What follows belongs to an exercise in optimizing a design on an open flow for small area, a short achievable clock period and few clock cycles; a production flow would make more cautious choices. Where RTL was checked, it was by simulation tests only, not by an equivalence proof against the original. Not every run is shown, and edits may drop behaviour that the tests do not exercise. Function not checked in runs 1, 2 and 14 to 16: the RTL went through the layout flow alone.

run_1/chip.png
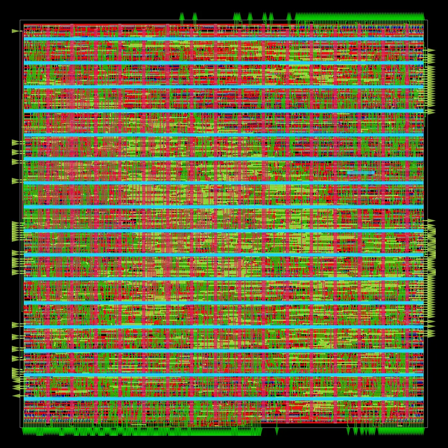
run_1/logic_types.png
(3 px per µm)
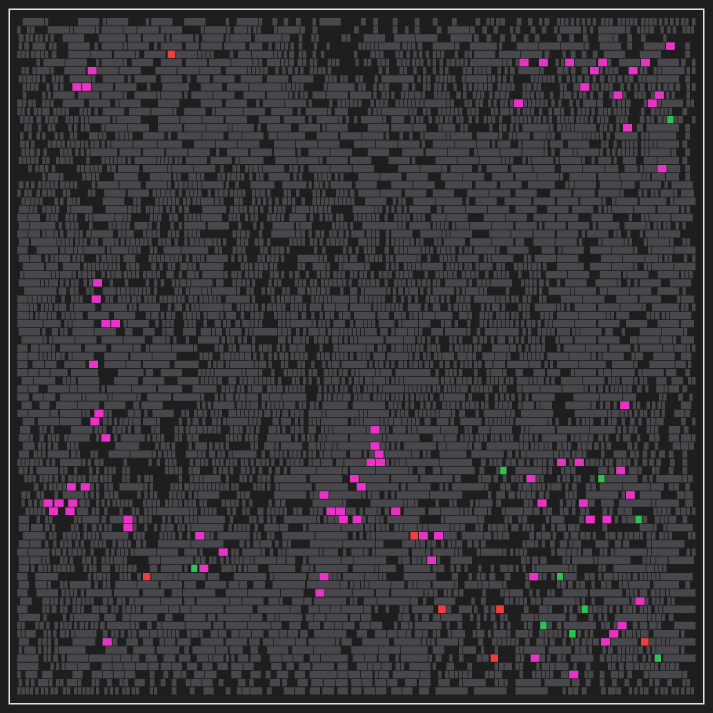
run_1/io_fan.png
(1.5 px per µm)
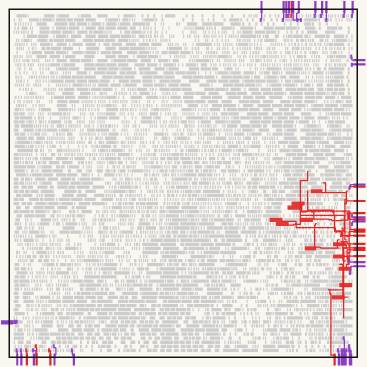
--- flow/design.v: outline only ---
// module MatrixMultUnit: 238 lines
// module mmu_mac: 1759 lines
// module mmu_fa: 4 lines
// module mmu_bsel: 3 lines
// module mmu_han: 4 lines
module MatrixMultUnit(
  input  wire reset_n,
  input  wire clk,
  input  wire dut_valid,
  output wire dut_ready,
  output wire        dut__tb__sram_input_write_enable,
  output wire [15:0] dut__tb__sram_input_write_address,
  output wire [31:0] dut__tb__sram_input_write_data,
  output wire [15:0] dut__tb__sram_input_read_address,
  input  wire [31:0] tb__dut__sram_input_read_data,
  output wire        dut__tb__sram_weight_write_enable,
  output wire [15:0] dut__tb__sram_weight_write_address,
  output wire [31:0] dut__tb__sram_weight_write_data,
  output wire [15:0] dut__tb__sram_weight_read_address,
  input  wire [31:0] tb__dut__sram_weight_read_data,
  output wire        dut__tb__sram_result_write_enable,
  output wire [15:0] dut__tb__sram_result_write_address,
  output wire [31:0] dut__tb__sram_result_write_data,
  output wire [15:0] dut__tb__sram_result_read_address,
  input  wire [31:0] tb__dut__sram_result_read_data,
  output wire        dut__tb__sram_scratchpad_write_enable,
  output wire [15:0] dut__tb__sram_scratchpad_write_address,
  output wire [31:0] dut__tb__sram_scratchpad_write_data,
  output wire [15:0] dut__tb__sram_scratchpad_read_address,
  input  wire [31:0] tb__dut__sram_scratchpad_read_data
);
  // ...
==> flow/flow/run.sh <==
#!/bin/bash
# The standard layout (standard synthesis included), with timing repair
# aiming at 6.85 ns of setup slack instead of 0.
set -euo pipefail
bash standard.sh SETUP_SLACK_MARGIN=6.85 finish > standard_flow.log 2>&1
==> flow/standard.sh <==
#!/bin/bash
# synth_recipe.tcl (not shown) runs the flow's synth.tcl, then flattens the netlist and writes it again
# the make line also repeats each setting of config.mk as NAME=value (left out here)
make -C /OpenROAD-flow-scripts/flow DESIGN_CONFIG=/design/flow/config.mk WORK_HOME=/design/flow/orfs CLKGATE_MAP_FILE= SYNTH_SCRIPT=/design/flow/synth_recipe.tcl "${@:-finish}"
==> flow/config.mk <==
export PLATFORM = sky130hd
export DESIGN_NAME = MatrixMultUnit
export DESIGN_NICKNAME = MatrixMultUnit
export VERILOG_FILES = /design/flow/design.v
export SDC_FILE = /design/flow/constraint.sdc
export NUM_CORES = 4
export LEC_CHECK = 0
export ABC_AREA = 1
export ABC_CLOCK_PERIOD_IN_PS = 3000
export CAP_MARGIN = 20
export CORE_MARGIN = 2
export CORE_UTILIZATION = 65
export SLEW_MARGIN = 20
export SYNTH_HIERARCHICAL = 1
==> flow/constraint.sdc <==
create_clock -name core_clock -period 10.0 [get_ports {clk}]
set_input_delay 2.0000 -clock core_clock [delete_from_list [all_inputs] [get_ports {clk}]]
set_output_delay 2.0000 -clock core_clock [all_outputs]
set_load 0.01 [all_outputs]
==> reports/results.ini, run 1 <==
[logic_synthesis]
synth_area_per_cell_um2 = 6.98
synth_area_leader_cell = nand2_1
synth.area.mux_share_pct = 2.15
async_flop_share_pct = 2.16

[sta]
setup_viol = 0
relSlewSlack_pct = 31.2
worstMarginPinSlew_ps = 1030
hold_viol_final = 0
setup_slack_ps = 6650
tns_ps = 0
worst_clock_skew_ps = 20.9
post-route-min-period_ps = 3350

[critical_path]
slowest_stage = fa_1
path_delay_family = adder cells
crit_path_max_fanout = 5
critical_path.cell_chain = nor2_4 -> buf_6 -> nor2_4 -> nand2_1 -> nand2_1 -> nand2_1 -> nand2_2 -> fa_1 -> fa_1 -> fa_2 -> inv_2 -> nand2_2 -> nand2_2 -> nand2_2 -> nand2_1 -> nand2_1 -> nand2_1 -> nand2_1 -> nand2_1 -> inv_1 -> nand2_1 -> nand2_1
path_common_cell = nand2_1
path_buf_inv = 3
startpoint_type = flip-flop

[clock_tree]
cts_num_sinks = 417
cts.hold.buffers_added = 0
clockBufferDepth = 3
clkTransAtPathRegs_ps = 60
htreeDepth = 2
cts_root_buf = clkbuf_16

[worst_hold_path]
holdPathStages = 0

[die]
start_util_pct = 65.6

[run]
timing.max_cap.violations = 0

[drt]
postRouteAntennaNets = 0
num_vias = 32200

[layout]
fill_cells = 3884
drive_above_1_share_pct = 13.7
seq_cell_count = 417

[outcome]
status = no timing/DRC/antenna violations

[place]
placed_area_mm2 = 0.0363
place_hpwl_um = 74000

[global_route]
grt_pass1_wl_um = 165000

-- chip.png (at the start) --
die span in x: 231 µm
Non-Filler Instances: 5899
WL final: 108000 µm

-- logic_types.png (at the start) --
non-inverting ao/oa cells: in red, cells 7. xor and xnor cells: in magenta, cells 74, where spread over the die. and/or cells: in green, cells 10, where south-east.
fraction of area in multi-input gates: 53.5%
commonest non-fill, non-tap cell in the layout: nand2_1

-- io_fan.png (at the start) --
`dut__tb__sram_input_write_data`: in purple, bits 32, direction output, end cells 32, buffers 0, wire 160 µm. `dut__tb__sram_weight_read_address`: in red, bits 16, direction output, end cells 16, buffers 12, wire 708 µm.
io pins: 392
IO buf count: 265

## run 1: per-stage QoR
step           hold slack, ps  utilization (%)
6_report                  326             77.1
5_1_grt                   338             77.1
4_1_cts                   328             76.1
3_5_place_dp              314             71.0
3_3_place_gp              312             71.0
2_1_floorplan             310                -
## run 1: worst reg2reg max path, cell delays in order, from the launching register on
cell     delay [ps]
dfxtp_4         430
nor2_4           70
buf_6           130
nor2_4          220
nand2_1         140
nand2_1         100
nand2_1          60
nand2_2          90
fa_1            460
fa_1            540
fa_2            380
inv_2            60
nand2_2          50
nand2_2          60
nand2_2          50
nand2_1          50
nand2_1          60
nand2_1          60
nand2_1          50
nand2_1          60
inv_1            40
nand2_1          50
nand2_1          40
## run 1: layer usage
| layer | vias to the layer above | routed length [µm] | track usage (%) |
|---|---|---|---|
| li1 | 15200 | - | - |
| met1 | 14800 | 39600 | 51.6 |
| met2 | 1848 | 48600 | 63.3 |
| met3 | 441 | 11600 | 6.14 |
| met4 | 2 | 7690 | 24.5 |
| met5 | - | 13 | 0 |
==> run 2: changes to the inputs <==
--- a/flow/config.mk
+++ b/flow/config.mk
@@ -6,5 +6,4 @@
 export NUM_CORES = 4
 export LEC_CHECK = 0
-export ABC_AREA = 1
 export ABC_CLOCK_PERIOD_IN_PS = 3000
 export CAP_MARGIN = 20
run_2/layer_met2.png
(2 px per µm)
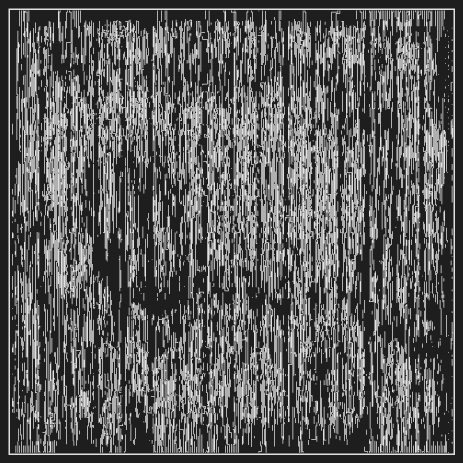
3344 nets have wire on it. The longest straight run is 77.7 µm. The layer holds 46% of the routed length. The wires run mostly vertical.
DR vias: 23700
WL final: 93700 µm
met2 usage: 59.5%

run_2/logic_types.png
(3 px per µm)
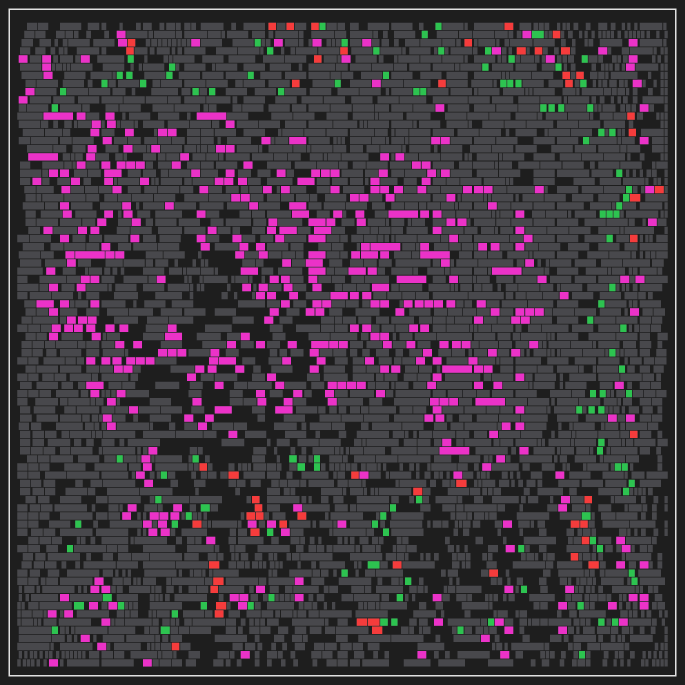
and/or cells: in green, cells 115, where spread over the die. xor and xnor cells: in magenta, cells 420. non-inverting ao/oa cells: in red, cells 54, where spread over the die.
commonest non-fill, non-tap cell in the layout: xor2_1
Non-Filler Instances: 3862
fraction of area in multi-input gates: 54.9%

==> run 2 against run 1 <==
Still clean on timing, DRC and antenna; synthesized cell count fell by 41%; fmax fell by 2.4%; routed wire length fell by 13%; clock-buffer cell count did not move; final cell count fell by 35%; via count fell by 27%; critical path type unchanged.
==> reports/results.ini, run 2 <==
[global_route]
grt_start_max_net_pins = 64
grt_pass1_vias = 24300
overflow = 0
grt.total_usage_pct = 38.0
grt_antenna_before_repair = 2
grt_pass1_wl_um = 143000

[critical_path]
crit_required_ps = 10480
startpoint_type = flip-flop
critical_path.cell_chain = inv_4 -> nand3_4 -> o21ai_4 -> buf_12 -> a22oi_2 -> xor2_1 -> fa_1 -> fa_2 -> fa_2 -> xnor2_2 -> xnor2_1 -> xnor2_1 -> xnor2_1 -> xnor2_1
crit_path_end_kind = flip-flop
path_common_cell = xnor2_1
slowest_delay_ps = 530
slowest_stage = fa_2
r2r_cells = 14
crit_path_max_fanout = 7
path_delay_family = adder cells
cp.depth = 14
path_buf_inv = 2
cp.arrival_ps = 3910
worst-r2r-setup-slack_ps = 6570
path_class = flip-flop to flip-flop

[clock_tree]
cts_tree = built
clockBufferDepth = 3
clkTransAtPathRegs_ps = 60
cts_root_buf = clkbuf_16
clock_latency_ps = 600
htreeDepth = 2
cts.hold.buffers_added = 0
cts_inserted_buffers = 44
cts_num_sinks = 417

[place]
portBuffers = 265
globalplace.congestion = 0.941
place_hpwl_um = 63400
placed_area_mm2 = 0.0338

[drt]
drtIter0Drc = 2250
viasPerCell = 6.13
drc_errors = 0
postRouteAntennaNets = 0
drtPass1Iterations = 19

[sta]
fin_crit_sh_pct = 34.3
relSlewSlack_pct = 31.2
hold_viol_final = 0
maxSlewViolCount = 0
rsz0062_at_grt = yes
worst_clock_skew_ps = 23.2
post-route-min-period_ps = 3430
setup_slack_ps = 6570
hold_ws_ps = 332
tns_ps = 0
setup_viol = 0
fmax_mhz = 291
worstMarginPinSlew_ps = 1020

[logic_synthesis]
synth_flop_cell = dfxtp_1
async_flop_share_pct = 2.16
syn_area_mm2 = 0.0308
synth_top_family_by_area = adder cells
yosysUniqueCellTypes = 88
synth_simple_gate_area_share_pct = 7.37
yosys-top-cells-area = dfxtp_1, fa_1, a22oi_2, xor2_1, edfxtp_1
ys_seq_area_share_pct = 29.8
synth_fa_ha_area_share_pct = 20.6
synth_top_area_share_pct = 21.4
synth.area.mux_share_pct = 3.48
synth_warnings = 8
synthCells = 2837
synth_compound_area_share_pct = 18.2
ys_ff_latch = 417
synth_area_per_cell_um2 = 10.9
synth-edff-count = 79
synth_area_leader_cell = dfxtp_1

[layout]
regArea_mm2 = 0.00938
num-multi-input-gates = 2062
n_antenna_cell = 1
fill_cells = 2821
multi_input_comb_area_mm2 = 0.0204
syn2layout_area_growth_pct = 20.4
n_all_buffers = 452
largest_class = multi-input gates
inverters_excl_clock = 241
drive_above_1_share_pct = 31.7
bufAreaShareNonClock_pct = 11.1
clk_share_pct = 4.15
seq_cell_count = 417
seq_share_pct = 25.3
layout_common_cells = xor2_1, a22oi_2, dfxtp_1
nClkBuffers = 59
design_area_mm2 = 0.0371

[die]
rows = 79
start_util_pct = 66.0
die_h_um = 222
core_area_mm2 = 0.0467
die_x_um = 222
nWellTaps = 607
dieArea_mm2 = 0.0492
ios = 392

[worst_hold_path]
holdPathStages = 0

[outcome]
status = no timing/DRC/antenna violations

[run]
timing.max_cap.violations = 0

[run 2: cell count changes in the layout (fill, tap and decap cells not counted), moves of 19 or more]
cell	change
a22oi_2	+272
dfxtp_1	-19
inv_1	-497
mux2i_1	+25
nand2_1	-1871
nand2_2	-36
nand3_1	-362
nor2_1	-78
nor2_4	-29
or2_2	+58
xnor2_1	+54
xor2_1	+256
xor2_2	+23
[run 2: timing repair]
action	in CTS	in global routing
gates cloned	14	0
gates resized for setup	686	70
pin swaps	31	41
buffers inserted	102	25
setup endpoints to repair	219	102
[run 2: stage by stage]
stage / std cells / util [%]
after floorplan: 2977 / -
after global placement: 3638 / 72.5
after detailed placement: 3638 / 72.5
after CTS: 3836 / 78.4
after global routing: 3861 / 79.5
final: 3862 / 79.5
[run 2: routing by layer]
metal  wire length [µm]  track usage, %  vias up  part of all wire, %
li1                   -               -    10200                    -
met1              36500            50.3    11700                   39
met2              43300            59.5     1473                   46
met3               9160            8.48      292                  9.8
met4               4740            18.0        0                  5.1
met5                  0               0        -                    0
==> run 3: changes to the inputs <==
--- a/flow/design.v
+++ b/flow/design.v
@@ -183,5 +183,9 @@
 reg        first1, first2, first3;
 reg        last1, last2, last3, last4, we;
-reg [31:0] op_a, op_b;
+reg [31:0] op_a;
+reg [15:0] op_one, op_two, op_neg;    
+wire [31:0] b_in = src1 ? tb__dut__sram_scratchpad_read_data : tb__dut__sram_weight_read_data;
+wire [15:0] b_one, b_two, b_neg;
+mmu_booth_enc u_enc (.b(b_in), .one(b_one), .two(b_two), .neg(b_neg));
 wire [31:0] acc;
 always @(posedge clk) begin
@@ -191,5 +195,7 @@
   first3 <= first2;
   op_a   <= src1 ? tb__dut__sram_result_read_data : tb__dut__sram_input_read_data;
-  op_b   <= src1 ? tb__dut__sram_scratchpad_read_data : tb__dut__sram_weight_read_data;
+  op_one <= b_one;
+  op_two <= b_two;
+  op_neg <= b_neg;
 end
 always @(posedge clk or negedge reset_n) begin
@@ -215,5 +221,7 @@
   .clk(clk),
   .a(op_a),
-  .b(op_b),
+  .b_one(op_one),
+  .b_two(op_two),
+  .b_neg(op_neg),
   .zero_acc(first3),
   .acc(acc)
@@ -240,5 +248,7 @@
   input  wire        clk,
   input  wire [31:0] a,
-  input  wire [31:0] b,
+  input  wire [15:0] b_one,    
+  input  wire [15:0] b_two,    
+  input  wire [15:0] b_neg,    
   input  wire        zero_acc,
   output reg  [31:0] acc
@@ -1229,7 +1239,7 @@
 wire [31:0] am_s = acc_s | {32{zero_acc}};
 wire [31:0] am_c = acc_c | {32{zero_acc}};
-wire bo0 = b[0] ^ 1'b0;
-wire bt0 = (b[1] & ~b[0] & ~1'b0) | (~b[1] & b[0] & 1'b0);
-wire bn0 = b[1];
+wire bo0 = b_one[0];
+wire bt0 = b_two[0];
+wire bn0 = b_neg[0];
 mmu_bsel s1 (.a0(a[0]), .a1(1'b0), .one(bo0), .two(bt0), .neg(bn0), .p(pp0_0));
 mmu_bsel s2 (.a0(a[1]), .a1(a[0]), .one(bo0), .two(bt0), .neg(bn0), .p(pp0_1));
@@ -1265,7 +1275,7 @@
 mmu_bsel s32 (.a0(a[31]), .a1(a[30]), .one(bo0), .two(bt0), .neg(bn0), .p(pp0_31));
 wire ng0 = ~bn0;
-wire bo1 = b[2] ^ b[1];
-wire bt1 = (b[3] & ~b[2] & ~b[1]) | (~b[3] & b[2] & b[1]);
-wire bn1 = b[3];
+wire bo1 = b_one[1];
+wire bt1 = b_two[1];
+wire bn1 = b_neg[1];
 mmu_bsel s33 (.a0(a[0]), .a1(1'b0), .one(bo1), .two(bt1), .neg(bn1), .p(pp1_0));
 mmu_bsel s34 (.a0(a[1]), .a1(a[0]), .one(bo1), .two(bt1), .neg(bn1), .p(pp1_1));
@@ -1299,7 +1309,7 @@
 mmu_bsel s62 (.a0(a[29]), .a1(a[28]), .one(bo1), .two(bt1), .neg(bn1), .p(pp1_29));
 wire ng1 = ~bn1;
-wire bo2 = b[4] ^ b[3];
-wire bt2 = (b[5] & ~b[4] & ~b[3]) | (~b[5] & b[4] & b[3]);
-wire bn2 = b[5];
+wire bo2 = b_one[2];
+wire bt2 = b_two[2];
+wire bn2 = b_neg[2];
 mmu_bsel s63 (.a0(a[0]), .a1(1'b0), .one(bo2), .two(bt2), .neg(bn2), .p(pp2_0));
 mmu_bsel s64 (.a0(a[1]), .a1(a[0]), .one(bo2), .two(bt2), .neg(bn2), .p(pp2_1));
@@ -1331,7 +1341,7 @@
 mmu_bsel s90 (.a0(a[27]), .a1(a[26]), .one(bo2), .two(bt2), .neg(bn2), .p(pp2_27));
 wire ng2 = ~bn2;
-wire bo3 = b[6] ^ b[5];
-wire bt3 = (b[7] & ~b[6] & ~b[5]) | (~b[7] & b[6] & b[5]);
-wire bn3 = b[7];
+wire bo3 = b_one[3];
+wire bt3 = b_two[3];
+wire bn3 = b_neg[3];
 mmu_bsel s91 (.a0(a[0]), .a1(1'b0), .one(bo3), .two(bt3), .neg(bn3), .p(pp3_0));
 mmu_bsel s92 (.a0(a[1]), .a1(a[0]), .one(bo3), .two(bt3), .neg(bn3), .p(pp3_1));
@@ -1361,7 +1371,7 @@
 mmu_bsel s116 (.a0(a[25]), .a1(a[24]), .one(bo3), .two(bt3), .neg(bn3), .p(pp3_25));
 wire ng3 = ~bn3;
-wire bo4 = b[8] ^ b[7];
-wire bt4 = (b[9] & ~b[8] & ~b[7]) | (~b[9] & b[8] & b[7]);
-wire bn4 = b[9];
+wire bo4 = b_one[4];
+wire bt4 = b_two[4];
+wire bn4 = b_neg[4];
 mmu_bsel s117 (.a0(a[0]), .a1(1'b0), .one(bo4), .two(bt4), .neg(bn4), .p(pp4_0));
 mmu_bsel s118 (.a0(a[1]), .a1(a[0]), .one(bo4), .two(bt4), .neg(bn4), .p(pp4_1));
@@ -1389,7 +1399,7 @@
 mmu_bsel s140 (.a0(a[23]), .a1(a[22]), .one(bo4), .two(bt4), .neg(bn4), .p(pp4_23));
 wire ng4 = ~bn4;
-wire bo5 = b[10] ^ b[9];
-wire bt5 = (b[11] & ~b[10] & ~b[9]) | (~b[11] & b[10] & b[9]);
-wire bn5 = b[11];
+wire bo5 = b_one[5];
+wire bt5 = b_two[5];
+wire bn5 = b_neg[5];
 mmu_bsel s141 (.a0(a[0]), .a1(1'b0), .one(bo5), .two(bt5), .neg(bn5), .p(pp5_0));
 mmu_bsel s142 (.a0(a[1]), .a1(a[0]), .one(bo5), .two(bt5), .neg(bn5), .p(pp5_1));
@@ -1415,7 +1425,7 @@
 mmu_bsel s162 (.a0(a[21]), .a1(a[20]), .one(bo5), .two(bt5), .neg(bn5), .p(pp5_21));
 wire ng5 = ~bn5;
-wire bo6 = b[12] ^ b[11];
-wire bt6 = (b[13] & ~b[12] & ~b[11]) | (~b[13] & b[12] & b[11]);
-wire bn6 = b[13];
+wire bo6 = b_one[6];
+wire bt6 = b_two[6];
+wire bn6 = b_neg[6];
 mmu_bsel s163 (.a0(a[0]), .a1(1'b0), .one(bo6), .two(bt6), .neg(bn6), .p(pp6_0));
 mmu_bsel s164 (.a0(a[1]), .a1(a[0]), .one(bo6), .two(bt6), .neg(bn6), .p(pp6_1));
@@ -1439,7 +1449,7 @@
 mmu_bsel s182 (.a0(a[19]), .a1(a[18]), .one(bo6), .two(bt6), .neg(bn6), .p(pp6_19));
 wire ng6 = ~bn6;
-wire bo7 = b[14] ^ b[13];
-wire bt7 = (b[15] & ~b[14] & ~b[13]) | (~b[15] & b[14] & b[13]);
-wire bn7 = b[15];
+wire bo7 = b_one[7];
+wire bt7 = b_two[7];
+wire bn7 = b_neg[7];
 mmu_bsel s183 (.a0(a[0]), .a1(1'b0), .one(bo7), .two(bt7), .neg(bn7), .p(pp7_0));
 mmu_bsel s184 (.a0(a[1]), .a1(a[0]), .one(bo7), .two(bt7), .neg(bn7), .p(pp7_1));
@@ -1461,7 +1471,7 @@
 mmu_bsel s200 (.a0(a[17]), .a1(a[16]), .one(bo7), .two(bt7), .neg(bn7), .p(pp7_17));
 wire ng7 = ~bn7;
-wire bo8 = b[16] ^ b[15];
-wire bt8 = (b[17] & ~b[16] & ~b[15]) | (~b[17] & b[16] & b[15]);
-wire bn8 = b[17];
+wire bo8 = b_one[8];
+wire bt8 = b_two[8];
+wire bn8 = b_neg[8];
 mmu_bsel s201 (.a0(a[0]), .a1(1'b0), .one(bo8), .two(bt8), .neg(bn8), .p(pp8_0));
 mmu_bsel s202 (.a0(a[1]), .a1(a[0]), .one(bo8), .two(bt8), .neg(bn8), .p(pp8_1));
@@ -1481,7 +1491,7 @@
 mmu_bsel s216 (.a0(a[15]), .a1(a[14]), .one(bo8), .two(bt8), .neg(bn8), .p(pp8_15));
 wire ng8 = ~bn8;
-wire bo9 = b[18] ^ b[17];
-wire bt9 = (b[19] & ~b[18] & ~b[17]) | (~b[19] & b[18] & b[17]);
-wire bn9 = b[19];
+wire bo9 = b_one[9];
+wire bt9 = b_two[9];
+wire bn9 = b_neg[9];
 mmu_bsel s217 (.a0(a[0]), .a1(1'b0), .one(bo9), .two(bt9), .neg(bn9), .p(pp9_0));
 mmu_bsel s218 (.a0(a[1]), .a1(a[0]), .one(bo9), .two(bt9), .neg(bn9), .p(pp9_1));
@@ -1499,7 +1509,7 @@
 mmu_bsel s230 (.a0(a[13]), .a1(a[12]), .one(bo9), .two(bt9), .neg(bn9), .p(pp9_13));
 wire ng9 = ~bn9;
-wire bo10 = b[20] ^ b[19];
-wire bt10 = (b[21] & ~b[20] & ~b[19]) | (~b[21] & b[20] & b[19]);
-wire bn10 = b[21];
+wire bo10 = b_one[10];
+wire bt10 = b_two[10];
+wire bn10 = b_neg[10];
 mmu_bsel s231 (.a0(a[0]), .a1(1'b0), .one(bo10), .two(bt10), .neg(bn10), .p(pp10_0));
 mmu_bsel s232 (.a0(a[1]), .a1(a[0]), .one(bo10), .two(bt10), .neg(bn10), .p(pp10_1));
@@ -1515,7 +1525,7 @@
 mmu_bsel s242 (.a0(a[11]), .a1(a[10]), .one(bo10), .two(bt10), .neg(bn10), .p(pp10_11));
 wire ng10 = ~bn10;
-wire bo11 = b[22] ^ b[21];
-wire bt11 = (b[23] & ~b[22] & ~b[21]) | (~b[23] & b[22] & b[21]);
-wire bn11 = b[23];
+wire bo11 = b_one[11];
+wire bt11 = b_two[11];
+wire bn11 = b_neg[11];
 mmu_bsel s243 (.a0(a[0]), .a1(1'b0), .one(bo11), .two(bt11), .neg(bn11), .p(pp11_0));
 mmu_bsel s244 (.a0(a[1]), .a1(a[0]), .one(bo11), .two(bt11), .neg(bn11), .p(pp11_1));
@@ -1529,7 +1539,7 @@
 mmu_bsel s252 (.a0(a[9]), .a1(a[8]), .one(bo11), .two(bt11), .neg(bn11), .p(pp11_9));
 wire ng11 = ~bn11;
-wire bo12 = b[24] ^ b[23];
-wire bt12 = (b[25] & ~b[24] & ~b[23]) | (~b[25] & b[24] & b[23]);
-wire bn12 = b[25];
+wire bo12 = b_one[12];
+wire bt12 = b_two[12];
+wire bn12 = b_neg[12];
 mmu_bsel s253 (.a0(a[0]), .a1(1'b0), .one(bo12), .two(bt12), .neg(bn12), .p(pp12_0));
 mmu_bsel s254 (.a0(a[1]), .a1(a[0]), .one(bo12), .two(bt12), .neg(bn12), .p(pp12_1));
@@ -1541,7 +1551,7 @@
 mmu_bsel s260 (.a0(a[7]), .a1(a[6]), .one(bo12), .two(bt12), .neg(bn12), .p(pp12_7));
 wire ng12 = ~bn12;
-wire bo13 = b[26] ^ b[25];
-wire bt13 = (b[27] & ~b[26] & ~b[25]) | (~b[27] & b[26] & b[25]);
-wire bn13 = b[27];
+wire bo13 = b_one[13];
+wire bt13 = b_two[13];
+wire bn13 = b_neg[13];
 mmu_bsel s261 (.a0(a[0]), .a1(1'b0), .one(bo13), .two(bt13), .neg(bn13), .p(pp13_0));
 mmu_bsel s262 (.a0(a[1]), .a1(a[0]), .one(bo13), .two(bt13), .neg(bn13), .p(pp13_1));
@@ -1551,7 +1561,7 @@
 mmu_bsel s266 (.a0(a[5]), .a1(a[4]), .one(bo13), .two(bt13), .neg(bn13), .p(pp13_5));
 wire ng13 = ~bn13;
-wire bo14 = b[28] ^ b[27];
-wire bt14 = (b[29] & ~b[28] & ~b[27]) | (~b[29] & b[28] & b[27]);
-wire bn14 = b[29];
+wire bo14 = b_one[14];
+wire bt14 = b_two[14];
+wire bn14 = b_neg[14];
 mmu_bsel s267 (.a0(a[0]), .a1(1'b0), .one(bo14), .two(bt14), .neg(bn14), .p(pp14_0));
 mmu_bsel s268 (.a0(a[1]), .a1(a[0]), .one(bo14), .two(bt14), .neg(bn14), .p(pp14_1));
@@ -1559,7 +1569,7 @@
 mmu_bsel s270 (.a0(a[3]), .a1(a[2]), .one(bo14), .two(bt14), .neg(bn14), .p(pp14_3));
 wire ng14 = ~bn14;
-wire bo15 = b[30] ^ b[29];
-wire bt15 = (b[31] & ~b[30] & ~b[29]) | (~b[31] & b[30] & b[29]);
-wire bn15 = b[31];
+wire bo15 = b_one[15];
+wire bt15 = b_two[15];
+wire bn15 = b_neg[15];
 mmu_bsel s271 (.a0(a[0]), .a1(1'b0), .one(bo15), .two(bt15), .neg(bn15), .p(pp15_0));
 mmu_bsel s272 (.a0(a[1]), .a1(a[0]), .one(bo15), .two(bt15), .neg(bn15), .p(pp15_1));
@@ -2000,4 +2010,55 @@
 assign co = (a & b) | (a & c) | (b & c);
 endmodule
+module mmu_booth_enc(input wire [31:0] b, output wire [15:0] one, output wire [15:0] two, output wire [15:0] neg);
+wire [32:0] bx = {b, 1'b0};
+assign one[0] = bx[1] ^ bx[0];
+assign two[0] = (bx[2] & ~bx[1] & ~bx[0]) | (~bx[2] & bx[1] & bx[0]);
+assign neg[0] = bx[2];
+assign one[1] = bx[3] ^ bx[2];
+assign two[1] = (bx[4] & ~bx[3] & ~bx[2]) | (~bx[4] & bx[3] & bx[2]);
+assign neg[1] = bx[4];
+assign one[2] = bx[5] ^ bx[4];
+assign two[2] = (bx[6] & ~bx[5] & ~bx[4]) | (~bx[6] & bx[5] & bx[4]);
+assign neg[2] = bx[6];
+assign one[3] = bx[7] ^ bx[6];
+assign two[3] = (bx[8] & ~bx[7] & ~bx[6]) | (~bx[8] & bx[7] & bx[6]);
+assign neg[3] = bx[8];
+assign one[4] = bx[9] ^ bx[8];
+assign two[4] = (bx[10] & ~bx[9] & ~bx[8]) | (~bx[10] & bx[9] & bx[8]);
+assign neg[4] = bx[10];
+assign one[5] = bx[11] ^ bx[10];
+assign two[5] = (bx[12] & ~bx[11] & ~bx[10]) | (~bx[12] & bx[11] & bx[10]);
+assign neg[5] = bx[12];
+assign one[6] = bx[13] ^ bx[12];
+assign two[6] = (bx[14] & ~bx[13] & ~bx[12]) | (~bx[14] & bx[13] & bx[12]);
+assign neg[6] = bx[14];
+assign one[7] = bx[15] ^ bx[14];
+assign two[7] = (bx[16] & ~bx[15] & ~bx[14]) | (~bx[16] & bx[15] & bx[14]);
+assign neg[7] = bx[16];
+assign one[8] = bx[17] ^ bx[16];
+assign two[8] = (bx[18] & ~bx[17] & ~bx[16]) | (~bx[18] & bx[17] & bx[16]);
+assign neg[8] = bx[18];
+assign one[9] = bx[19] ^ bx[18];
+assign two[9] = (bx[20] & ~bx[19] & ~bx[18]) | (~bx[20] & bx[19] & bx[18]);
+assign neg[9] = bx[20];
+assign one[10] = bx[21] ^ bx[20];
+assign two[10] = (bx[22] & ~bx[21] & ~bx[20]) | (~bx[22] & bx[21] & bx[20]);
+assign neg[10] = bx[22];
+assign one[11] = bx[23] ^ bx[22];
+assign two[11] = (bx[24] & ~bx[23] & ~bx[22]) | (~bx[24] & bx[23] & bx[22]);
+assign neg[11] = bx[24];
+assign one[12] = bx[25] ^ bx[24];
+assign two[12] = (bx[26] & ~bx[25] & ~bx[24]) | (~bx[26] & bx[25] & bx[24]);
+assign neg[12] = bx[26];
+assign one[13] = bx[27] ^ bx[26];
+assign two[13] = (bx[28] & ~bx[27] & ~bx[26]) | (~bx[28] & bx[27] & bx[26]);
+assign neg[13] = bx[28];
+assign one[14] = bx[29] ^ bx[28];
+assign two[14] = (bx[30] & ~bx[29] & ~bx[28]) | (~bx[30] & bx[29] & bx[28]);
+assign neg[14] = bx[30];
+assign one[15] = bx[31] ^ bx[30];
+assign two[15] = (bx[32] & ~bx[31] & ~bx[30]) | (~bx[32] & bx[31] & bx[30]);
+assign neg[15] = bx[32];
+endmodule
 module mmu_bsel(input wire a0, input wire a1, input wire one, input wire two, input wire neg, output wire p);
 assign p = ~(((one & a0) | (two & a1)) ^ neg);
--- a/flow/config.mk
+++ b/flow/config.mk
@@ -6,5 +6,4 @@
 export NUM_CORES = 4
 export LEC_CHECK = 0
-export ABC_CLOCK_PERIOD_IN_PS = 3000
 export CAP_MARGIN = 20
 export CORE_MARGIN = 2
run_3/io_placement.png
(2 px per µm) Pins as bars across the die edge, other pins in gray.
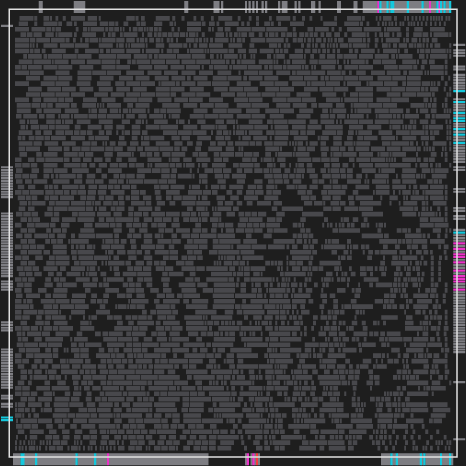
`dut_ready`: in red, pins 1, direction output, edge south. `dut__tb__sram_weight_read_address`: in magenta, pins 16, direction output, edge 10 east, 3 south, 3 north. `dut__tb__sram_input_write_data`: in cyan, pins 32, direction output, edge 11 south, 10 north, 9 east, 2 west.

run_3/chip.png
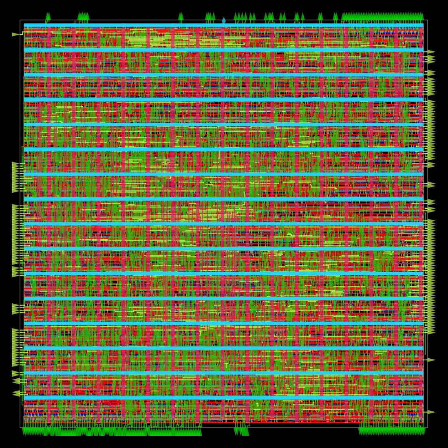
Chip Height: 223 µm
Rows: 80
Core Util, Final: 75.0%
Non-Filler Instances: 3799

==> run 3 against run 2 <==
Critical path type is now flip-flop to output port; largest cell class unchanged; hold slack lost 2.7 ps; sequential share of layout area grew 2.1 points; routed wire length shrank 9.7%.
==> reports/results.ini, run 3 <==
[logic_synthesis]
synth_warnings = 8
synthCells = 2864
yosys-top-cells-area = dfxtp_1, fa_1, a22oi_2, xor2_1, edfxtp_1
ys_ff_latch = 433
yosysUniqueCellTypes = 87
synth_area_per_cell_um2 = 10.9
syn_area_mm2 = 0.0312
ys_seq_area_share_pct = 30.5
async_flop_share_pct = 2.08

[clock_tree]
clock_latency_ps = 600
cts_resized = 633
postCtsSetupBuffers = 55
cts_root_buf = clkbuf_16
cts_tree = built

[sta]
hold_ws_ps = 329
fin_crit_sh_pct = 31.5
fmax_mhz = 317
tns_ps = 0
worstMarginPinSlew_ps = 1060
hold_viol_final = 0

[global_route]
grt_antenna_before_repair = 0
grt_start_max_net_pins = 65
overflow = 0

[critical_path]
critical_path.cell_chain = inv_2 -> buf_6
r2r_cells = 10
slowest_delay_ps = 390
path_buf_inv = 2
crit_path_max_fanout = 2

[layout]
drive_above_1_share_pct = 26.7
layout_common_cells = xor2_1, a22oi_2, fa_1
n_antenna_cell = 0

[die]
start_util_pct = 65.6
die_x_um = 223
ios = 392

[drt]
viasPerCell = 5.92
drtPass1Iterations = 5
drtIter0Drc = 1808
postRouteAntennaNets = 0

[place]
globalplace.congestion = 0.945
place_inst = 3629

[outcome]
status = no timing/DRC/antenna violations

Testbench counts for the RTL of run 3, summed over its fixed seeds: cycles 565,141.
-- run 3: metal layers --
layer  part of all wire (%)  vias up  GRT usage, %  routed length (µm)
met5                      0        -             0                   0
met2                     49     1020          58.3               41700
met3                    7.4      215          6.39                6230
met1                     38    11200          42.0               32300
met4                    5.1        0          16.3                4320
li1                       -    10100             -                   -
-- run 3: worst reg2reg max path, delay by kind of cell (launching register included) --
kind                       cells  cell delay (ps)
DFF                            1              520
AOI/OAI and AO/OA              1              140
xor gates and xnor gates       6              910
adders and majority gates      3             1430
-- run 3: final cells by class --
class / instances / area (µm²)
multi-input cells: 2054 / 19500
fillers: 3325 / 11900
flip-flops and latches: 433 / 9760
repair buffers: 368 / 3040
clock buffers: 65 / 1410
inverters: 240 / 906
well taps: 615 / 769
clock inverters: 24 / 234
-- run 3: kinds of logic after synthesis --
| logic type | Yosys count | synth area share (%) |
|---|---|---|
| AOI/OAI and AO/OA | 587 | 17.5 |
| xor gates and xnor gates | 419 | 11.8 |
| adders and majority gates | 353 | 20.4 |
| buffers and inverters | 517 | 8.86 |
| DFF | 433 | 30.5 |
| muxes | 98 | 3.44 |
| other | 2 | 0.0241 |
| and+or+nand+nor | 455 | 7.55 |
==> run 4: changes to the inputs <==
--- a/flow/config.mk
+++ b/flow/config.mk
@@ -6,4 +6,5 @@
 export NUM_CORES = 4
 export LEC_CHECK = 0
+export ABC_AREA = 1
 export CAP_MARGIN = 20
 export CORE_MARGIN = 2
run_4/io_placement.png
(2 px per µm) Pins as bars across the die edge, other pins in gray.
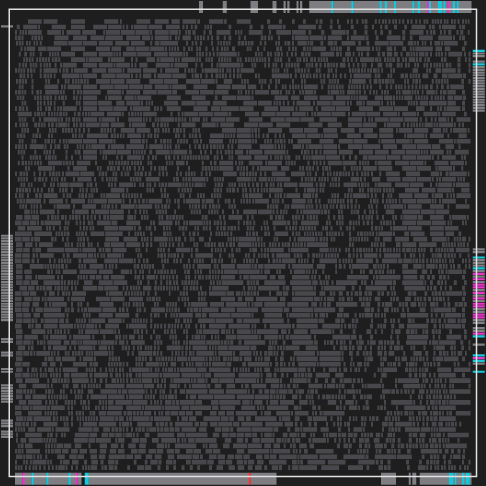
Chip Height: 233 µm
die span in x: 233 µm

run_4/io_fan.png
(1.5 px per µm)
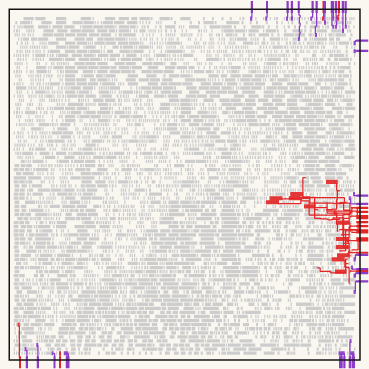

==> run 4 against run 3 <==
Non-clock buffer count is 29 lower; fmax is 0.51% lower; register-to-register slack better by 50 ps; critical endpoint is now dut__tb__sram_scratchpad_write_enable; highest routed layer unchanged; largest cell class unchanged.
==> reports/results.ini, run 4 <==
[outcome]
status = no timing/DRC/antenna violations

[drt]
drtIter0Drc = 2760
wl_met3_um = 7960
route.met2.wl_um = 47700
viasPerCell = 5.35

[sta]
post-route-min-period_ps = 3170
worstMarginPinSlew_ps = 969
rsz0062_at_grt = yes
hold_ws_ps = 327
worst_clock_skew_ps = 25.3
hold_viol_final = 0
setup_slack_ps = 6830

[critical_path]
path_buf_inv = 1
path_delay_family = flip-flops
crit_required_ps = 8000
path_class = flip-flop to output port
startpoint_type = flip-flop
critical_path.cell_chain = buf_2

[global_route]
grt_start_max_net_pins = 66
overflow = 0
grt_pass1_vias = 29200
top_usage_layer = met2

[place]
portBuffers = 265
globalplace.congestion = 0.955
placed_area_mm2 = 0.0365

[layout]
post-route-util_pct = 74.4
fill_cells = 4097
final_common_cell = nand2_1

[logic_synthesis]
synth_area_per_cell_um2 = 7.05
yosysUniqueCellTypes = 52
ys_ff_latch = 433
syn_area_mm2 = 0.0341
ys_seq_area_share_pct = 27.9
synthCells = 4829
synth_top_area_share_pct = 22.1

[clock_tree]
cts_inserted_buffers = 47
cts_num_sinks = 433
cts_tree = built
cts.hold.buffers_added = 0
clkTransAtPathRegs_ps = 60

[die]
dieArea_mm2 = 0.0542
rows = 83
start_util_pct = 66.1

[worst_hold_path]
holdPathStages = 0

-- run 4: cell types whose count changed after synthesis, moves of 20 or more --
cell      delta
xnor2_1     -59
clkbuf_1    -32
xor2_1     -271
or2_2       -58
inv_1      +521
nand3_1    +411
nor2_1      +60
nand2b_1    -20
nand2_1   +1903
mux2i_1     -25
a22oi_2    -272
-- run 4: logic make-up after synthesis --
group / share of synthesized area, %
xor+xnor: 2.29
fa+ha+maj: 18.7
simple gates: 32.1
mux: 2.12
compound gates: 2.98
flops: 27.9
buf+inv: 13.9
other cells: 0.0221
-- run 4: timing repair --
item	CTS	global route
buffers inserted	28	13
gates cloned	0	6
gates resized for setup	628	63
endpoints found under the setup margin	182	42
pin swaps	0	1
-- run 4: cell type report --
type	count	area (µm²)	area share, %
Inverter	773	2900	7.58
Multi-Input combinational cell	3505	20400	53.2
Timing Repair Buffer	339	2870	7.48
Clock buffer	70	1350	3.53
Tap cell	680	851	2.22
Clock inverter	17	243	0.633
Sequential cell	433	9730	25.4
==> run 5: changes to the inputs <==
--- a/flow/config.mk
+++ b/flow/config.mk
@@ -6,8 +6,9 @@
 export NUM_CORES = 4
 export LEC_CHECK = 0
-export ABC_AREA = 1
 export CAP_MARGIN = 20
 export CORE_MARGIN = 2
 export CORE_UTILIZATION = 65
+export CTS_CLUSTER_DIAMETER = 60
+export CTS_CLUSTER_SIZE = 25
 export SLEW_MARGIN = 20
 export SYNTH_HIERARCHICAL = 1
run_5/io_placement.png
(2 px per µm) Pins as bars across the die edge, other pins in gray.
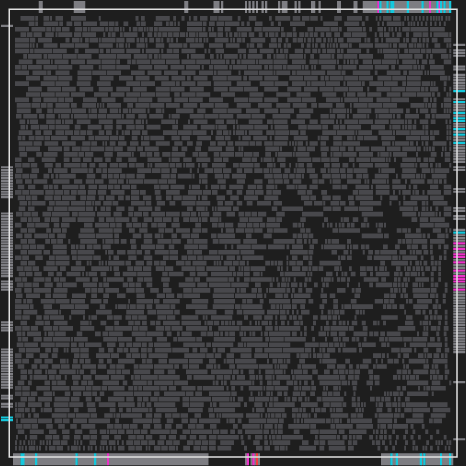
Chip Height: 223 µm
die span in x: 223 µm

run_5/chip.png
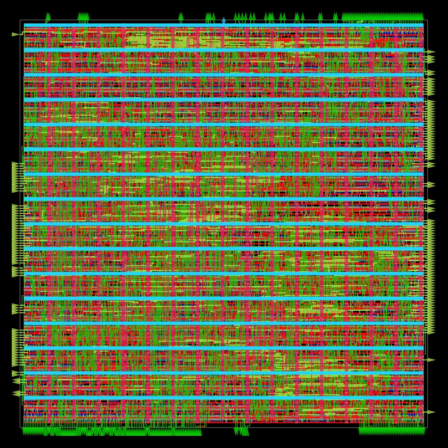
Non-Filler Instances: 3788
die area: 0.0498 mm²
WL final: 84800 µm
Final Cell Area: 0.0357 mm²

==> run 5 against run 4 <==
Still clean; global-route usage down 1.6 points; final cell count decreased by 35%; first-iteration DRC count down 28%; clock-buffer cell count fell by 28; via count fell by 27%; utilization grew 0.60 points; register-to-register slack worse by 40 ps; critical path type unchanged.
==> reports/results.ini, run 5 <==
[place]
globalplace.congestion = 0.945
place_inst = 3629
place_hpwl_um = 60100

[logic_synthesis]
synth_top_area_share_pct = 22.1
yosysUniqueCellTypes = 87
synth_warnings = 8
synth_area_leader_cell = dfxtp_1

[critical_path]
r2r_cells = 9
startpoint_type = flip-flop
crit_path_end_kind = output port
crit_path_max_fanout = 2
worst-r2r-setup-slack_ps = 6890
cp.arrival_ps = 1170
slowest_stage = dfxtp_1
slowest_delay_ps = 330

[sta]
setup_viol = 0
hold_ws_ps = 337
rsz0062_at_grt = yes
worst_clock_skew_ps = 45.0
fin_crit_sh_pct = 31.7

[layout]
post-route-util_pct = 75.0
drive_above_1_share_pct = 27.2

[global_route]
use_met3_pct = 5.27
grt_pass1_vias = 23600
overflow = 0
grt_start_max_net_pins = 65
grt_antenna_before_repair = 0
top_usage_layer = met2
grt_pass1_wl_um = 132000

[drt]
drtIter0Drc = 1978
drc_errors = 0
drtPass1Iterations = 7

[clock_tree]
clockBufferDepth = 3
cts_num_sinks = 433
cts_tree = built
clkTransAtPathRegs_ps = 90

[die]
start_util_pct = 65.6
rows = 80

[outcome]
status = no timing/DRC/antenna violations

==> run 5: what timing repair did <==
item / 4_1_cts / 5_1_grt
hold buffers: 0 / 0
setup endpoints to repair: 187 / 68
resized for setup: 592 / 54
buffers inserted: 68 / 23
pin swaps: 0 / 2
hold endpoints to repair: 0 / 0
==> run 5: routing by layer <==
metal / routed length [µm] / part of all wire (%) / vias to the layer above
met2: 42000 / 50 / 999
met3: 5960 / 7.0 / 225
met5: 0 / 0 / -
met4: 4550 / 5.4 / 0
met1: 32300 / 38 / 11300
li1: - / - / 10100
==> run 5: logic make-up (layout without fill, tap and decap cells) <==
family / count (synthesis) / in the layout / synth area share (%)
other cells: 2 / 142 / 0.0241
mux: 98 / 98 / 3.44
simple gates: 455 / 455 / 7.55
flops: 433 / 433 / 30.5
compound gates: 587 / 587 / 17.5
buf+inv: 517 / 686 / 8.86
xor+xnor: 419 / 419 / 11.8
fa+ha+maj: 353 / 353 / 20.4
==> run 5: cell type report <==
class,count,share of cell area [%]
multi-input combinational,2054,54.8
sequential,433,27.5
timing repair buffer,378,9.26
clock buffer,42,2.80
inverter,240,2.54
tap,615,2.16
clock inverter,26,0.982
==> run 6: changes to the inputs <==
--- a/flow/config.mk
+++ b/flow/config.mk
@@ -6,9 +6,8 @@
 export NUM_CORES = 4
 export LEC_CHECK = 0
+export ABC_CLOCK_PERIOD_IN_PS = 3000
 export CAP_MARGIN = 20
 export CORE_MARGIN = 2
 export CORE_UTILIZATION = 65
-export CTS_CLUSTER_DIAMETER = 60
-export CTS_CLUSTER_SIZE = 25
 export SLEW_MARGIN = 20
 export SYNTH_HIERARCHICAL = 1
run_6/layer_met2.png
(2 px per µm)
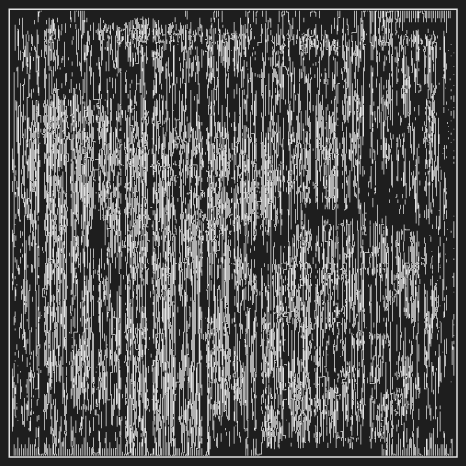
met2 usage: 58.3%
DR vias: 22500

run_6/logic_types.png
(3 px per µm)
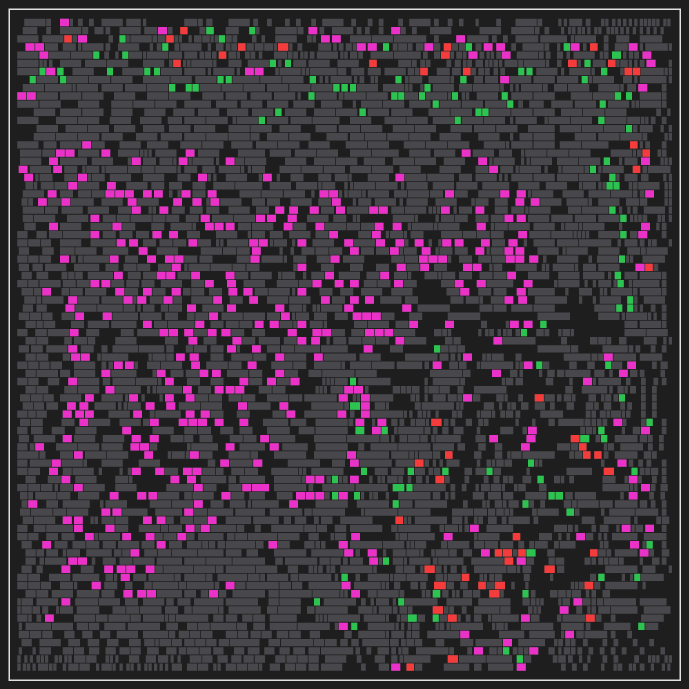
fraction of area in multi-input gates: 54.8%
Non-Filler Instances: 3799

==> run 6 against run 5 <==
Critical path depth increased by 1; first-iteration DRC count fell by 8.6%; die area stayed put; clock skew down 21 ps; critical path type unchanged; highest routed layer unchanged.
==> reports/results.ini, run 6 <==
[outcome]
status = no timing/DRC/antenna violations

[drt]
drc_errors = 0
topRoutingLayerUsed = met4
drtPass1Iterations = 5
drtIter0Drc = 1808
postRouteAntennaNets = 0
wl_per_cell_um = 22.3
wirelength_um = 84600
wl_met1_um = 32300
route.met2.wl_um = 41700
viasPerCell = 5.92
wl_met3_um = 6230

[clock_tree]
cts_num_sinks = 433
htreeDepth = 2
cts_inserted_buffers = 48
cts.hold.buffers_added = 0
cts_tree = built
postCtsSetupBuffers = 55
clock_latency_ps = 600
cts_root_buf = clkbuf_16
cts_resized = 633
clkTransAtPathRegs_ps = 60
clockBufferDepth = 3

[critical_path]
startpoint_type = flip-flop
path_buf_inv = 2
cp.depth = 2
crit_required_ps = 8000
slowest_delay_ps = 390
cp.arrival_ps = 1150
slowest_stage = dfrtp_1
worst-r2r-setup-slack_ps = 6880
critical_path.cell_chain = inv_2 -> buf_6
path_delay_family = flip-flops
path_class = flip-flop to output port
crit_path_end_kind = output port
r2r_cells = 10
crit_path_max_fanout = 2

[global_route]
top_usage_layer = met2
grt_pass1_vias = 23500
overflow = 0
grt.total_usage_pct = 34.2
met1_usage_pct = 42.0
grt_pass1_wl_um = 131000
grt_start_max_net_pins = 65
use_met3_pct = 6.39
grt_antenna_before_repair = 0

[logic_synthesis]
ys_ff_latch = 433
synth-edff-count = 79
yosys-top-cells-area = dfxtp_1, fa_1, a22oi_2, xor2_1, edfxtp_1
synth_area_leader_cell = dfxtp_1
synthCells = 2864
async_flop_share_pct = 2.08
yosysUniqueCellTypes = 87
synth_flop_cell = dfxtp_1
synth_top_cells_by_count = dfxtp_1, xor2_1, a22oi_2, fa_1, inv_1
ys_seq_area_share_pct = 30.5
synth_warnings = 8
post-synth-top-count-cell = dfxtp_1
synth_area_per_cell_um2 = 10.9
synth_top_area_share_pct = 22.1
syn_area_mm2 = 0.0312

[sta]
maxSlewViolCount = 0
relSlewSlack_pct = 29.1
hold_viol_final = 0
post-route-min-period_ps = 3150
tns_ps = 0
fin_crit_sh_pct = 31.5
fmax_mhz = 317
worst_clock_skew_ps = 24.1
setup_viol = 0
rsz0062_at_grt = yes
worstMarginPinSlew_ps = 1060

[layout]
layout_common_cells = xor2_1, a22oi_2, fa_1
final_common_cell = xor2_1
drive_above_1_share_pct = 26.7
syn2layout_area_growth_pct = 14.2
n_antenna_cell = 0
fin_nets = 3629

[die]
start_util_pct = 65.6
ios = 392
dieArea_mm2 = 0.0498
die_h_um = 223
die_x_um = 223
core_area_mm2 = 0.0475
rows = 80

[worst_hold_path]
hp-class = flip-flop to flip-flop
holdPathStages = 0

[place]
portBuffers = 265
place_hpwl_um = 60100
globalplace.congestion = 0.945

[run]
timing.max_cap.violations = 0

-- run 6: cell counts after synthesis --
No cell type changed its count.
-- run 6: cell families after synthesis --
kind of cell	after synthesis	synth area share, %
fa+ha+maj	353	20.4
buf+inv	517	8.86
compound gates	587	17.5
flops	433	30.5
simple gates	455	7.55
mux	98	3.44
xor+xnor	419	11.8
other cells	2	0.0241
-- run 6: layout make-up --
class                      instances  area [µm²]
tap                              615         769
multi-input combinational       2054       19500
inverter                         240         906
clock inverter                    24         234
clock buffer                      65        1410
fill                            3325       11900
timing repair buffer             368        3040
sequential                       433        9760
-- run 6: per-stage QoR --
step           util [%]  hold WS (ps)  setup slack (ps)  cells  instance area [µm²]
6_report           75.0           329              6850   3799                35700
5_1_grt            75.0           352              6730   3799                35700
4_1_cts            74.5           334              6780   3773                35400
3_5_place_dp       70.5           314              5990   3629                33500
3_3_place_gp       70.5           311              6170   3629                33500
2_1_floorplan         -           310              6850   3004                31800
-- run 6: worst register-to-register path: stages (launching register included) --
cell     delay, ps
dfxtp_1        520
a22oi_2        140
xor2_1         170
fa_1           470
fa_1           500
fa_1           460
xnor2_1        200
xnor2_1        150
xnor2_1        150
xnor2_1        150
xnor2_1         90
==> run 7: changes to the inputs <==
==> flow/flow/run.sh (replaced) <==
#!/bin/bash
# The standard layout (standard synthesis included), with timing repair
# aiming at 6.95 ns of setup slack instead of 0.
set -euo pipefail
bash standard.sh SETUP_SLACK_MARGIN=6.95 finish > standard_flow.log 2>&1
run_7/logic_types.png
(3 px per µm)
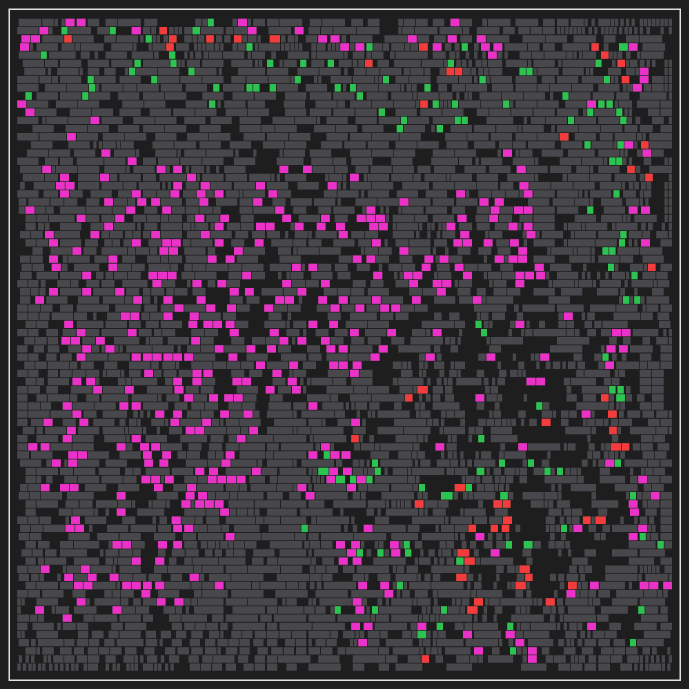
xor and xnor cells: in magenta, cells 419. and/or cells: in green, cells 117, where spread over the die. non-inverting ao/oa cells: in red, cells 51.
Non-Filler Instances: 3827
fraction of area in multi-input gates: 53.3%

run_7/layer_met2.png
(2 px per µm)
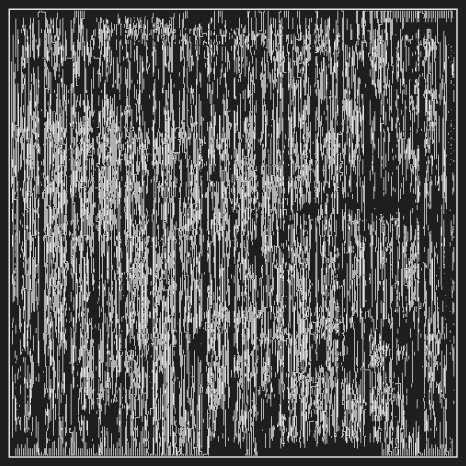
WL final: 87000 µm
DR vias: 22800

==> run 7 against run 6 <==
Fmax shrank 0.48%; flip-flop and latch count did not move; register-to-register slack improved by 90 ps; highest routed layer unchanged.
==> reports/results.ini, run 7 <==
[critical_path]
cp.depth = 2
slowest_delay_ps = 390
path_buf_inv = 2
startpoint_type = flip-flop
path_class = flip-flop to output port
crit_required_ps = 8000
critical_path.cell_chain = inv_2 -> buf_6
worst-r2r-setup-slack_ps = 6970
slowest_stage = dfrtp_1
r2r_cells = 5
path_delay_family = flip-flops

[sta]
fmax_mhz = 316
rsz0062_at_grt = yes
worst_clock_skew_ps = 19.6
worstMarginPinSlew_ps = 1050
hold_viol_final = 0
post-route-min-period_ps = 3170
setup_viol = 0
relSlewSlack_pct = 29.8

[logic_synthesis]
ys_ff_latch = 433
synth_area_per_cell_um2 = 10.9
synth_top_area_share_pct = 22.1
ys_seq_area_share_pct = 30.5
yosys-top-cells-area = dfxtp_1, fa_1, a22oi_2, xor2_1, edfxtp_1
syn_area_mm2 = 0.0312
async_flop_share_pct = 2.08
synth-edff-count = 79
synth_area_leader_cell = dfxtp_1
synth_top_cells_by_count = dfxtp_1, xor2_1, a22oi_2, fa_1, inv_1
post-synth-top-count-cell = dfxtp_1
yosysUniqueCellTypes = 87
synthCells = 2864
synth_flop_cell = dfxtp_1
synth_warnings = 8

[global_route]
grt_antenna_before_repair = 0
grt_pass1_vias = 23700

[outcome]
status = no timing/DRC/antenna violations

[die]
dieArea_mm2 = 0.0498
core_area_mm2 = 0.0475
ios = 392
rows = 80
start_util_pct = 65.6
die_x_um = 223

[layout]
syn2layout_area_growth_pct = 17.6
layout_common_cells = xor2_1, a22oi_2, fa_1
post-route-util_pct = 77.2
n_antenna_cell = 0
design_area_mm2 = 0.0367
regArea_mm2 = 0.00984
drive_above_1_share_pct = 28.1

[clock_tree]
cts_resized = 809
clkTransAtPathRegs_ps = 60
cts_inserted_buffers = 47
cts.hold.buffers_added = 0
cts_tree = built
clock_latency_ps = 610
clockBufferDepth = 3
htreeDepth = 2
postCtsSetupBuffers = 71

[drt]
viasPerCell = 5.95
wl_per_cell_um = 22.7
drtIter0Drc = 1842
drtPass1Iterations = 5
postRouteAntennaNets = 0

[place]
place_hpwl_um = 60300
place_ws_ps = 6030

[worst_hold_path]
hp-class = flip-flop to flip-flop

run 7: layout make-up:
class	count	area share [%]
Multi-Input combinational cell	2054	53.3
Sequential cell	433	26.8
Timing Repair Buffer	399	11.0
Clock buffer	66	3.62
Inverter	240	2.47
Tap cell	615	2.10
Clock inverter	20	0.743
run 7: kinds of logic (layout without fill, tap and decap cells):
kind of cell	count (synthesis)	after routing	synth area share (%)
compound gates	587	587	17.5
buf+inv	517	725	8.86
simple gates	455	455	7.55
flops	433	433	30.5
xor+xnor	419	419	11.8
fa+ha+maj	353	353	20.4
mux	98	98	3.44
other cells	2	142	0.0241
run 7: worst register-to-register path: stages, from the launching register on:
cell,delay (ps)
dfxtp_1,830
a22oi_2,180
xor2_1,210
fa_1,600
fa_1,450
fa_1,580
run 7: metal layers:
layer  routed length [µm]  GRT usage [%]  up-vias
li1                     -              -    10200
met1                32300           42.2    11300
met2                43800           61.0     1054
met3                 5830           5.10      274
met4                 4950           17.5        0
met5                    0              0        -
==> run 8: changes to the inputs <==
==> flow/run.sh (new file) <==
#!/bin/bash
# synth_recipe.tcl (not shown) runs the flow's synth.tcl, then flattens the netlist and writes it again
# the make line also repeats each setting of config.mk as NAME=value (left out here)
make -C /OpenROAD-flow-scripts/flow DESIGN_CONFIG=/design/flow/config.mk WORK_HOME=/design/flow/orfs CLKGATE_MAP_FILE= SYNTH_SCRIPT=/design/flow/synth_recipe.tcl finish
--- a/flow/config.mk
+++ b/flow/config.mk
@@ -6,8 +6,8 @@
 export NUM_CORES = 4
 export LEC_CHECK = 0
-export ABC_CLOCK_PERIOD_IN_PS = 3000
 export CAP_MARGIN = 20
 export CORE_MARGIN = 2
 export CORE_UTILIZATION = 65
+export SETUP_SLACK_MARGIN = 5
 export SLEW_MARGIN = 20
 export SYNTH_HIERARCHICAL = 1
removed: flow/flow/run.sh
removed: flow/standard.sh
run_8/io_placement.png
(2 px per µm) Pins as bars across the die edge, other pins in gray.
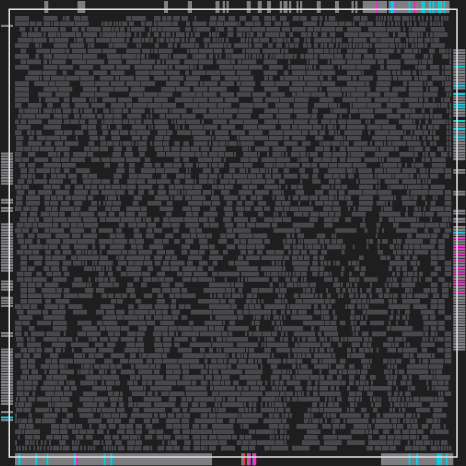
`dut__tb__sram_input_write_data`: in cyan, pins 32, direction output, edge 12 south, 10 north, 9 east, 1 west. `dut__tb__sram_weight_read_address`: in magenta, pins 16, direction output, edge 10 east, 3 south, 3 north. `dut_ready`: in red, pins 1, direction output, edge south.

run_8/chip.png
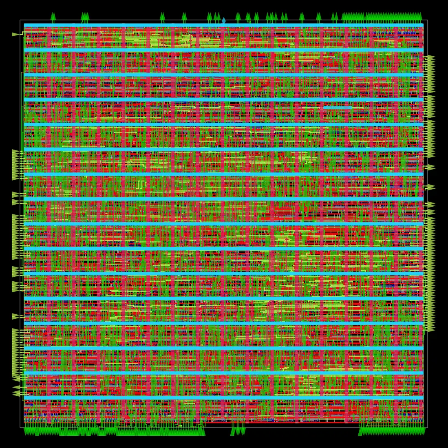
Non-Filler Instances: 3731
Core Util, Final: 74.0%
WL final: 80600 µm
Final Cell Area: 0.0352 mm²

==> run 8 against run 7 <==
Hold slack barely moved; highest routed layer is now met5; critical endpoint is now b_step[4]; die area stayed put; global-route usage is 2.1 points lower; flip-flop and latch count did not move; final area is 4.1% lower; still clean; via count shrank 3.0%; worst setup slack lost 920 ps.
==> reports/results.ini, run 8 <==
[critical_path]
cp.depth = 7
critical_path.cell_chain = or3b_1 -> buf_4 -> clkinv_4 -> nand3_1 -> nor2_2 -> nor2_1 -> a211oi_1
crit_path_end_kind = flip-flop
startpoint_type = flip-flop
slowest_stage = a211oi_1
path_buf_inv = 2
r2r_cells = 7
path_delay_family = simple AND/OR/NAND/NOR gates
worst-r2r-setup-slack_ps = 5910
crit_required_ps = 10210

[global_route]
grt_pass1_vias = 22900
overflow = 0
grt_pass1_wl_um = 127000
grt.total_usage_pct = 32.8

[sta]
fin_crit_sh_pct = 40.9
post-route-min-period_ps = 4090
setup_viol = 0
worstMarginPinSlew_ps = 1150
fmax_mhz = 245
setup_slack_ps = 5910
relSlewSlack_pct = 23.5
worst_clock_skew_ps = 24.4
hold_viol_final = 0
rsz0062_at_grt = no
maxSlewViolCount = 0

[logic_synthesis]
yosys-top-cells-area = dfxtp_1, fa_1, a22oi_2, xor2_1, edfxtp_1
synth_top_area_share_pct = 22.1
yosysUniqueCellTypes = 87
synth_warnings = 8
post-synth-top-count-cell = dfxtp_1
synthCells = 2864
synth-edff-count = 79
ys_seq_area_share_pct = 30.5
synth_area_per_cell_um2 = 10.9
synth_top_cells_by_count = dfxtp_1, xor2_1, a22oi_2, fa_1, inv_1
ys_ff_latch = 433
syn_area_mm2 = 0.0312
async_flop_share_pct = 2.08

[clock_tree]
clockBufferDepth = 3
cts_root_buf = clkbuf_16
clkTransAtPathRegs_ps = 60
cts_inserted_buffers = 47
postCtsSetupBuffers = 0
clock_latency_ps = 590
cts_tree = built
cts.hold.buffers_added = 0

[place]
placed_area_mm2 = 0.0336
globalplace.congestion = 0.959
place_hpwl_um = 59000
portBuffers = 265

[worst_hold_path]
holdPathStages = 0
hp-class = flip-flop to flip-flop

[die]
ios = 392
core_area_mm2 = 0.0475
rows = 80
die_x_um = 223
dieArea_mm2 = 0.0498
die_h_um = 223
start_util_pct = 65.6

[layout]
fill_cells = 3342
final_common_cell = dfxtp_1
multi_input_comb_area_mm2 = 0.0195
syn2layout_area_growth_pct = 12.8
fin_nets = 3564
drive_above_1_share_pct = 17.9
regArea_mm2 = 0.00952
layout_common_cells = dfxtp_1, xor2_1, a22oi_2

[drt]
drc_errors = 0
drtIter0Drc = 1855
postRouteAntennaNets = 0
wl_per_cell_um = 21.6
viasPerCell = 5.92
num_vias = 22100
drtPass1Iterations = 6

[outcome]
status = no timing/DRC/antenna violations

[run]
timing.max_cap.violations = 0

run 8: layout make-up:
cell class / count / area share (%)
clock buffers: 65 / 3.94
clock inverters: 20 / 0.544
inverters: 240 / 2.57
multi-input cells: 2054 / 55.3
flip-flops and latches: 433 / 27.0
well taps: 615 / 2.19
repair buffers: 304 / 8.38
run 8: cell families after synthesis:
| family | after synthesis | synth area share, % |
|---|---|---|
| buffers and inverters | 517 | 8.86 |
| muxes | 98 | 3.44 |
| and+or+nand+nor | 455 | 7.55 |
| adders and majority gates | 353 | 20.4 |
| DFF | 433 | 30.5 |
| AOI/OAI and AO/OA | 587 | 17.5 |
| other | 2 | 0.0241 |
| xor gates and xnor gates | 419 | 11.8 |
run 8: per-layer routing:
metal,GRT usage [%],wire length (µm),up-vias
met1,40.2,31100,11000
met2,56.9,40600,967
met4,13.0,3210,2
met3,6.55,5640,210
li1,-,-,9931
met5,0,13,-
run 8: stage by stage:
step	util (%)	hold slack, ps	instances
after floorplan	-	310	3004
final	74.0	325	3731
after CTS	74.0	328	3730
after detailed placement	70.7	314	3645
after global placement	70.7	315	3645
after global routing	74.0	344	3731
--- run 9: outline of the changes from run 8 ---
flow/design.v: 2069 -> 1794 lines; modules unchanged: 4
  mmu_mac: edited, 1761 -> 1489 lines
  removed: mmu_bsel
==> flow/flow/run.sh (new file) <==
#!/bin/bash
# The standard layout (standard synthesis included), with timing repair
# aiming at 6.75 ns of setup slack instead of 0.
set -euo pipefail
bash standard.sh SETUP_SLACK_MARGIN=6.75 finish > standard_flow.log 2>&1
==> flow/standard.sh (new file) <==
#!/bin/bash
# synth_recipe.tcl (not shown) runs the flow's synth.tcl, then flattens the netlist and writes it again
# the make line also repeats each setting of config.mk as NAME=value (left out here)
make -C /OpenROAD-flow-scripts/flow DESIGN_CONFIG=/design/flow/config.mk WORK_HOME=/design/flow/orfs CLKGATE_MAP_FILE= SYNTH_SCRIPT=/design/flow/synth_recipe.tcl "${@:-finish}"
--- a/flow/config.mk
+++ b/flow/config.mk
@@ -6,8 +6,8 @@
 export NUM_CORES = 4
 export LEC_CHECK = 0
+export ABC_CLOCK_PERIOD_IN_PS = 3000
 export CAP_MARGIN = 20
 export CORE_MARGIN = 2
 export CORE_UTILIZATION = 65
-export SETUP_SLACK_MARGIN = 5
 export SLEW_MARGIN = 20
 export SYNTH_HIERARCHICAL = 1
removed: flow/run.sh
run_9/logic_types.png
(3 px per µm)
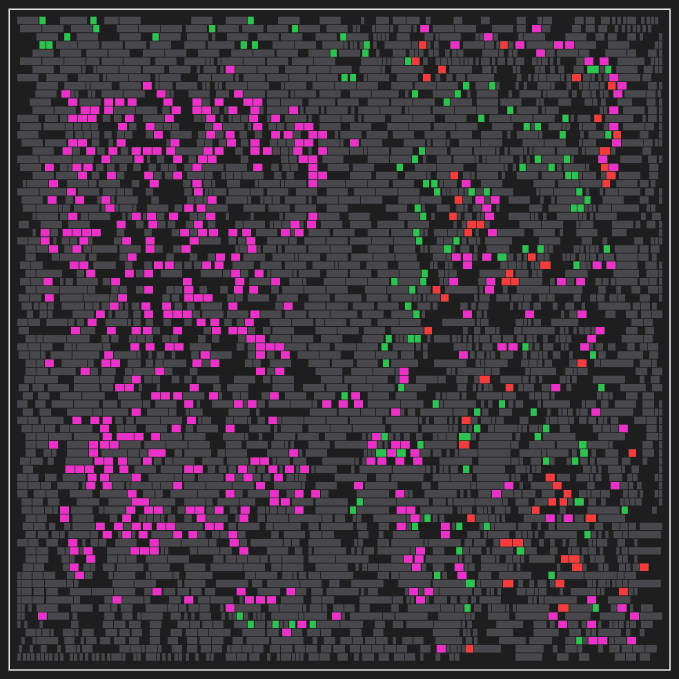
non-inverting ao/oa cells: in red, cells 52. xor and xnor cells: in magenta, cells 420, where spread over the die. and/or cells: in green, cells 117.
Non-Filler Instances: 3711
fraction of area in multi-input gates: 53.0%
commonest non-fill, non-tap cell in the layout: xnor2_1

run_9/layer_met2.png
(2 px per µm)
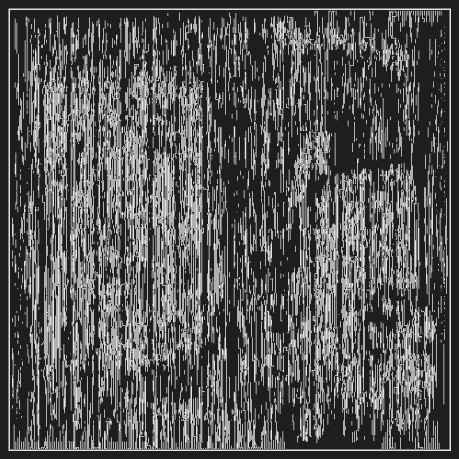
WL final: 82700 µm
DR vias: 22200
met2 usage: 54.4%

==> run 9 against run 8 <==
Clock skew shrank 14 ps; area after synthesis shrank 3.1%; flip-flop and latch count is the same; worst setup slack gained 870 ps; critical endpoint is now u_mac.q31_3; die area shrank 3.0%; still clean; highest routed layer is now met4; fmax grew 27%; clock-buffer cell count grew 4; first-iteration DRC count grew 34%.
==> reports/results.ini, run 9 <==
[outcome]
status = no timing/DRC/antenna violations

[layout]
fill_cells = 3342
post-route-util_pct = 73.8
fin_nets = 3551
drive_above_1_share_pct = 14.0
multi_input_comb_area_mm2 = 0.0181
syn2layout_area_growth_pct = 12.8
design_area_mm2 = 0.0341
regArea_mm2 = 0.00968
n_antenna_cell = 0
layout_common_cells = xnor2_1, dfxtp_1, a22oi_1

[sta]
setup_viol = 0
relSlewSlack_pct = 26.7
fin_crit_sh_pct = 32.2
maxSlewViolCount = 0
hold_viol_final = 0
fmax_mhz = 311
worst_clock_skew_ps = 10.7
hold_ws_ps = 328
rsz0062_at_grt = yes
post-route-min-period_ps = 3220
setup_slack_ps = 6780
tns_ps = 0
worstMarginPinSlew_ps = 1100

[die]
die_h_um = 220
ios = 392
dieArea_mm2 = 0.0483
die_x_um = 220
start_util_pct = 65.4
core_area_mm2 = 0.0463
rows = 79

[logic_synthesis]
synth_top_family_by_area = adder cells
synth_fa_ha_area_share_pct = 21.0
ys_ff_latch = 433
syn_area_mm2 = 0.0303
yosysUniqueCellTypes = 85
synth_warnings = 8
synth_area_leader_cell = dfxtp_1
synth-edff-count = 79
ys_seq_area_share_pct = 31.4
async_flop_share_pct = 2.08
synthCells = 2979
synth.area.mux_share_pct = 3.54
synth_top_cells_by_count = xnor2_1, dfxtp_1, a22oi_1, fa_1, inv_1
synth_compound_area_share_pct = 13.3
yosys-top-cells-area = dfxtp_1, fa_1, xnor2_1, edfxtp_1, a22oi_1
synth_flop_cell = dfxtp_1
synth_top_area_share_pct = 22.8
post-synth-top-count-cell = xnor2_1
synth-xor-area-share_pct = 12.2
synth_simple_gate_area_share_pct = 7.88

[place]
place_hpwl_um = 59900
portBuffers = 265
placed_area_mm2 = 0.0320
place_ws_ps = 5990
place_inst = 3601
globalplace.congestion = 0.958

[critical_path]
crit_path_end_kind = flip-flop
startpoint_type = flip-flop
r2r_cells = 11
crit_required_ps = 10520
crit_path_max_fanout = 28
worst-r2r-setup-slack_ps = 6780
path_class = flip-flop to flip-flop

[drt]
postRouteAntennaNets = 0
drtIter0Drc = 2494
drtPass1Iterations = 7
wl_per_cell_um = 22.3
drc_errors = 0

[global_route]
grt_pass1_vias = 22000
grt_pass1_wl_um = 125000
grt_antenna_before_repair = 0
grt_start_max_net_pins = 65
grt.total_usage_pct = 33.9
overflow = 0

[clock_tree]
clockBufferDepth = 3
cts_num_sinks = 433
cts_tree = built
htreeDepth = 2
cts.hold.buffers_added = 0
cts_inserted_buffers = 48
clkTransAtPathRegs_ps = 60
clock_latency_ps = 590
cts_root_buf = clkbuf_16

[worst_hold_path]
holdPathStages = 0
hp-class = flip-flop to flip-flop

[run]
timing.max_cap.violations = 0

Testbench counts for the RTL of run 9, summed over its fixed seeds: cycles 565,141.
run 9: cell type report:
cell class	instances	area share (%)
inverter	243	2.79
clock buffer	69	4.37
timing repair inverter	1	0.0147
sequential	433	28.4
tap	607	2.23
multi-input combinational	2032	53.0
timing repair buffer	308	8.55
clock inverter	18	0.656
run 9: worst max-delay path, stage by stage, from the launching register on:
cell	delay, ps
dfxtp_1	460
inv_8	150
xnor2_1	300
fa_1	460
fa_1	470
fa_2	370
xnor2_2	140
xnor2_1	190
xnor2_1	160
xnor2_1	160
xnor2_1	150
xnor2_1	130
run 9: repair_timing:
item                       4_1_cts  5_1_grt
cloned                           1        0
pin swaps                        0        0
buffers inserted                 5       17
resized for setup              324       92
setup endpoints to repair      201       79
run 9: per-layer routing:
metal	global-route usage (%)	wire length [µm]
met5	0	0
met4	13.5	3960
met3	6.17	7470
met2	54.4	38000
met1	45.6	33200
==> run 10: changes to the inputs <==
==> flow/flow/run.sh (replaced) <==
#!/bin/bash
# The standard layout (standard synthesis included), with timing repair
# aiming at 6.85 ns of setup slack instead of 0.
set -euo pipefail
bash standard.sh SETUP_SLACK_MARGIN=6.85 finish > standard_flow.log 2>&1
--- a/flow/config.mk
+++ b/flow/config.mk
@@ -6,8 +6,9 @@
 export NUM_CORES = 4
 export LEC_CHECK = 0
-export ABC_CLOCK_PERIOD_IN_PS = 3000
 export CAP_MARGIN = 20
 export CORE_MARGIN = 2
 export CORE_UTILIZATION = 65
+export CTS_CLUSTER_DIAMETER = 60
+export CTS_CLUSTER_SIZE = 25
 export SLEW_MARGIN = 20
 export SYNTH_HIERARCHICAL = 1
run_10/layer_met2.png
(2 px per µm)
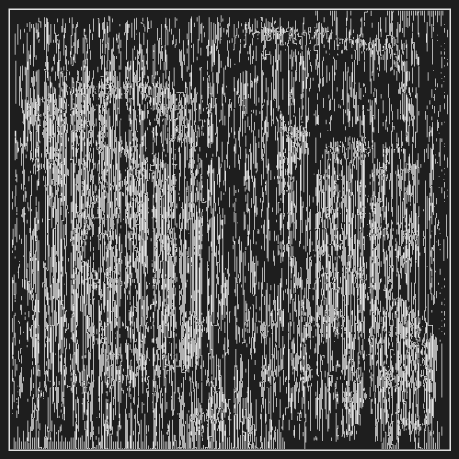
The layer carries 39.7 mm of wire. 3142 nets have wire on it. The layer holds 46% of the routed length.
met2 usage: 57.0%
WL final: 85500 µm

run_10/io_fan.png
(1.5 px per µm)
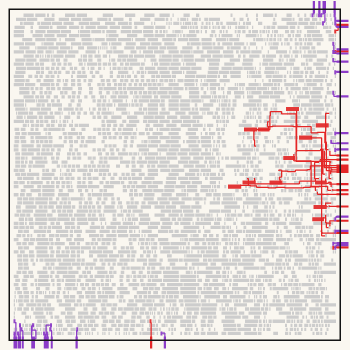
`dut__tb__sram_input_write_data`: in purple, bits 32, direction output, end cells 32, buffers 0, wire 169 µm. `dut__tb__sram_weight_read_address`: in red, bits 16, direction output, end cells 16, buffers 12, wire 769 µm.

==> run 10 against run 9 <==
Final cell count rose by 1.1%; clock-buffer cell count fell by 29; flip-flop and latch count did not move; first-iteration DRC count fell by 5.0%; synthesized cell count did not move; critical path type unchanged.
==> reports/results.ini, run 10 <==
[outcome]
status = no timing/DRC/antenna violations

[clock_tree]
htreeDepth = 2
clkTransAtPathRegs_ps = 90
cts_num_sinks = 433
clock_latency_ps = 600
postCtsSetupBuffers = 80
clockBufferDepth = 3
cts.hold.buffers_added = 0
cts_root_buf = clkbuf_16
cts_resized = 684
cts_inserted_buffers = 36

[die]
rows = 79
start_util_pct = 65.4
core_area_mm2 = 0.0463
ios = 392
die_h_um = 220
dieArea_mm2 = 0.0483

[global_route]
grt_start_max_net_pins = 65
grt_pass1_wl_um = 130000
overflow = 0
grt_pass1_vias = 22500
grt_antenna_before_repair = 0

[critical_path]
crit_path_max_fanout = 5
critical_path.cell_chain = clkinv_4 -> buf_12 -> xnor2_2 -> fa_1 -> fa_1 -> fa_2 -> xnor2_2 -> xnor2_1 -> xnor2_1 -> xnor2_1 -> xnor2_1 -> xnor2_1
r2r_cells = 12
startpoint_type = flip-flop
crit_path_end_kind = flip-flop
slowest_delay_ps = 530
crit_required_ps = 10500
cp.arrival_ps = 3730
cp.depth = 12
worst-r2r-setup-slack_ps = 6770
path_common_cell = xnor2_1
path_delay_family = adder cells
path_class = flip-flop to flip-flop

[logic_synthesis]
syn_area_mm2 = 0.0303
ys_seq_area_share_pct = 31.4
async_flop_share_pct = 2.08
synth_warnings = 8
synth_area_per_cell_um2 = 10.2
synth_top_cells_by_count = xnor2_1, dfxtp_1, a22oi_1, fa_1, inv_1
synth_flop_cell = dfxtp_1
ys_ff_latch = 433
synth_top_area_share_pct = 22.8
synth-edff-count = 79
synthCells = 2979
post-synth-top-count-cell = xnor2_1

[layout]
fin_nets = 3601
final_common_cell = xnor2_1
regArea_mm2 = 0.00978
syn2layout_area_growth_pct = 12.3
post-route-util_pct = 73.4
layout_common_cells = xnor2_1, a22oi_1, fa_1
drive_above_1_share_pct = 19.5
design_area_mm2 = 0.0340
fill_cells = 3413
final_cells = 3752

[place]
place_ws_ps = 5840
globalplace.congestion = 0.940
placed_area_mm2 = 0.0320

[drt]
wl_per_cell_um = 22.8
postRouteAntennaNets = 0
drc_errors = 0
drtIter0Drc = 2370
num_vias = 22500
viasPerCell = 6.00

[run]
timing.max_cap.violations = 0

[sta]
setup_viol = 0
setup_slack_ps = 6770
worstMarginPinSlew_ps = 1100
relSlewSlack_pct = 26.4
fin_crit_sh_pct = 32.3
worst_clock_skew_ps = 38.5
maxSlewViolCount = 0
tns_ps = 0
fmax_mhz = 310

[worst_hold_path]
hp-class = flip-flop to flip-flop
holdPathStages = 0

## run 10: cell counts after synthesis
Identical to the previous run, type by type.
## run 10: cells by family after synthesis
logic type               count (synthesis)  synth area share, %
AO/OA/AOI/OAI                          570                 13.3
XOR/XNOR                               420                 12.2
adder cells (fa/ha/maj)                353                 21.0
buffers and inverters                  639                 10.7
flip-flops                             433                 31.4
multiplexers                            98                 3.54
other                                    1               0.0124
AND/OR/NAND/NOR                        465                 7.88
## run 10: layout make-up
cell class / count / area share (%)
Timing Repair Buffer: 367 / 8.72
Timing Repair inverter: 4 / 0.0737
Inverter: 243 / 2.95
Multi-Input combinational cell: 2032 / 53.4
Clock inverter: 26 / 0.939
Clock buffer: 40 / 2.88
Sequential cell: 433 / 28.8
Tap cell: 607 / 2.24
## run 10: per-layer routing
metal  track usage, %  routed length (µm)
met5                0                   0
met4             16.8                4430
met3             6.51                7540
met2             57.0               39700
met1             46.9               33800
==> run 11: changes to the inputs <==
--- a/flow/config.mk
+++ b/flow/config.mk
@@ -6,9 +6,8 @@
 export NUM_CORES = 4
 export LEC_CHECK = 0
+export ABC_CLOCK_PERIOD_IN_PS = 3000
 export CAP_MARGIN = 20
 export CORE_MARGIN = 2
 export CORE_UTILIZATION = 65
-export CTS_CLUSTER_DIAMETER = 60
-export CTS_CLUSTER_SIZE = 25
 export SLEW_MARGIN = 20
 export SYNTH_HIERARCHICAL = 1
run_11/logic_types.png
(3 px per µm)
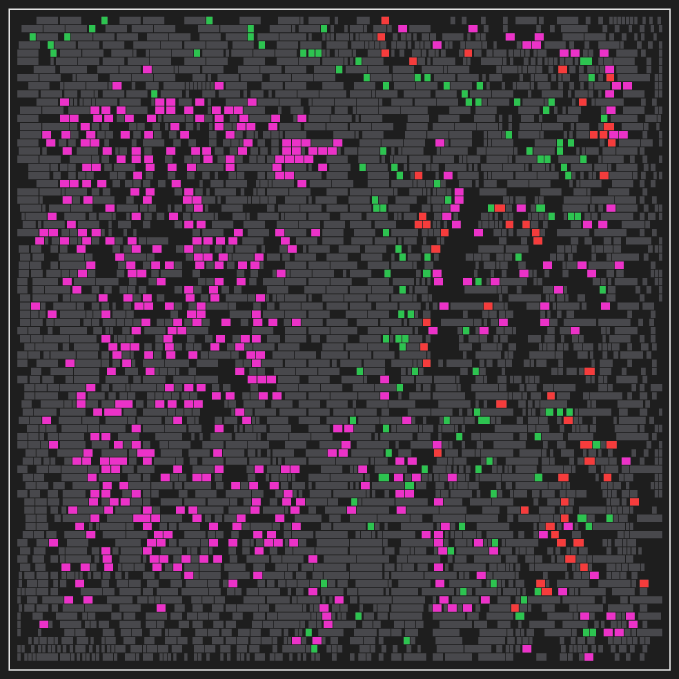
fraction of area in multi-input gates: 53.3%
Non-Filler Instances: 3770

run_11/io_fan.png
(1.5 px per µm)
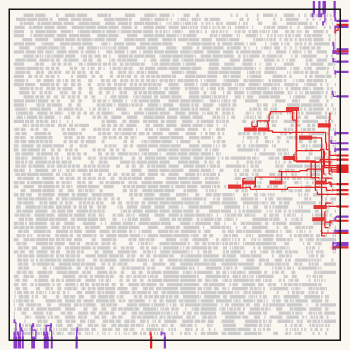

==> run 11 against run 10 <==
Clock skew decreased by 4.3 ps; still clean; hold slack worse by 6.2 ps; utilization grew 0.14 points; critical path depth fell by 10; final cell count grew 0.48%.
==> reports/results.ini, run 11 <==
[outcome]
status = no timing/DRC/antenna violations

[sta]
setup_slack_ps = 6810
setup_viol = 0
tns_ps = 0
worst_clock_skew_ps = 34.2
fmax_mhz = 313
fin_crit_sh_pct = 31.9
maxSlewViolCount = 0
relSlewSlack_pct = 28.6

[logic_synthesis]
async_flop_share_pct = 2.08
synth_flop_cell = dfxtp_1
synth_top_area_share_pct = 22.8
synth_top_cells_by_count = xnor2_1, dfxtp_1, a22oi_1, fa_1, inv_1
synth_fa_ha_area_share_pct = 21.0
post-synth-top-count-cell = xnor2_1
syn_area_mm2 = 0.0303
synth_top_family_by_area = adder cells
synth_simple_gate_area_share_pct = 7.88
synth-xor-area-share_pct = 12.2
synth_warnings = 8
yosys-top-cells-area = dfxtp_1, fa_1, xnor2_1, edfxtp_1, a22oi_1
synthCells = 2979
synth_compound_area_share_pct = 13.3

[drt]
wirelength_um = 85400
num_vias = 22600
drtPass1Iterations = 7
viasPerCell = 6.00
drc_errors = 0
wl_per_cell_um = 22.7
route.met2.wl_um = 39400
drtIter0Drc = 2319
wl_met3_um = 7020

[critical_path]
path_class = flip-flop to output port
cp.arrival_ps = 1190
cp.depth = 2
crit_required_ps = 8000
r2r_cells = 12
crit_path_max_fanout = 2
critical_path.cell_chain = buf_8 -> buf_6
startpoint_type = flip-flop

[clock_tree]
cts.hold.buffers_added = 0
clock_latency_ps = 600
clkTransAtPathRegs_ps = 60
htreeDepth = 2
cts_num_sinks = 433

[layout]
syn2layout_area_growth_pct = 12.5
drive_above_1_share_pct = 19.1
fin_nets = 3608
n_antenna_cell = 0
fill_cells = 3411
design_area_mm2 = 0.0340
post-route-util_pct = 73.6

[die]
rows = 79
start_util_pct = 65.4
core_area_mm2 = 0.0463
dieArea_mm2 = 0.0483

[global_route]
overflow = 0
grt_antenna_before_repair = 1
use_met2_pct = 56.6
use_met3_pct = 5.71
met1_usage_pct = 47.5
top_usage_layer = met2
grt_pass1_vias = 22500
grt_pass1_wl_um = 130000

[run]
timing.max_cap.violations = 0

[place]
portBuffers = 265
globalplace.congestion = 0.940
place_inst = 3599

## run 11: cell types whose count changed in the layout (fill, tap and decap cells not counted), moves of 9 or more
cell             before  now
clkbuf_2             13    2
dfxtp_2              47   34
clkbuf_1              0   11
dfxtp_1             241  255
clkbuf_16            38   48
clkinv_2              4   13
buf_2               101  127
clkdlybuf4s15_2      17    3
## run 11: area by class of cell
| class | count | area, µm² | share of cell area (%) |
|---|---|---|---|
| clock buffer | 61 | 1270 | 3.73 |
| sequential | 433 | 9760 | 28.7 |
| multi-input combinational | 2032 | 18200 | 53.3 |
| tap | 607 | 759 | 2.23 |
| inverter | 243 | 993 | 2.92 |
| timing repair inverter | 2 | 10.0 | 0.0294 |
| timing repair buffer | 365 | 2860 | 8.39 |
| clock inverter | 27 | 241 | 0.709 |
## run 11: worst register-to-register path, delay by kind of cell (launching register included)
family                   cells  cell delay (ps)
XOR/XNOR                     7             1070
adder cells (fa/ha/maj)      3             1400
buffers and inverters        2              250
flip-flops                   1              360
## run 11: repair_timing
action	in CTS	in global routing
setup endpoints to repair	217	65
pin swaps	13	7
gates cloned	3	0
gates resized for setup	708	36
setup buffers	73	6
==> run 12: changes to the inputs <==
--- a/flow/config.mk
+++ b/flow/config.mk
@@ -6,8 +6,7 @@
 export NUM_CORES = 4
 export LEC_CHECK = 0
-export ABC_CLOCK_PERIOD_IN_PS = 3000
-export CAP_MARGIN = 20
+export CAP_MARGIN = 5
 export CORE_MARGIN = 2
 export CORE_UTILIZATION = 65
-export SLEW_MARGIN = 20
+export SLEW_MARGIN = 5
 export SYNTH_HIERARCHICAL = 1
run_12/layer_met2.png
(2 px per µm)
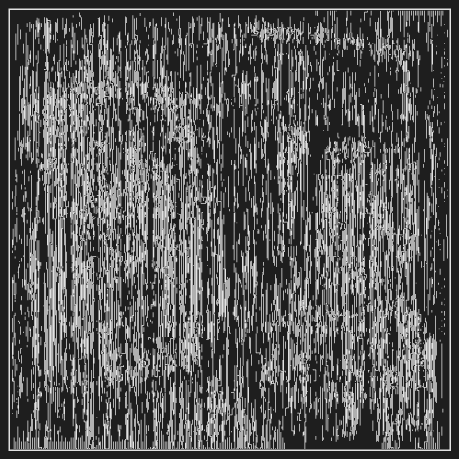
met2 usage: 56.6%
DR vias: 22700
WL final: 85500 µm

run_12/io_placement.png
(2 px per µm) Pins as bars across the die edge, other pins in gray.
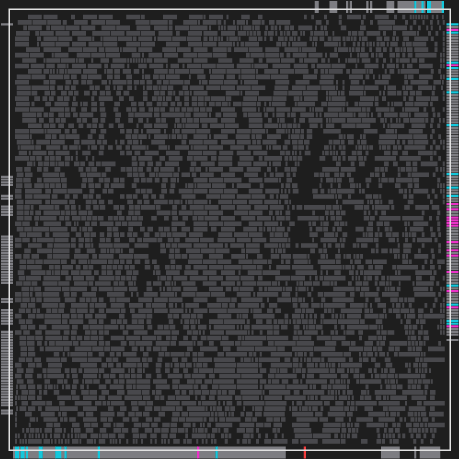
`dut__tb__sram_input_write_data`: in cyan, pins 32, direction output, edge 14 east, 13 south, 5 north. `dut__tb__sram_weight_read_address`: in magenta, pins 16, direction output, edge 15 east, 1 south. `dut_ready`: in red, pins 1, direction output, edge south.
Chip Height: 220 µm
die span in x: 220 µm

==> run 12 against run 11 <==
Still clean; flip-flop and latch count did not move; die area did not move; clock-buffer cell count did not move; via count rose by 0.23%; routed wire length barely moved; final cell count barely moved; fmax fell by 0.20%; sequential share of layout area barely moved; utilization barely moved; critical path type is now flip-flop to flip-flop; highest routed layer unchanged.
==> reports/results.ini, run 12 <==
[sta]
setup_slack_ps = 6800
maxSlewViolCount = 0
fin_crit_sh_pct = 32.0
worst_clock_skew_ps = 36.6
rsz0062_at_grt = yes
hold_viol_final = 0
tns_ps = 0
worstMarginPinSlew_ps = 1090

[place]
place_hpwl_um = 60700
placed_area_mm2 = 0.0320
place_ws_ps = 5840
place_inst = 3599
portBuffers = 265

[global_route]
grt_pass1_wl_um = 130000
grt_pass1_vias = 22500
grt_antenna_before_repair = 1
top_usage_layer = met2
grt.total_usage_pct = 35.6
use_met3_pct = 5.71
met1_usage_pct = 47.5

[layout]
final_common_cell = xnor2_1
syn2layout_area_growth_pct = 12.5
n_antenna_cell = 0
fin_nets = 3607
multi_input_comb_area_mm2 = 0.0182
layout_common_cells = xnor2_1, a22oi_1, fa_1

[logic_synthesis]
synth_top_area_share_pct = 22.8
synth_fa_ha_area_share_pct = 21.0
synthCells = 2979
yosys-top-cells-area = dfxtp_1, fa_1, xnor2_1, edfxtp_1, a22oi_1
synth_top_family_by_area = adder cells
synth-xor-area-share_pct = 12.2
ys_seq_area_share_pct = 31.4
synth_simple_gate_area_share_pct = 7.88
synth.area.mux_share_pct = 3.54
post-synth-top-count-cell = xnor2_1
synth_flop_cell = dfxtp_1
yosysUniqueCellTypes = 85
synth_area_per_cell_um2 = 10.2

[drt]
wl_per_cell_um = 22.7
drtIter0Drc = 2327
topRoutingLayerUsed = met4
wl_met1_um = 33800
drtPass1Iterations = 8

[clock_tree]
cts_resized = 708
htreeDepth = 2
cts_tree = built
cts.hold.buffers_added = 0
clock_latency_ps = 600

[run]
timing.max_cap.violations = 0

[worst_hold_path]
holdPathStages = 0
hp-class = flip-flop to flip-flop

[critical_path]
crit_path_max_fanout = 5
path_class = flip-flop to flip-flop
slowest_delay_ps = 520
cp.arrival_ps = 3670
startpoint_type = flip-flop
r2r_cells = 12
cp.depth = 12
crit_required_ps = 10470
path_buf_inv = 2
worst-r2r-setup-slack_ps = 6800
crit_path_end_kind = flip-flop

[die]
dieArea_mm2 = 0.0483
core_area_mm2 = 0.0463
start_util_pct = 65.4

[outcome]
status = no timing/DRC/antenna violations

[run 12: cell types whose count changed in the layout (fill, tap and decap cells not counted)]
cell | before | now
nor2_2 | 3 | 2
nor2_4 | 2 | 3
buf_8 | 2 | 1
[run 12: per-stage QoR]
| step | hold slack (ps) |
|---|---|
| global placement | 316 |
| global route | 339 |
| floorplan | 310 |
| detailed placement | 314 |
| CTS | 329 |
| finish | 328 |
[run 12: layout make-up]
type / instances / share of cell area, %
Clock buffer: 61 / 3.73
Clock inverter: 27 / 0.710
Inverter: 243 / 2.92
Multi-Input combinational cell: 2032 / 53.4
Sequential cell: 433 / 28.7
Tap cell: 607 / 2.23
Timing Repair Buffer: 364 / 8.35
Timing Repair inverter: 2 / 0.0294
==> run 13: changes to the inputs <==
==> flow/run.sh (new file) <==
#!/bin/bash
# synth_recipe.tcl (not shown) runs the flow's synth.tcl, then flattens the netlist and writes it again
# the make line also repeats each setting of config.mk as NAME=value (left out here)
make -C /OpenROAD-flow-scripts/flow DESIGN_CONFIG=/design/flow/config.mk WORK_HOME=/design/flow/orfs CLKGATE_MAP_FILE= SYNTH_SCRIPT=/design/flow/synth_recipe.tcl finish
--- a/flow/config.mk
+++ b/flow/config.mk
@@ -6,7 +6,8 @@
 export NUM_CORES = 4
 export LEC_CHECK = 0
-export CAP_MARGIN = 5
+export CAP_MARGIN = 20
 export CORE_MARGIN = 2
 export CORE_UTILIZATION = 65
-export SLEW_MARGIN = 5
+export SETUP_SLACK_MARGIN = 5
+export SLEW_MARGIN = 20
 export SYNTH_HIERARCHICAL = 1
removed: flow/flow/run.sh
removed: flow/standard.sh
run_13/chip.png
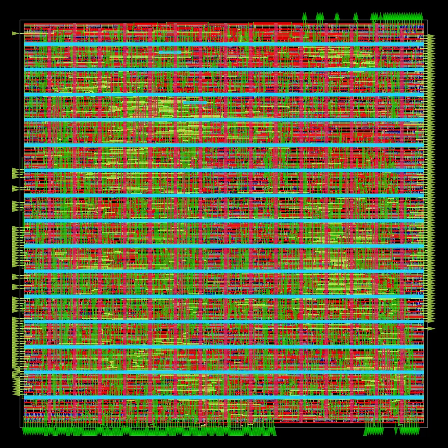
Final Cell Area: 0.0338 mm²
Rows: 79

run_13/io_fan.png
(1.5 px per µm)
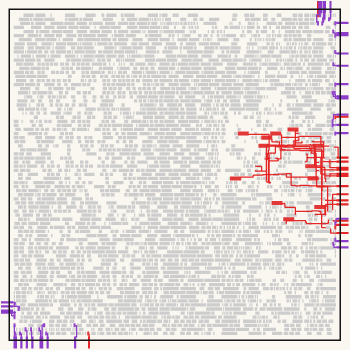
`dut__tb__sram_input_write_data`: in purple, bits 32, direction output, end cells 32, buffers 0, wire 172 µm. `dut__tb__sram_weight_read_address`: in red, bits 16, direction output, end cells 16, buffers 12, wire 924 µm.

==> run 13 against run 12 <==
First-iteration DRC count is 4.2% higher; area after synthesis stayed put; final cell count is 2.0% lower; fmax is 20% lower; still clean; clock skew is 14 ps lower; highest routed layer is now met5; flip-flop and latch count stayed put.
==> reports/results.ini, run 13 <==
[sta]
fin_crit_sh_pct = 39.8
worstMarginPinSlew_ps = 1200
setup_slack_ps = 6020
maxSlewViolCount = 0
tns_ps = 0
rsz0062_at_grt = no
hold_ws_ps = 326
relSlewSlack_pct = 20.2
fmax_mhz = 251
setup_viol = 0
post-route-min-period_ps = 3980

[clock_tree]
cts_root_buf = clkbuf_16
cts_resized = 0
postCtsSetupBuffers = 0
clockBufferDepth = 3
clkTransAtPathRegs_ps = 60
clock_latency_ps = 610
cts_tree = built
cts.hold.buffers_added = 0

[critical_path]
slowest_stage = dfxtp_1
path_common_cell = xnor2_1
worst-r2r-setup-slack_ps = 6020
crit_path_max_fanout = 27
crit_required_ps = 10530
critical_path.cell_chain = a22oi_1 -> xnor2_1 -> fa_1 -> fa_1 -> fa_1 -> xnor2_1 -> xnor2_1 -> xnor2_1 -> xnor2_1 -> xnor2_1 -> xnor2_1
cp.depth = 11
slowest_delay_ps = 1110
startpoint_type = flip-flop
r2r_cells = 11
path_delay_family = adder cells
path_buf_inv = 0
path_class = flip-flop to flip-flop

[global_route]
grt.total_usage_pct = 34.5
grt_antenna_before_repair = 2
grt_pass1_wl_um = 127000
met1_usage_pct = 46.6
grt_pass1_vias = 21900
overflow = 0
grt_start_max_net_pins = 65
top_usage_layer = met2

[layout]
drive_above_1_share_pct = 9.29
final_common_cell = xnor2_1
layout_common_cells = xnor2_1, dfxtp_1, a22oi_1

[logic_synthesis]
synth_area_leader_cell = dfxtp_1
ys_ff_latch = 433
synth_top_cells_by_count = xnor2_1, dfxtp_1, a22oi_1, fa_1, inv_1
yosysUniqueCellTypes = 85
async_flop_share_pct = 2.08
yosys-top-cells-area = dfxtp_1, fa_1, xnor2_1, edfxtp_1, a22oi_1
syn_area_mm2 = 0.0303
ys_seq_area_share_pct = 31.4
synth_top_area_share_pct = 22.8
synth-edff-count = 79
synth_area_per_cell_um2 = 10.2
post-synth-top-count-cell = xnor2_1

[drt]
drtIter0Drc = 2424
postRouteAntennaNets = 0
viasPerCell = 6.01
wirelength_um = 82800
drc_errors = 0
wl_met1_um = 33700
drtPass1Iterations = 6
route.met2.wl_um = 39600
topRoutingLayerUsed = met5

[die]
ios = 392
core_area_mm2 = 0.0463
start_util_pct = 65.4
die_x_um = 220
die_h_um = 220

[place]
globalplace.congestion = 0.950
portBuffers = 265
place_inst = 3605
place_hpwl_um = 61200

[run]
timing.max_cap.violations = 0

[worst_hold_path]
holdPathStages = 0
hp-class = flip-flop to flip-flop

[outcome]
status = no timing/DRC/antenna violations

[run 13: cell counts after synthesis]
Identical to the previous run, type by type.
[run 13: cell families (layout without fill, tap and decap cells)]
family	Yosys count	in the layout	share of synthesized area, %
AOI/OAI and AO/OA	570	570	13.3
xor gates and xnor gates	420	420	12.2
muxes	98	98	3.54
DFF	433	433	31.4
adders and majority gates	353	353	21.0
buffers and inverters	639	623	10.7
other	1	126	0.0124
and+or+nand+nor	465	465	7.88
[run 13: area by class of cell]
class	instances	area, µm²
multi-input cells	2032	18000
well taps	607	759
clock buffers	66	1410
fillers	3304	12500
inverters	243	917
repair buffers	291	2870
clock inverters	23	304
flip-flops and latches	433	9510
[run 13: worst register-to-register path, stage by stage (launching register included)]
cell,delay [ps]
dfxtp_1,1110
a22oi_1,200
xnor2_1,220
fa_1,590
fa_1,430
fa_1,400
xnor2_1,150
xnor2_1,200
xnor2_1,150
xnor2_1,160
xnor2_1,160
xnor2_1,140
## Run 14: large edit since run 13, in outline
flow/design.v: 1794 -> 1810 lines; modules unchanged: 4
  mmu_mac: edited, 1489 -> 1505 lines
==> flow/flow/run.sh (new file) <==
#!/bin/bash
# The standard layout (standard synthesis included), with timing repair
# aiming at 6.85 ns of setup slack instead of 0.
set -euo pipefail
bash standard.sh SETUP_SLACK_MARGIN=6.85 finish > standard_flow.log 2>&1
==> flow/standard.sh (new file) <==
#!/bin/bash
# synth_recipe.tcl (not shown) runs the flow's synth.tcl, then flattens the netlist and writes it again
# the make line also repeats each setting of config.mk as NAME=value (left out here)
make -C /OpenROAD-flow-scripts/flow DESIGN_CONFIG=/design/flow/config.mk WORK_HOME=/design/flow/orfs CLKGATE_MAP_FILE= SYNTH_SCRIPT=/design/flow/synth_recipe.tcl "${@:-finish}"
--- a/flow/config.mk
+++ b/flow/config.mk
@@ -6,8 +6,8 @@
 export NUM_CORES = 4
 export LEC_CHECK = 0
+export ABC_CLOCK_PERIOD_IN_PS = 3000
 export CAP_MARGIN = 20
 export CORE_MARGIN = 2
 export CORE_UTILIZATION = 65
-export SETUP_SLACK_MARGIN = 5
 export SLEW_MARGIN = 20
 export SYNTH_HIERARCHICAL = 1
removed: flow/run.sh
run_14/chip.png
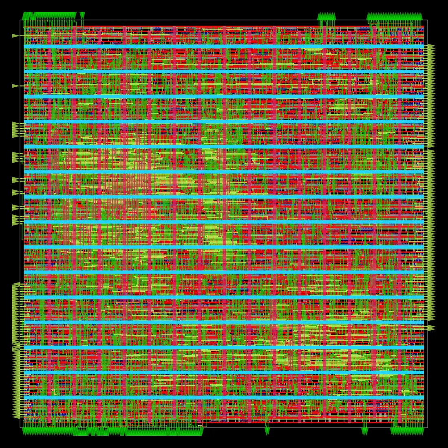
WL final: 85100 µm
Core Util, Final: 73.0%

run_14/layer_met2.png
(2 px per µm)
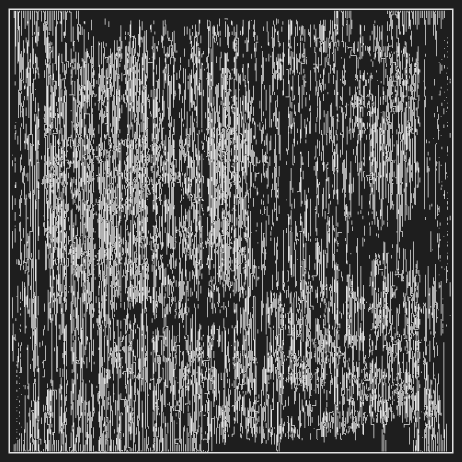
The layer carries 39.2 mm of wire. The wires run mostly vertical. The longest straight run is 61.9 µm. The layer holds 46% of the routed length.
DR vias: 23100
met2 usage: 54.6%

==> run 14 against run 13 <==
Still clean; utilization about the same; clock-buffer cell count grew 3; hold slack better by 5.6 ps; highest routed layer is now met4.
==> reports/results.ini, run 14 <==
[outcome]
status = no timing/DRC/antenna violations

[global_route]
grt_pass1_wl_um = 131000
grt_pass1_vias = 23300
grt_antenna_before_repair = 0
grt.total_usage_pct = 34.2
overflow = 0
grt_start_max_net_pins = 65

[layout]
fin_nets = 3602
n_antenna_cell = 0
layout_common_cells = xnor2_1, fa_1, dfxtp_1
design_area_mm2 = 0.0340
final_common_cell = xnor2_1
drive_above_1_share_pct = 17.4
syn2layout_area_growth_pct = 11.0
final_cells = 3747

[sta]
hold_viol_final = 0
rsz0062_at_grt = yes
hold_ws_ps = 332
worstMarginPinSlew_ps = 929
tns_ps = 0
setup_slack_ps = 6720
relSlewSlack_pct = 37.9
maxSlewViolCount = 0
fmax_mhz = 305
fin_crit_sh_pct = 32.8
worst_clock_skew_ps = 20.7
post-route-min-period_ps = 3280

[critical_path]
crit_path_end_kind = output port
path_common_cell = buf_6
path_buf_inv = 2
crit_required_ps = 8000
path_delay_family = flip-flops
startpoint_type = flip-flop
cp.arrival_ps = 1280
crit_path_max_fanout = 3
slowest_delay_ps = 440
slowest_stage = dfrtp_1
critical_path.cell_chain = buf_6 -> buf_6
r2r_cells = 6
path_class = flip-flop to output port
cp.depth = 2
worst-r2r-setup-slack_ps = 6900

[die]
die_x_um = 221
core_area_mm2 = 0.0466
die_h_um = 221
ios = 392
rows = 79
dieArea_mm2 = 0.0489
start_util_pct = 65.8

[logic_synthesis]
yosys-top-cells-area = dfxtp_1, fa_1, xnor2_1, edfxtp_1, a22oi_1
post-synth-top-count-cell = dfxtp_1
synth_fa_ha_area_share_pct = 21.8
ys_seq_area_share_pct = 31.0
syn_area_mm2 = 0.0306
synth_flop_cell = dfxtp_1
synth_top_cells_by_count = dfxtp_1, xnor2_1, fa_1, a22oi_1, inv_1
synth_warnings = 8
synth_top_area_share_pct = 22.6
synthCells = 3007
synth-xor-area-share_pct = 11.0
synth_top_family_by_area = adder cells
synth-edff-count = 79
synth_compound_area_share_pct = 13.7
yosysUniqueCellTypes = 93
synth_area_per_cell_um2 = 10.2
ys_ff_latch = 433
synth_area_leader_cell = dfxtp_1
synth.area.mux_share_pct = 3.53
async_flop_share_pct = 2.08
synth_simple_gate_area_share_pct = 8.24

[place]
place_ws_ps = 6000
globalplace.congestion = 0.965
portBuffers = 265
place_hpwl_um = 60100
place_inst = 3631
placed_area_mm2 = 0.0324

[worst_hold_path]
holdPathStages = 0
hp-class = flip-flop to flip-flop

[clock_tree]
cts_inserted_buffers = 47
cts_resized = 620
clkTransAtPathRegs_ps = 60
htreeDepth = 2
cts.hold.buffers_added = 0
cts_root_buf = clkbuf_16
cts_tree = built
clockBufferDepth = 3
postCtsSetupBuffers = 28
clock_latency_ps = 600
cts_num_sinks = 433

[drt]
viasPerCell = 6.15
drc_errors = 0
drtIter0Drc = 2789
postRouteAntennaNets = 0
drtPass1Iterations = 7
wl_per_cell_um = 22.7

[run]
timing.max_cap.violations = 0

==> run 14: cell count changes after synthesis, sizes merged, moves of 3 or more <==
| cell | change |
|---|---|
| o21bai | -3 |
| o21ai | +8 |
| a2111oi | -3 |
| o211ai | +5 |
| buf | +21 |
| or2 | +3 |
| xor2 | -8 |
| a21oi | +4 |
| nand3 | +6 |
| clkbuf | -12 |
| fa | +16 |
| inv | -4 |
| nand2 | +4 |
| xnor2 | -27 |
==> run 14: routing by layer <==
layer | up-vias | GRT usage [%] | part of all wire, %
li1 | 10000 | - | -
met1 | 11300 | 46.3 | 40
met2 | 1478 | 54.6 | 46
met3 | 287 | 5.98 | 9.8
met4 | 0 | 14.3 | 4.1
met5 | - | 0 | 0
==> run 14: final cells by class <==
cell class	instances	area, µm²
sequential	433	9660
fill	3347	12600
clock buffer	69	1430
tap	607	759
multi-input combinational	2055	18400
timing repair buffer	326	2560
inverter	239	916
clock inverter	18	243
==> run 14: cells by family after synthesis <==
| logic type | count (synthesis) |
|---|---|
| xor gates and xnor gates | 385 |
| adders and majority gates | 369 |
| buffers and inverters | 644 |
| other | 1 |
| AOI/OAI and AO/OA | 589 |
| and+or+nand+nor | 487 |
| muxes | 99 |
| DFF | 433 |
==> run 15: changes to the inputs <==
==> flow/flow/run.sh (replaced) <==
#!/bin/bash
# The standard layout (standard synthesis included), with timing repair
# aiming at 6.9 ns of setup slack instead of 0.
set -euo pipefail
bash standard.sh SETUP_SLACK_MARGIN=6.9 finish > standard_flow.log 2>&1
run_15/logic_types.png
(3 px per µm)
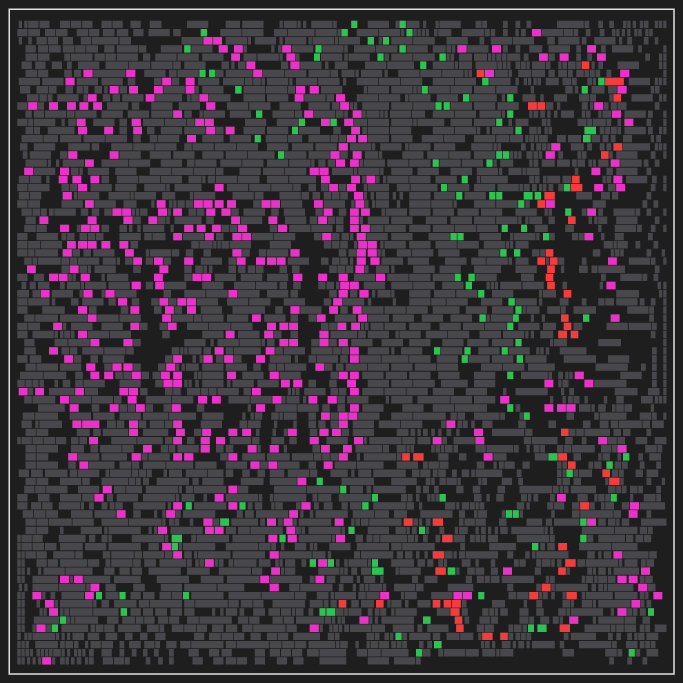
fraction of area in multi-input gates: 54.0%
Non-Filler Instances: 3751

run_15/io_fan.png
(1.5 px per µm)
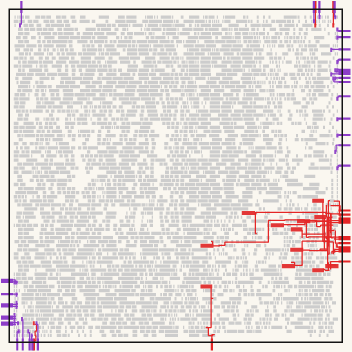

==> run 15 against run 14 <==
Still clean; final cell count rose by 0.11%; utilization rose by 0.23 points; clock skew barely moved; non-clock buffer count rose by 4; flip-flop and latch count did not move; fmax rose by 2.2%; hold slack barely moved; first-iteration DRC count fell by 10%; critical path type unchanged; critical endpoint unchanged.
==> reports/results.ini, run 15 <==
[place]
globalplace.congestion = 0.965
placed_area_mm2 = 0.0324
place_ws_ps = 6000
portBuffers = 265
place_inst = 3631
place_hpwl_um = 60100

[logic_synthesis]
ys_ff_latch = 433
synth_flop_cell = dfxtp_1
synth_area_leader_cell = dfxtp_1
synthCells = 3007
yosys-top-cells-area = dfxtp_1, fa_1, xnor2_1, edfxtp_1, a22oi_1
synth-edff-count = 79
synth_top_cells_by_count = dfxtp_1, xnor2_1, fa_1, a22oi_1, inv_1
ys_seq_area_share_pct = 31.0
post-synth-top-count-cell = dfxtp_1
synth_warnings = 8

[layout]
design_area_mm2 = 0.0341
layout_common_cells = xnor2_1, dfxtp_1, fa_1
fill_cells = 3337
syn2layout_area_growth_pct = 11.3
n_antenna_cell = 0
regArea_mm2 = 0.00966

[drt]
viasPerCell = 6.13
drtIter0Drc = 2501
drc_errors = 0
wirelength_um = 85200
drtPass1Iterations = 6
num_vias = 23000

[clock_tree]
clock_latency_ps = 600
cts_inserted_buffers = 47
cts_tree = built
cts.hold.buffers_added = 0
htreeDepth = 2
clockBufferDepth = 3

[die]
die_x_um = 221
rows = 79
dieArea_mm2 = 0.0489
die_h_um = 221
ios = 392

[global_route]
grt_antenna_before_repair = 0
grt.total_usage_pct = 34.3
overflow = 0
met1_usage_pct = 46.4
grt_pass1_vias = 23400
grt_pass1_wl_um = 131000
use_met2_pct = 54.4

[critical_path]
critical_path.cell_chain = buf_2
crit_path_end_kind = output port
crit_path_max_fanout = 3
path_class = flip-flop to output port
cp.depth = 1
worst-r2r-setup-slack_ps = 6930
cp.arrival_ps = 1210
r2r_cells = 6
slowest_delay_ps = 440

[sta]
setup_slack_ps = 6790
rsz0062_at_grt = yes
relSlewSlack_pct = 31.2
worstMarginPinSlew_ps = 1030
setup_viol = 0
hold_viol_final = 0
post-route-min-period_ps = 3210

[run]
timing.max_cap.violations = 0

[outcome]
status = no timing/DRC/antenna violations

[worst_hold_path]
hp-class = flip-flop to flip-flop

run 15: routing by layer:
layer	part of all wire (%)	vias to the layer above
met2	46	1466
li1	-	10000
met4	4.2	0
met3	10	303
met1	40	11200
met5	0	-
run 15: layout make-up:
class	instances	area share [%]
clock buffer	69	4.21
multi-input combinational	2055	54.0
tap	607	2.23
inverter	239	2.69
clock inverter	18	0.712
timing repair buffer	330	7.80
sequential	433	28.3
run 15: what timing repair did:
| action | in CTS | in global routing |
|---|---|---|
| buffers inserted | 27 | 6 |
| endpoints found under the setup margin | 210 | 64 |
| pin swaps | 0 | 0 |
| resized for setup | 658 | 40 |
run 15: kinds of logic (layout without fill, tap and decap cells):
logic type	count (synthesis)	count (layout)	share of synthesized area, %
buffers and inverters	644	656	10.7
AO/OA/AOI/OAI	589	589	13.7
AND/OR/NAND/NOR	487	487	8.24
flip-flops	433	433	31.0
XOR/XNOR	385	385	11.0
adder cells (fa/ha/maj)	369	369	21.8
multiplexers	99	99	3.53
other	1	126	0.0122
==> run 16: changes to the inputs <==
==> flow/flow/run.sh (replaced) <==
#!/bin/bash
# The standard layout (standard synthesis included), with timing repair
# aiming at 6.8 ns of setup slack instead of 0.
set -euo pipefail
bash standard.sh SETUP_SLACK_MARGIN=6.8 finish > standard_flow.log 2>&1
run_16/logic_types.png
(3 px per µm)
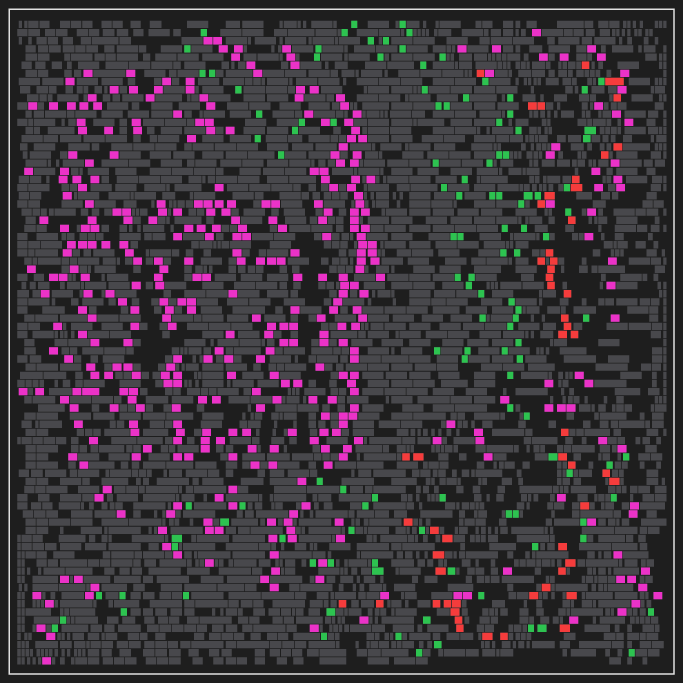
xor and xnor cells: in magenta, cells 385, where spread over the die. non-inverting ao/oa cells: in red, cells 54, where a vertical strip on the right. and/or cells: in green, cells 121.
Non-Filler Instances: 3736
fraction of area in multi-input gates: 53.5%

run_16/io_fan.png
(1.5 px per µm)
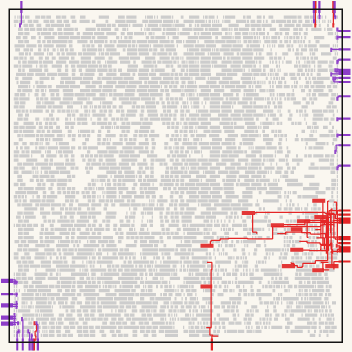
`dut__tb__sram_input_write_data`: in purple, bits 32, direction output, end cells 32, buffers 0, wire 158 µm. `dut__tb__sram_weight_read_address`: in red, bits 16, direction output, end cells 16, buffers 12, wire 815 µm.

==> run 16 against run 15 <==
Area after synthesis stayed put; routed wire length shrank 0.55%; final cell count down 0.40%; clock-buffer cell count unchanged; final area rose by 0.74%; synthesized cell count is the same; global-route usage shrank 0.15 points; register-to-register slack got worse by 70 ps; non-clock buffer count is 15 lower; utilization grew 0.54 points; critical path type unchanged.
==> reports/results.ini, run 16 <==
[outcome]
status = no timing/DRC/antenna violations

[critical_path]
crit_required_ps = 8000
path_common_cell = buf_6
slowest_stage = dfrtp_1
path_class = flip-flop to output port
crit_path_end_kind = output port
startpoint_type = flip-flop
slowest_delay_ps = 440
crit_path_max_fanout = 3
path_buf_inv = 2
cp.depth = 2
cp.arrival_ps = 1280
path_delay_family = flip-flops
worst-r2r-setup-slack_ps = 6860
critical_path.cell_chain = buf_6 -> buf_6

[logic_synthesis]
synth_compound_area_share_pct = 13.7
synth_area_leader_cell = dfxtp_1
synth-xor-area-share_pct = 11.0
synth_top_area_share_pct = 22.6
syn_area_mm2 = 0.0306
ys_seq_area_share_pct = 31.0
synth.area.mux_share_pct = 3.53
async_flop_share_pct = 2.08
yosysUniqueCellTypes = 93
ys_ff_latch = 433
synth_fa_ha_area_share_pct = 21.8
synth_area_per_cell_um2 = 10.2
synth_top_family_by_area = adder cells
synth-edff-count = 79
post-synth-top-count-cell = dfxtp_1
synth_simple_gate_area_share_pct = 8.24
synth_warnings = 8
synth_top_cells_by_count = dfxtp_1, xnor2_1, fa_1, a22oi_1, inv_1

[clock_tree]
cts_inserted_buffers = 47
cts_root_buf = clkbuf_16
htreeDepth = 2
cts_tree = built
clock_latency_ps = 590
cts.hold.buffers_added = 0
clkTransAtPathRegs_ps = 60
cts_num_sinks = 433
clockBufferDepth = 3

[global_route]
grt_pass1_wl_um = 131000
grt_antenna_before_repair = 0
overflow = 0
grt_pass1_vias = 23200
grt.total_usage_pct = 34.1
grt_start_max_net_pins = 65

[drt]
num_vias = 22900
wirelength_um = 84800
drtPass1Iterations = 7
drtIter0Drc = 2703
drc_errors = 0
wl_per_cell_um = 22.7
viasPerCell = 6.13
postRouteAntennaNets = 0

[layout]
final_common_cell = xnor2_1
syn2layout_area_growth_pct = 12.2
fin_nets = 3591
n_antenna_cell = 0
drive_above_1_share_pct = 15.0
layout_common_cells = xnor2_1, dfxtp_1, fa_1
post-route-util_pct = 73.8

[sta]
relSlewSlack_pct = 37.4
setup_slack_ps = 6720
fin_crit_sh_pct = 32.8
rsz0062_at_grt = yes
tns_ps = 0
post-route-min-period_ps = 3280
worst_clock_skew_ps = 18.8
fmax_mhz = 305
worstMarginPinSlew_ps = 939

[run]
timing.max_cap.violations = 0

[place]
place_hpwl_um = 60100
portBuffers = 265
place_ws_ps = 6000
globalplace.congestion = 0.965

[worst_hold_path]
holdPathStages = 0
hp-class = flip-flop to flip-flop

[die]
die_x_um = 221
die_h_um = 221
dieArea_mm2 = 0.0489
start_util_pct = 65.8
core_area_mm2 = 0.0466
ios = 392

==> run 16: stage by stage <==
| stage | cells | area [µm²] | hold slack [ps] |
|---|---|---|---|
| 2_1_floorplan | 3132 | 31100 | 310 |
| 3_3_place_gp | 3631 | 32400 | 311 |
| 3_5_place_dp | 3631 | 32400 | 315 |
| 4_1_cts | 3733 | 34300 | 332 |
| 5_1_grt | 3736 | 34300 | 330 |
| 6_report | 3736 | 34300 | 331 |
==> run 16: cell type report <==
cell class	instances	area, µm²
Multi-Input combinational cell	2055	18400
Fill cell	3291	12200
Sequential cell	433	9660
Timing Repair Buffer	315	2950
Clock buffer	69	1430
Inverter	239	913
Tap cell	607	759
Clock inverter	18	243
==> run 16: metal layers <==
layer / up-vias / part of all wire, % / global-route usage (%)
li1: 9987 / - / -
met1: 11200 / 40 / 46.4
met2: 1432 / 46 / 54.5
met3: 284 / 10 / 5.74
met4: 0 / 4.0 / 14.0
met5: - / 0 / 0
==> run 16: timing repair <==
action | in CTS | in global routing
pin swaps | 0 | 0
setup endpoints to repair | 191 | 102
hold endpoints to repair | 0 | 0
resized for setup | 393 | 82
buffers inserted | 15 | 3

==> screenshots <==
Finished layout with every layer on.
Plate I
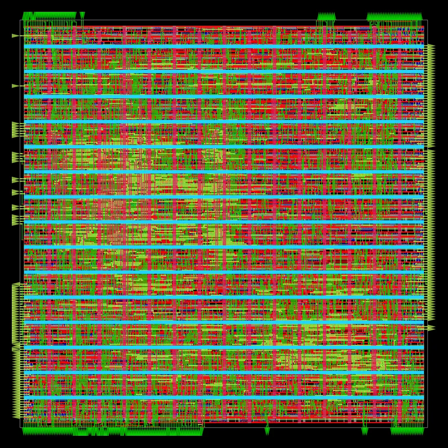
Plate II
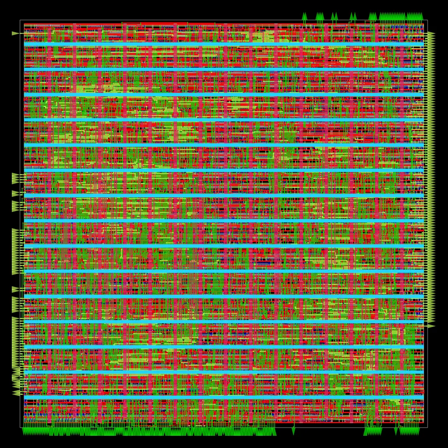
Plate III
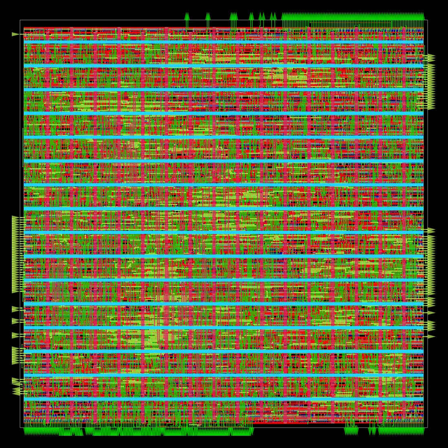
Plate IV
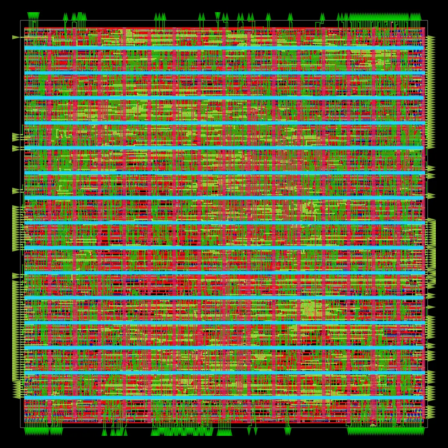
Plate V
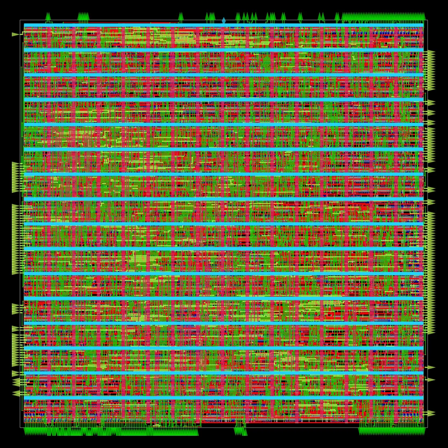
- most cells: Plate III
Plate IV -> run 2
Plate III -> run 4
Plate II -> run 11
Plate V -> run 7
Plate I -> run 16

==> afterwards: timing with drivers on the ports <==
How much do the figures lean on ideal ports? The routed layouts below were timed once more, with nothing changed but the port constraints.
Step 1 (the two cells are an assumption about what drives the block):
set clk [get_ports {clk}]
set_driving_cell -lib_cell sky130_fd_sc_hd__clkbuf_16 $clk
set_driving_cell -lib_cell sky130_fd_sc_hd__buf_2 [delete_from_list [all_inputs] $clk]
Step 2, shift: input delay + t, output delay - t, t = (earliest + latest rising clock arrival at the registers) / 2. This alone moves slack from input paths to output paths.
Three values: no drivers, after step 1, after step 2; two values: the first two.
run	t (ns)	setup WS [ns]	worst hold slack (ns)	slew at the worst register clock pin (ns)
run 1	0.671	6.648 / 6.648 / 6.648	0.326 / 0.326 / 0.326	0.07 / 0.07
run 2	0.649	6.565 / 6.565 / 6.565	0.332 / 0.332 / 0.332	0.07 / 0.07
run 3	0.651	6.850 / 6.789 / 6.771	0.329 / 0.329 / 0.329	0.07 / 0.07
run 4	0.651	6.834 / 6.774 / 6.815	0.327 / 0.327 / 0.327	0.07 / 0.07
run 5	0.639	6.832 / 6.770 / 6.816	0.337 / 0.337 / 0.337	0.09 / 0.09
run 6	0.651	6.850 / 6.789 / 6.771	0.329 / 0.329 / 0.329	0.07 / 0.07
run 7	0.665	6.835 / 6.774 / 6.844	0.325 / 0.325 / 0.325	0.07 / 0.07
run 8	0.637	5.913 / 5.913 / 5.913	0.325 / 0.325 / 0.325	0.06 / 0.06
run 9	0.649	6.782 / 6.723 / 6.621	0.328 / 0.328 / 0.328	0.06 / 0.06
run 10	0.633	6.771 / 6.753 / 6.678	0.334 / 0.334 / 0.334	0.10 / 0.10
run 11	0.642	6.809 / 6.752 / 6.709	0.328 / 0.328 / 0.328	0.07 / 0.07
run 12	0.643	6.803 / 6.752 / 6.701	0.328 / 0.328 / 0.328	0.07 / 0.07
run 13	0.654	6.017 / 6.017 / 6.017	0.326 / 0.326 / 0.326	0.07 / 0.07
run 14	0.647	6.719 / 6.659 / 6.831	0.332 / 0.332 / 0.332	0.07 / 0.07
run 15	0.647	6.789 / 6.730 / 6.839	0.332 / 0.332 / 0.332	0.07 / 0.07
run 16	0.649	6.717 / 6.653 / 6.837	0.331 / 0.331 / 0.331	0.07 / 0.07
After both steps every run listed still meets setup and hold. For run 9, which loses most, drivers alone change the setup slack by -0.059 ns; drivers and shift together by -0.161 ns.
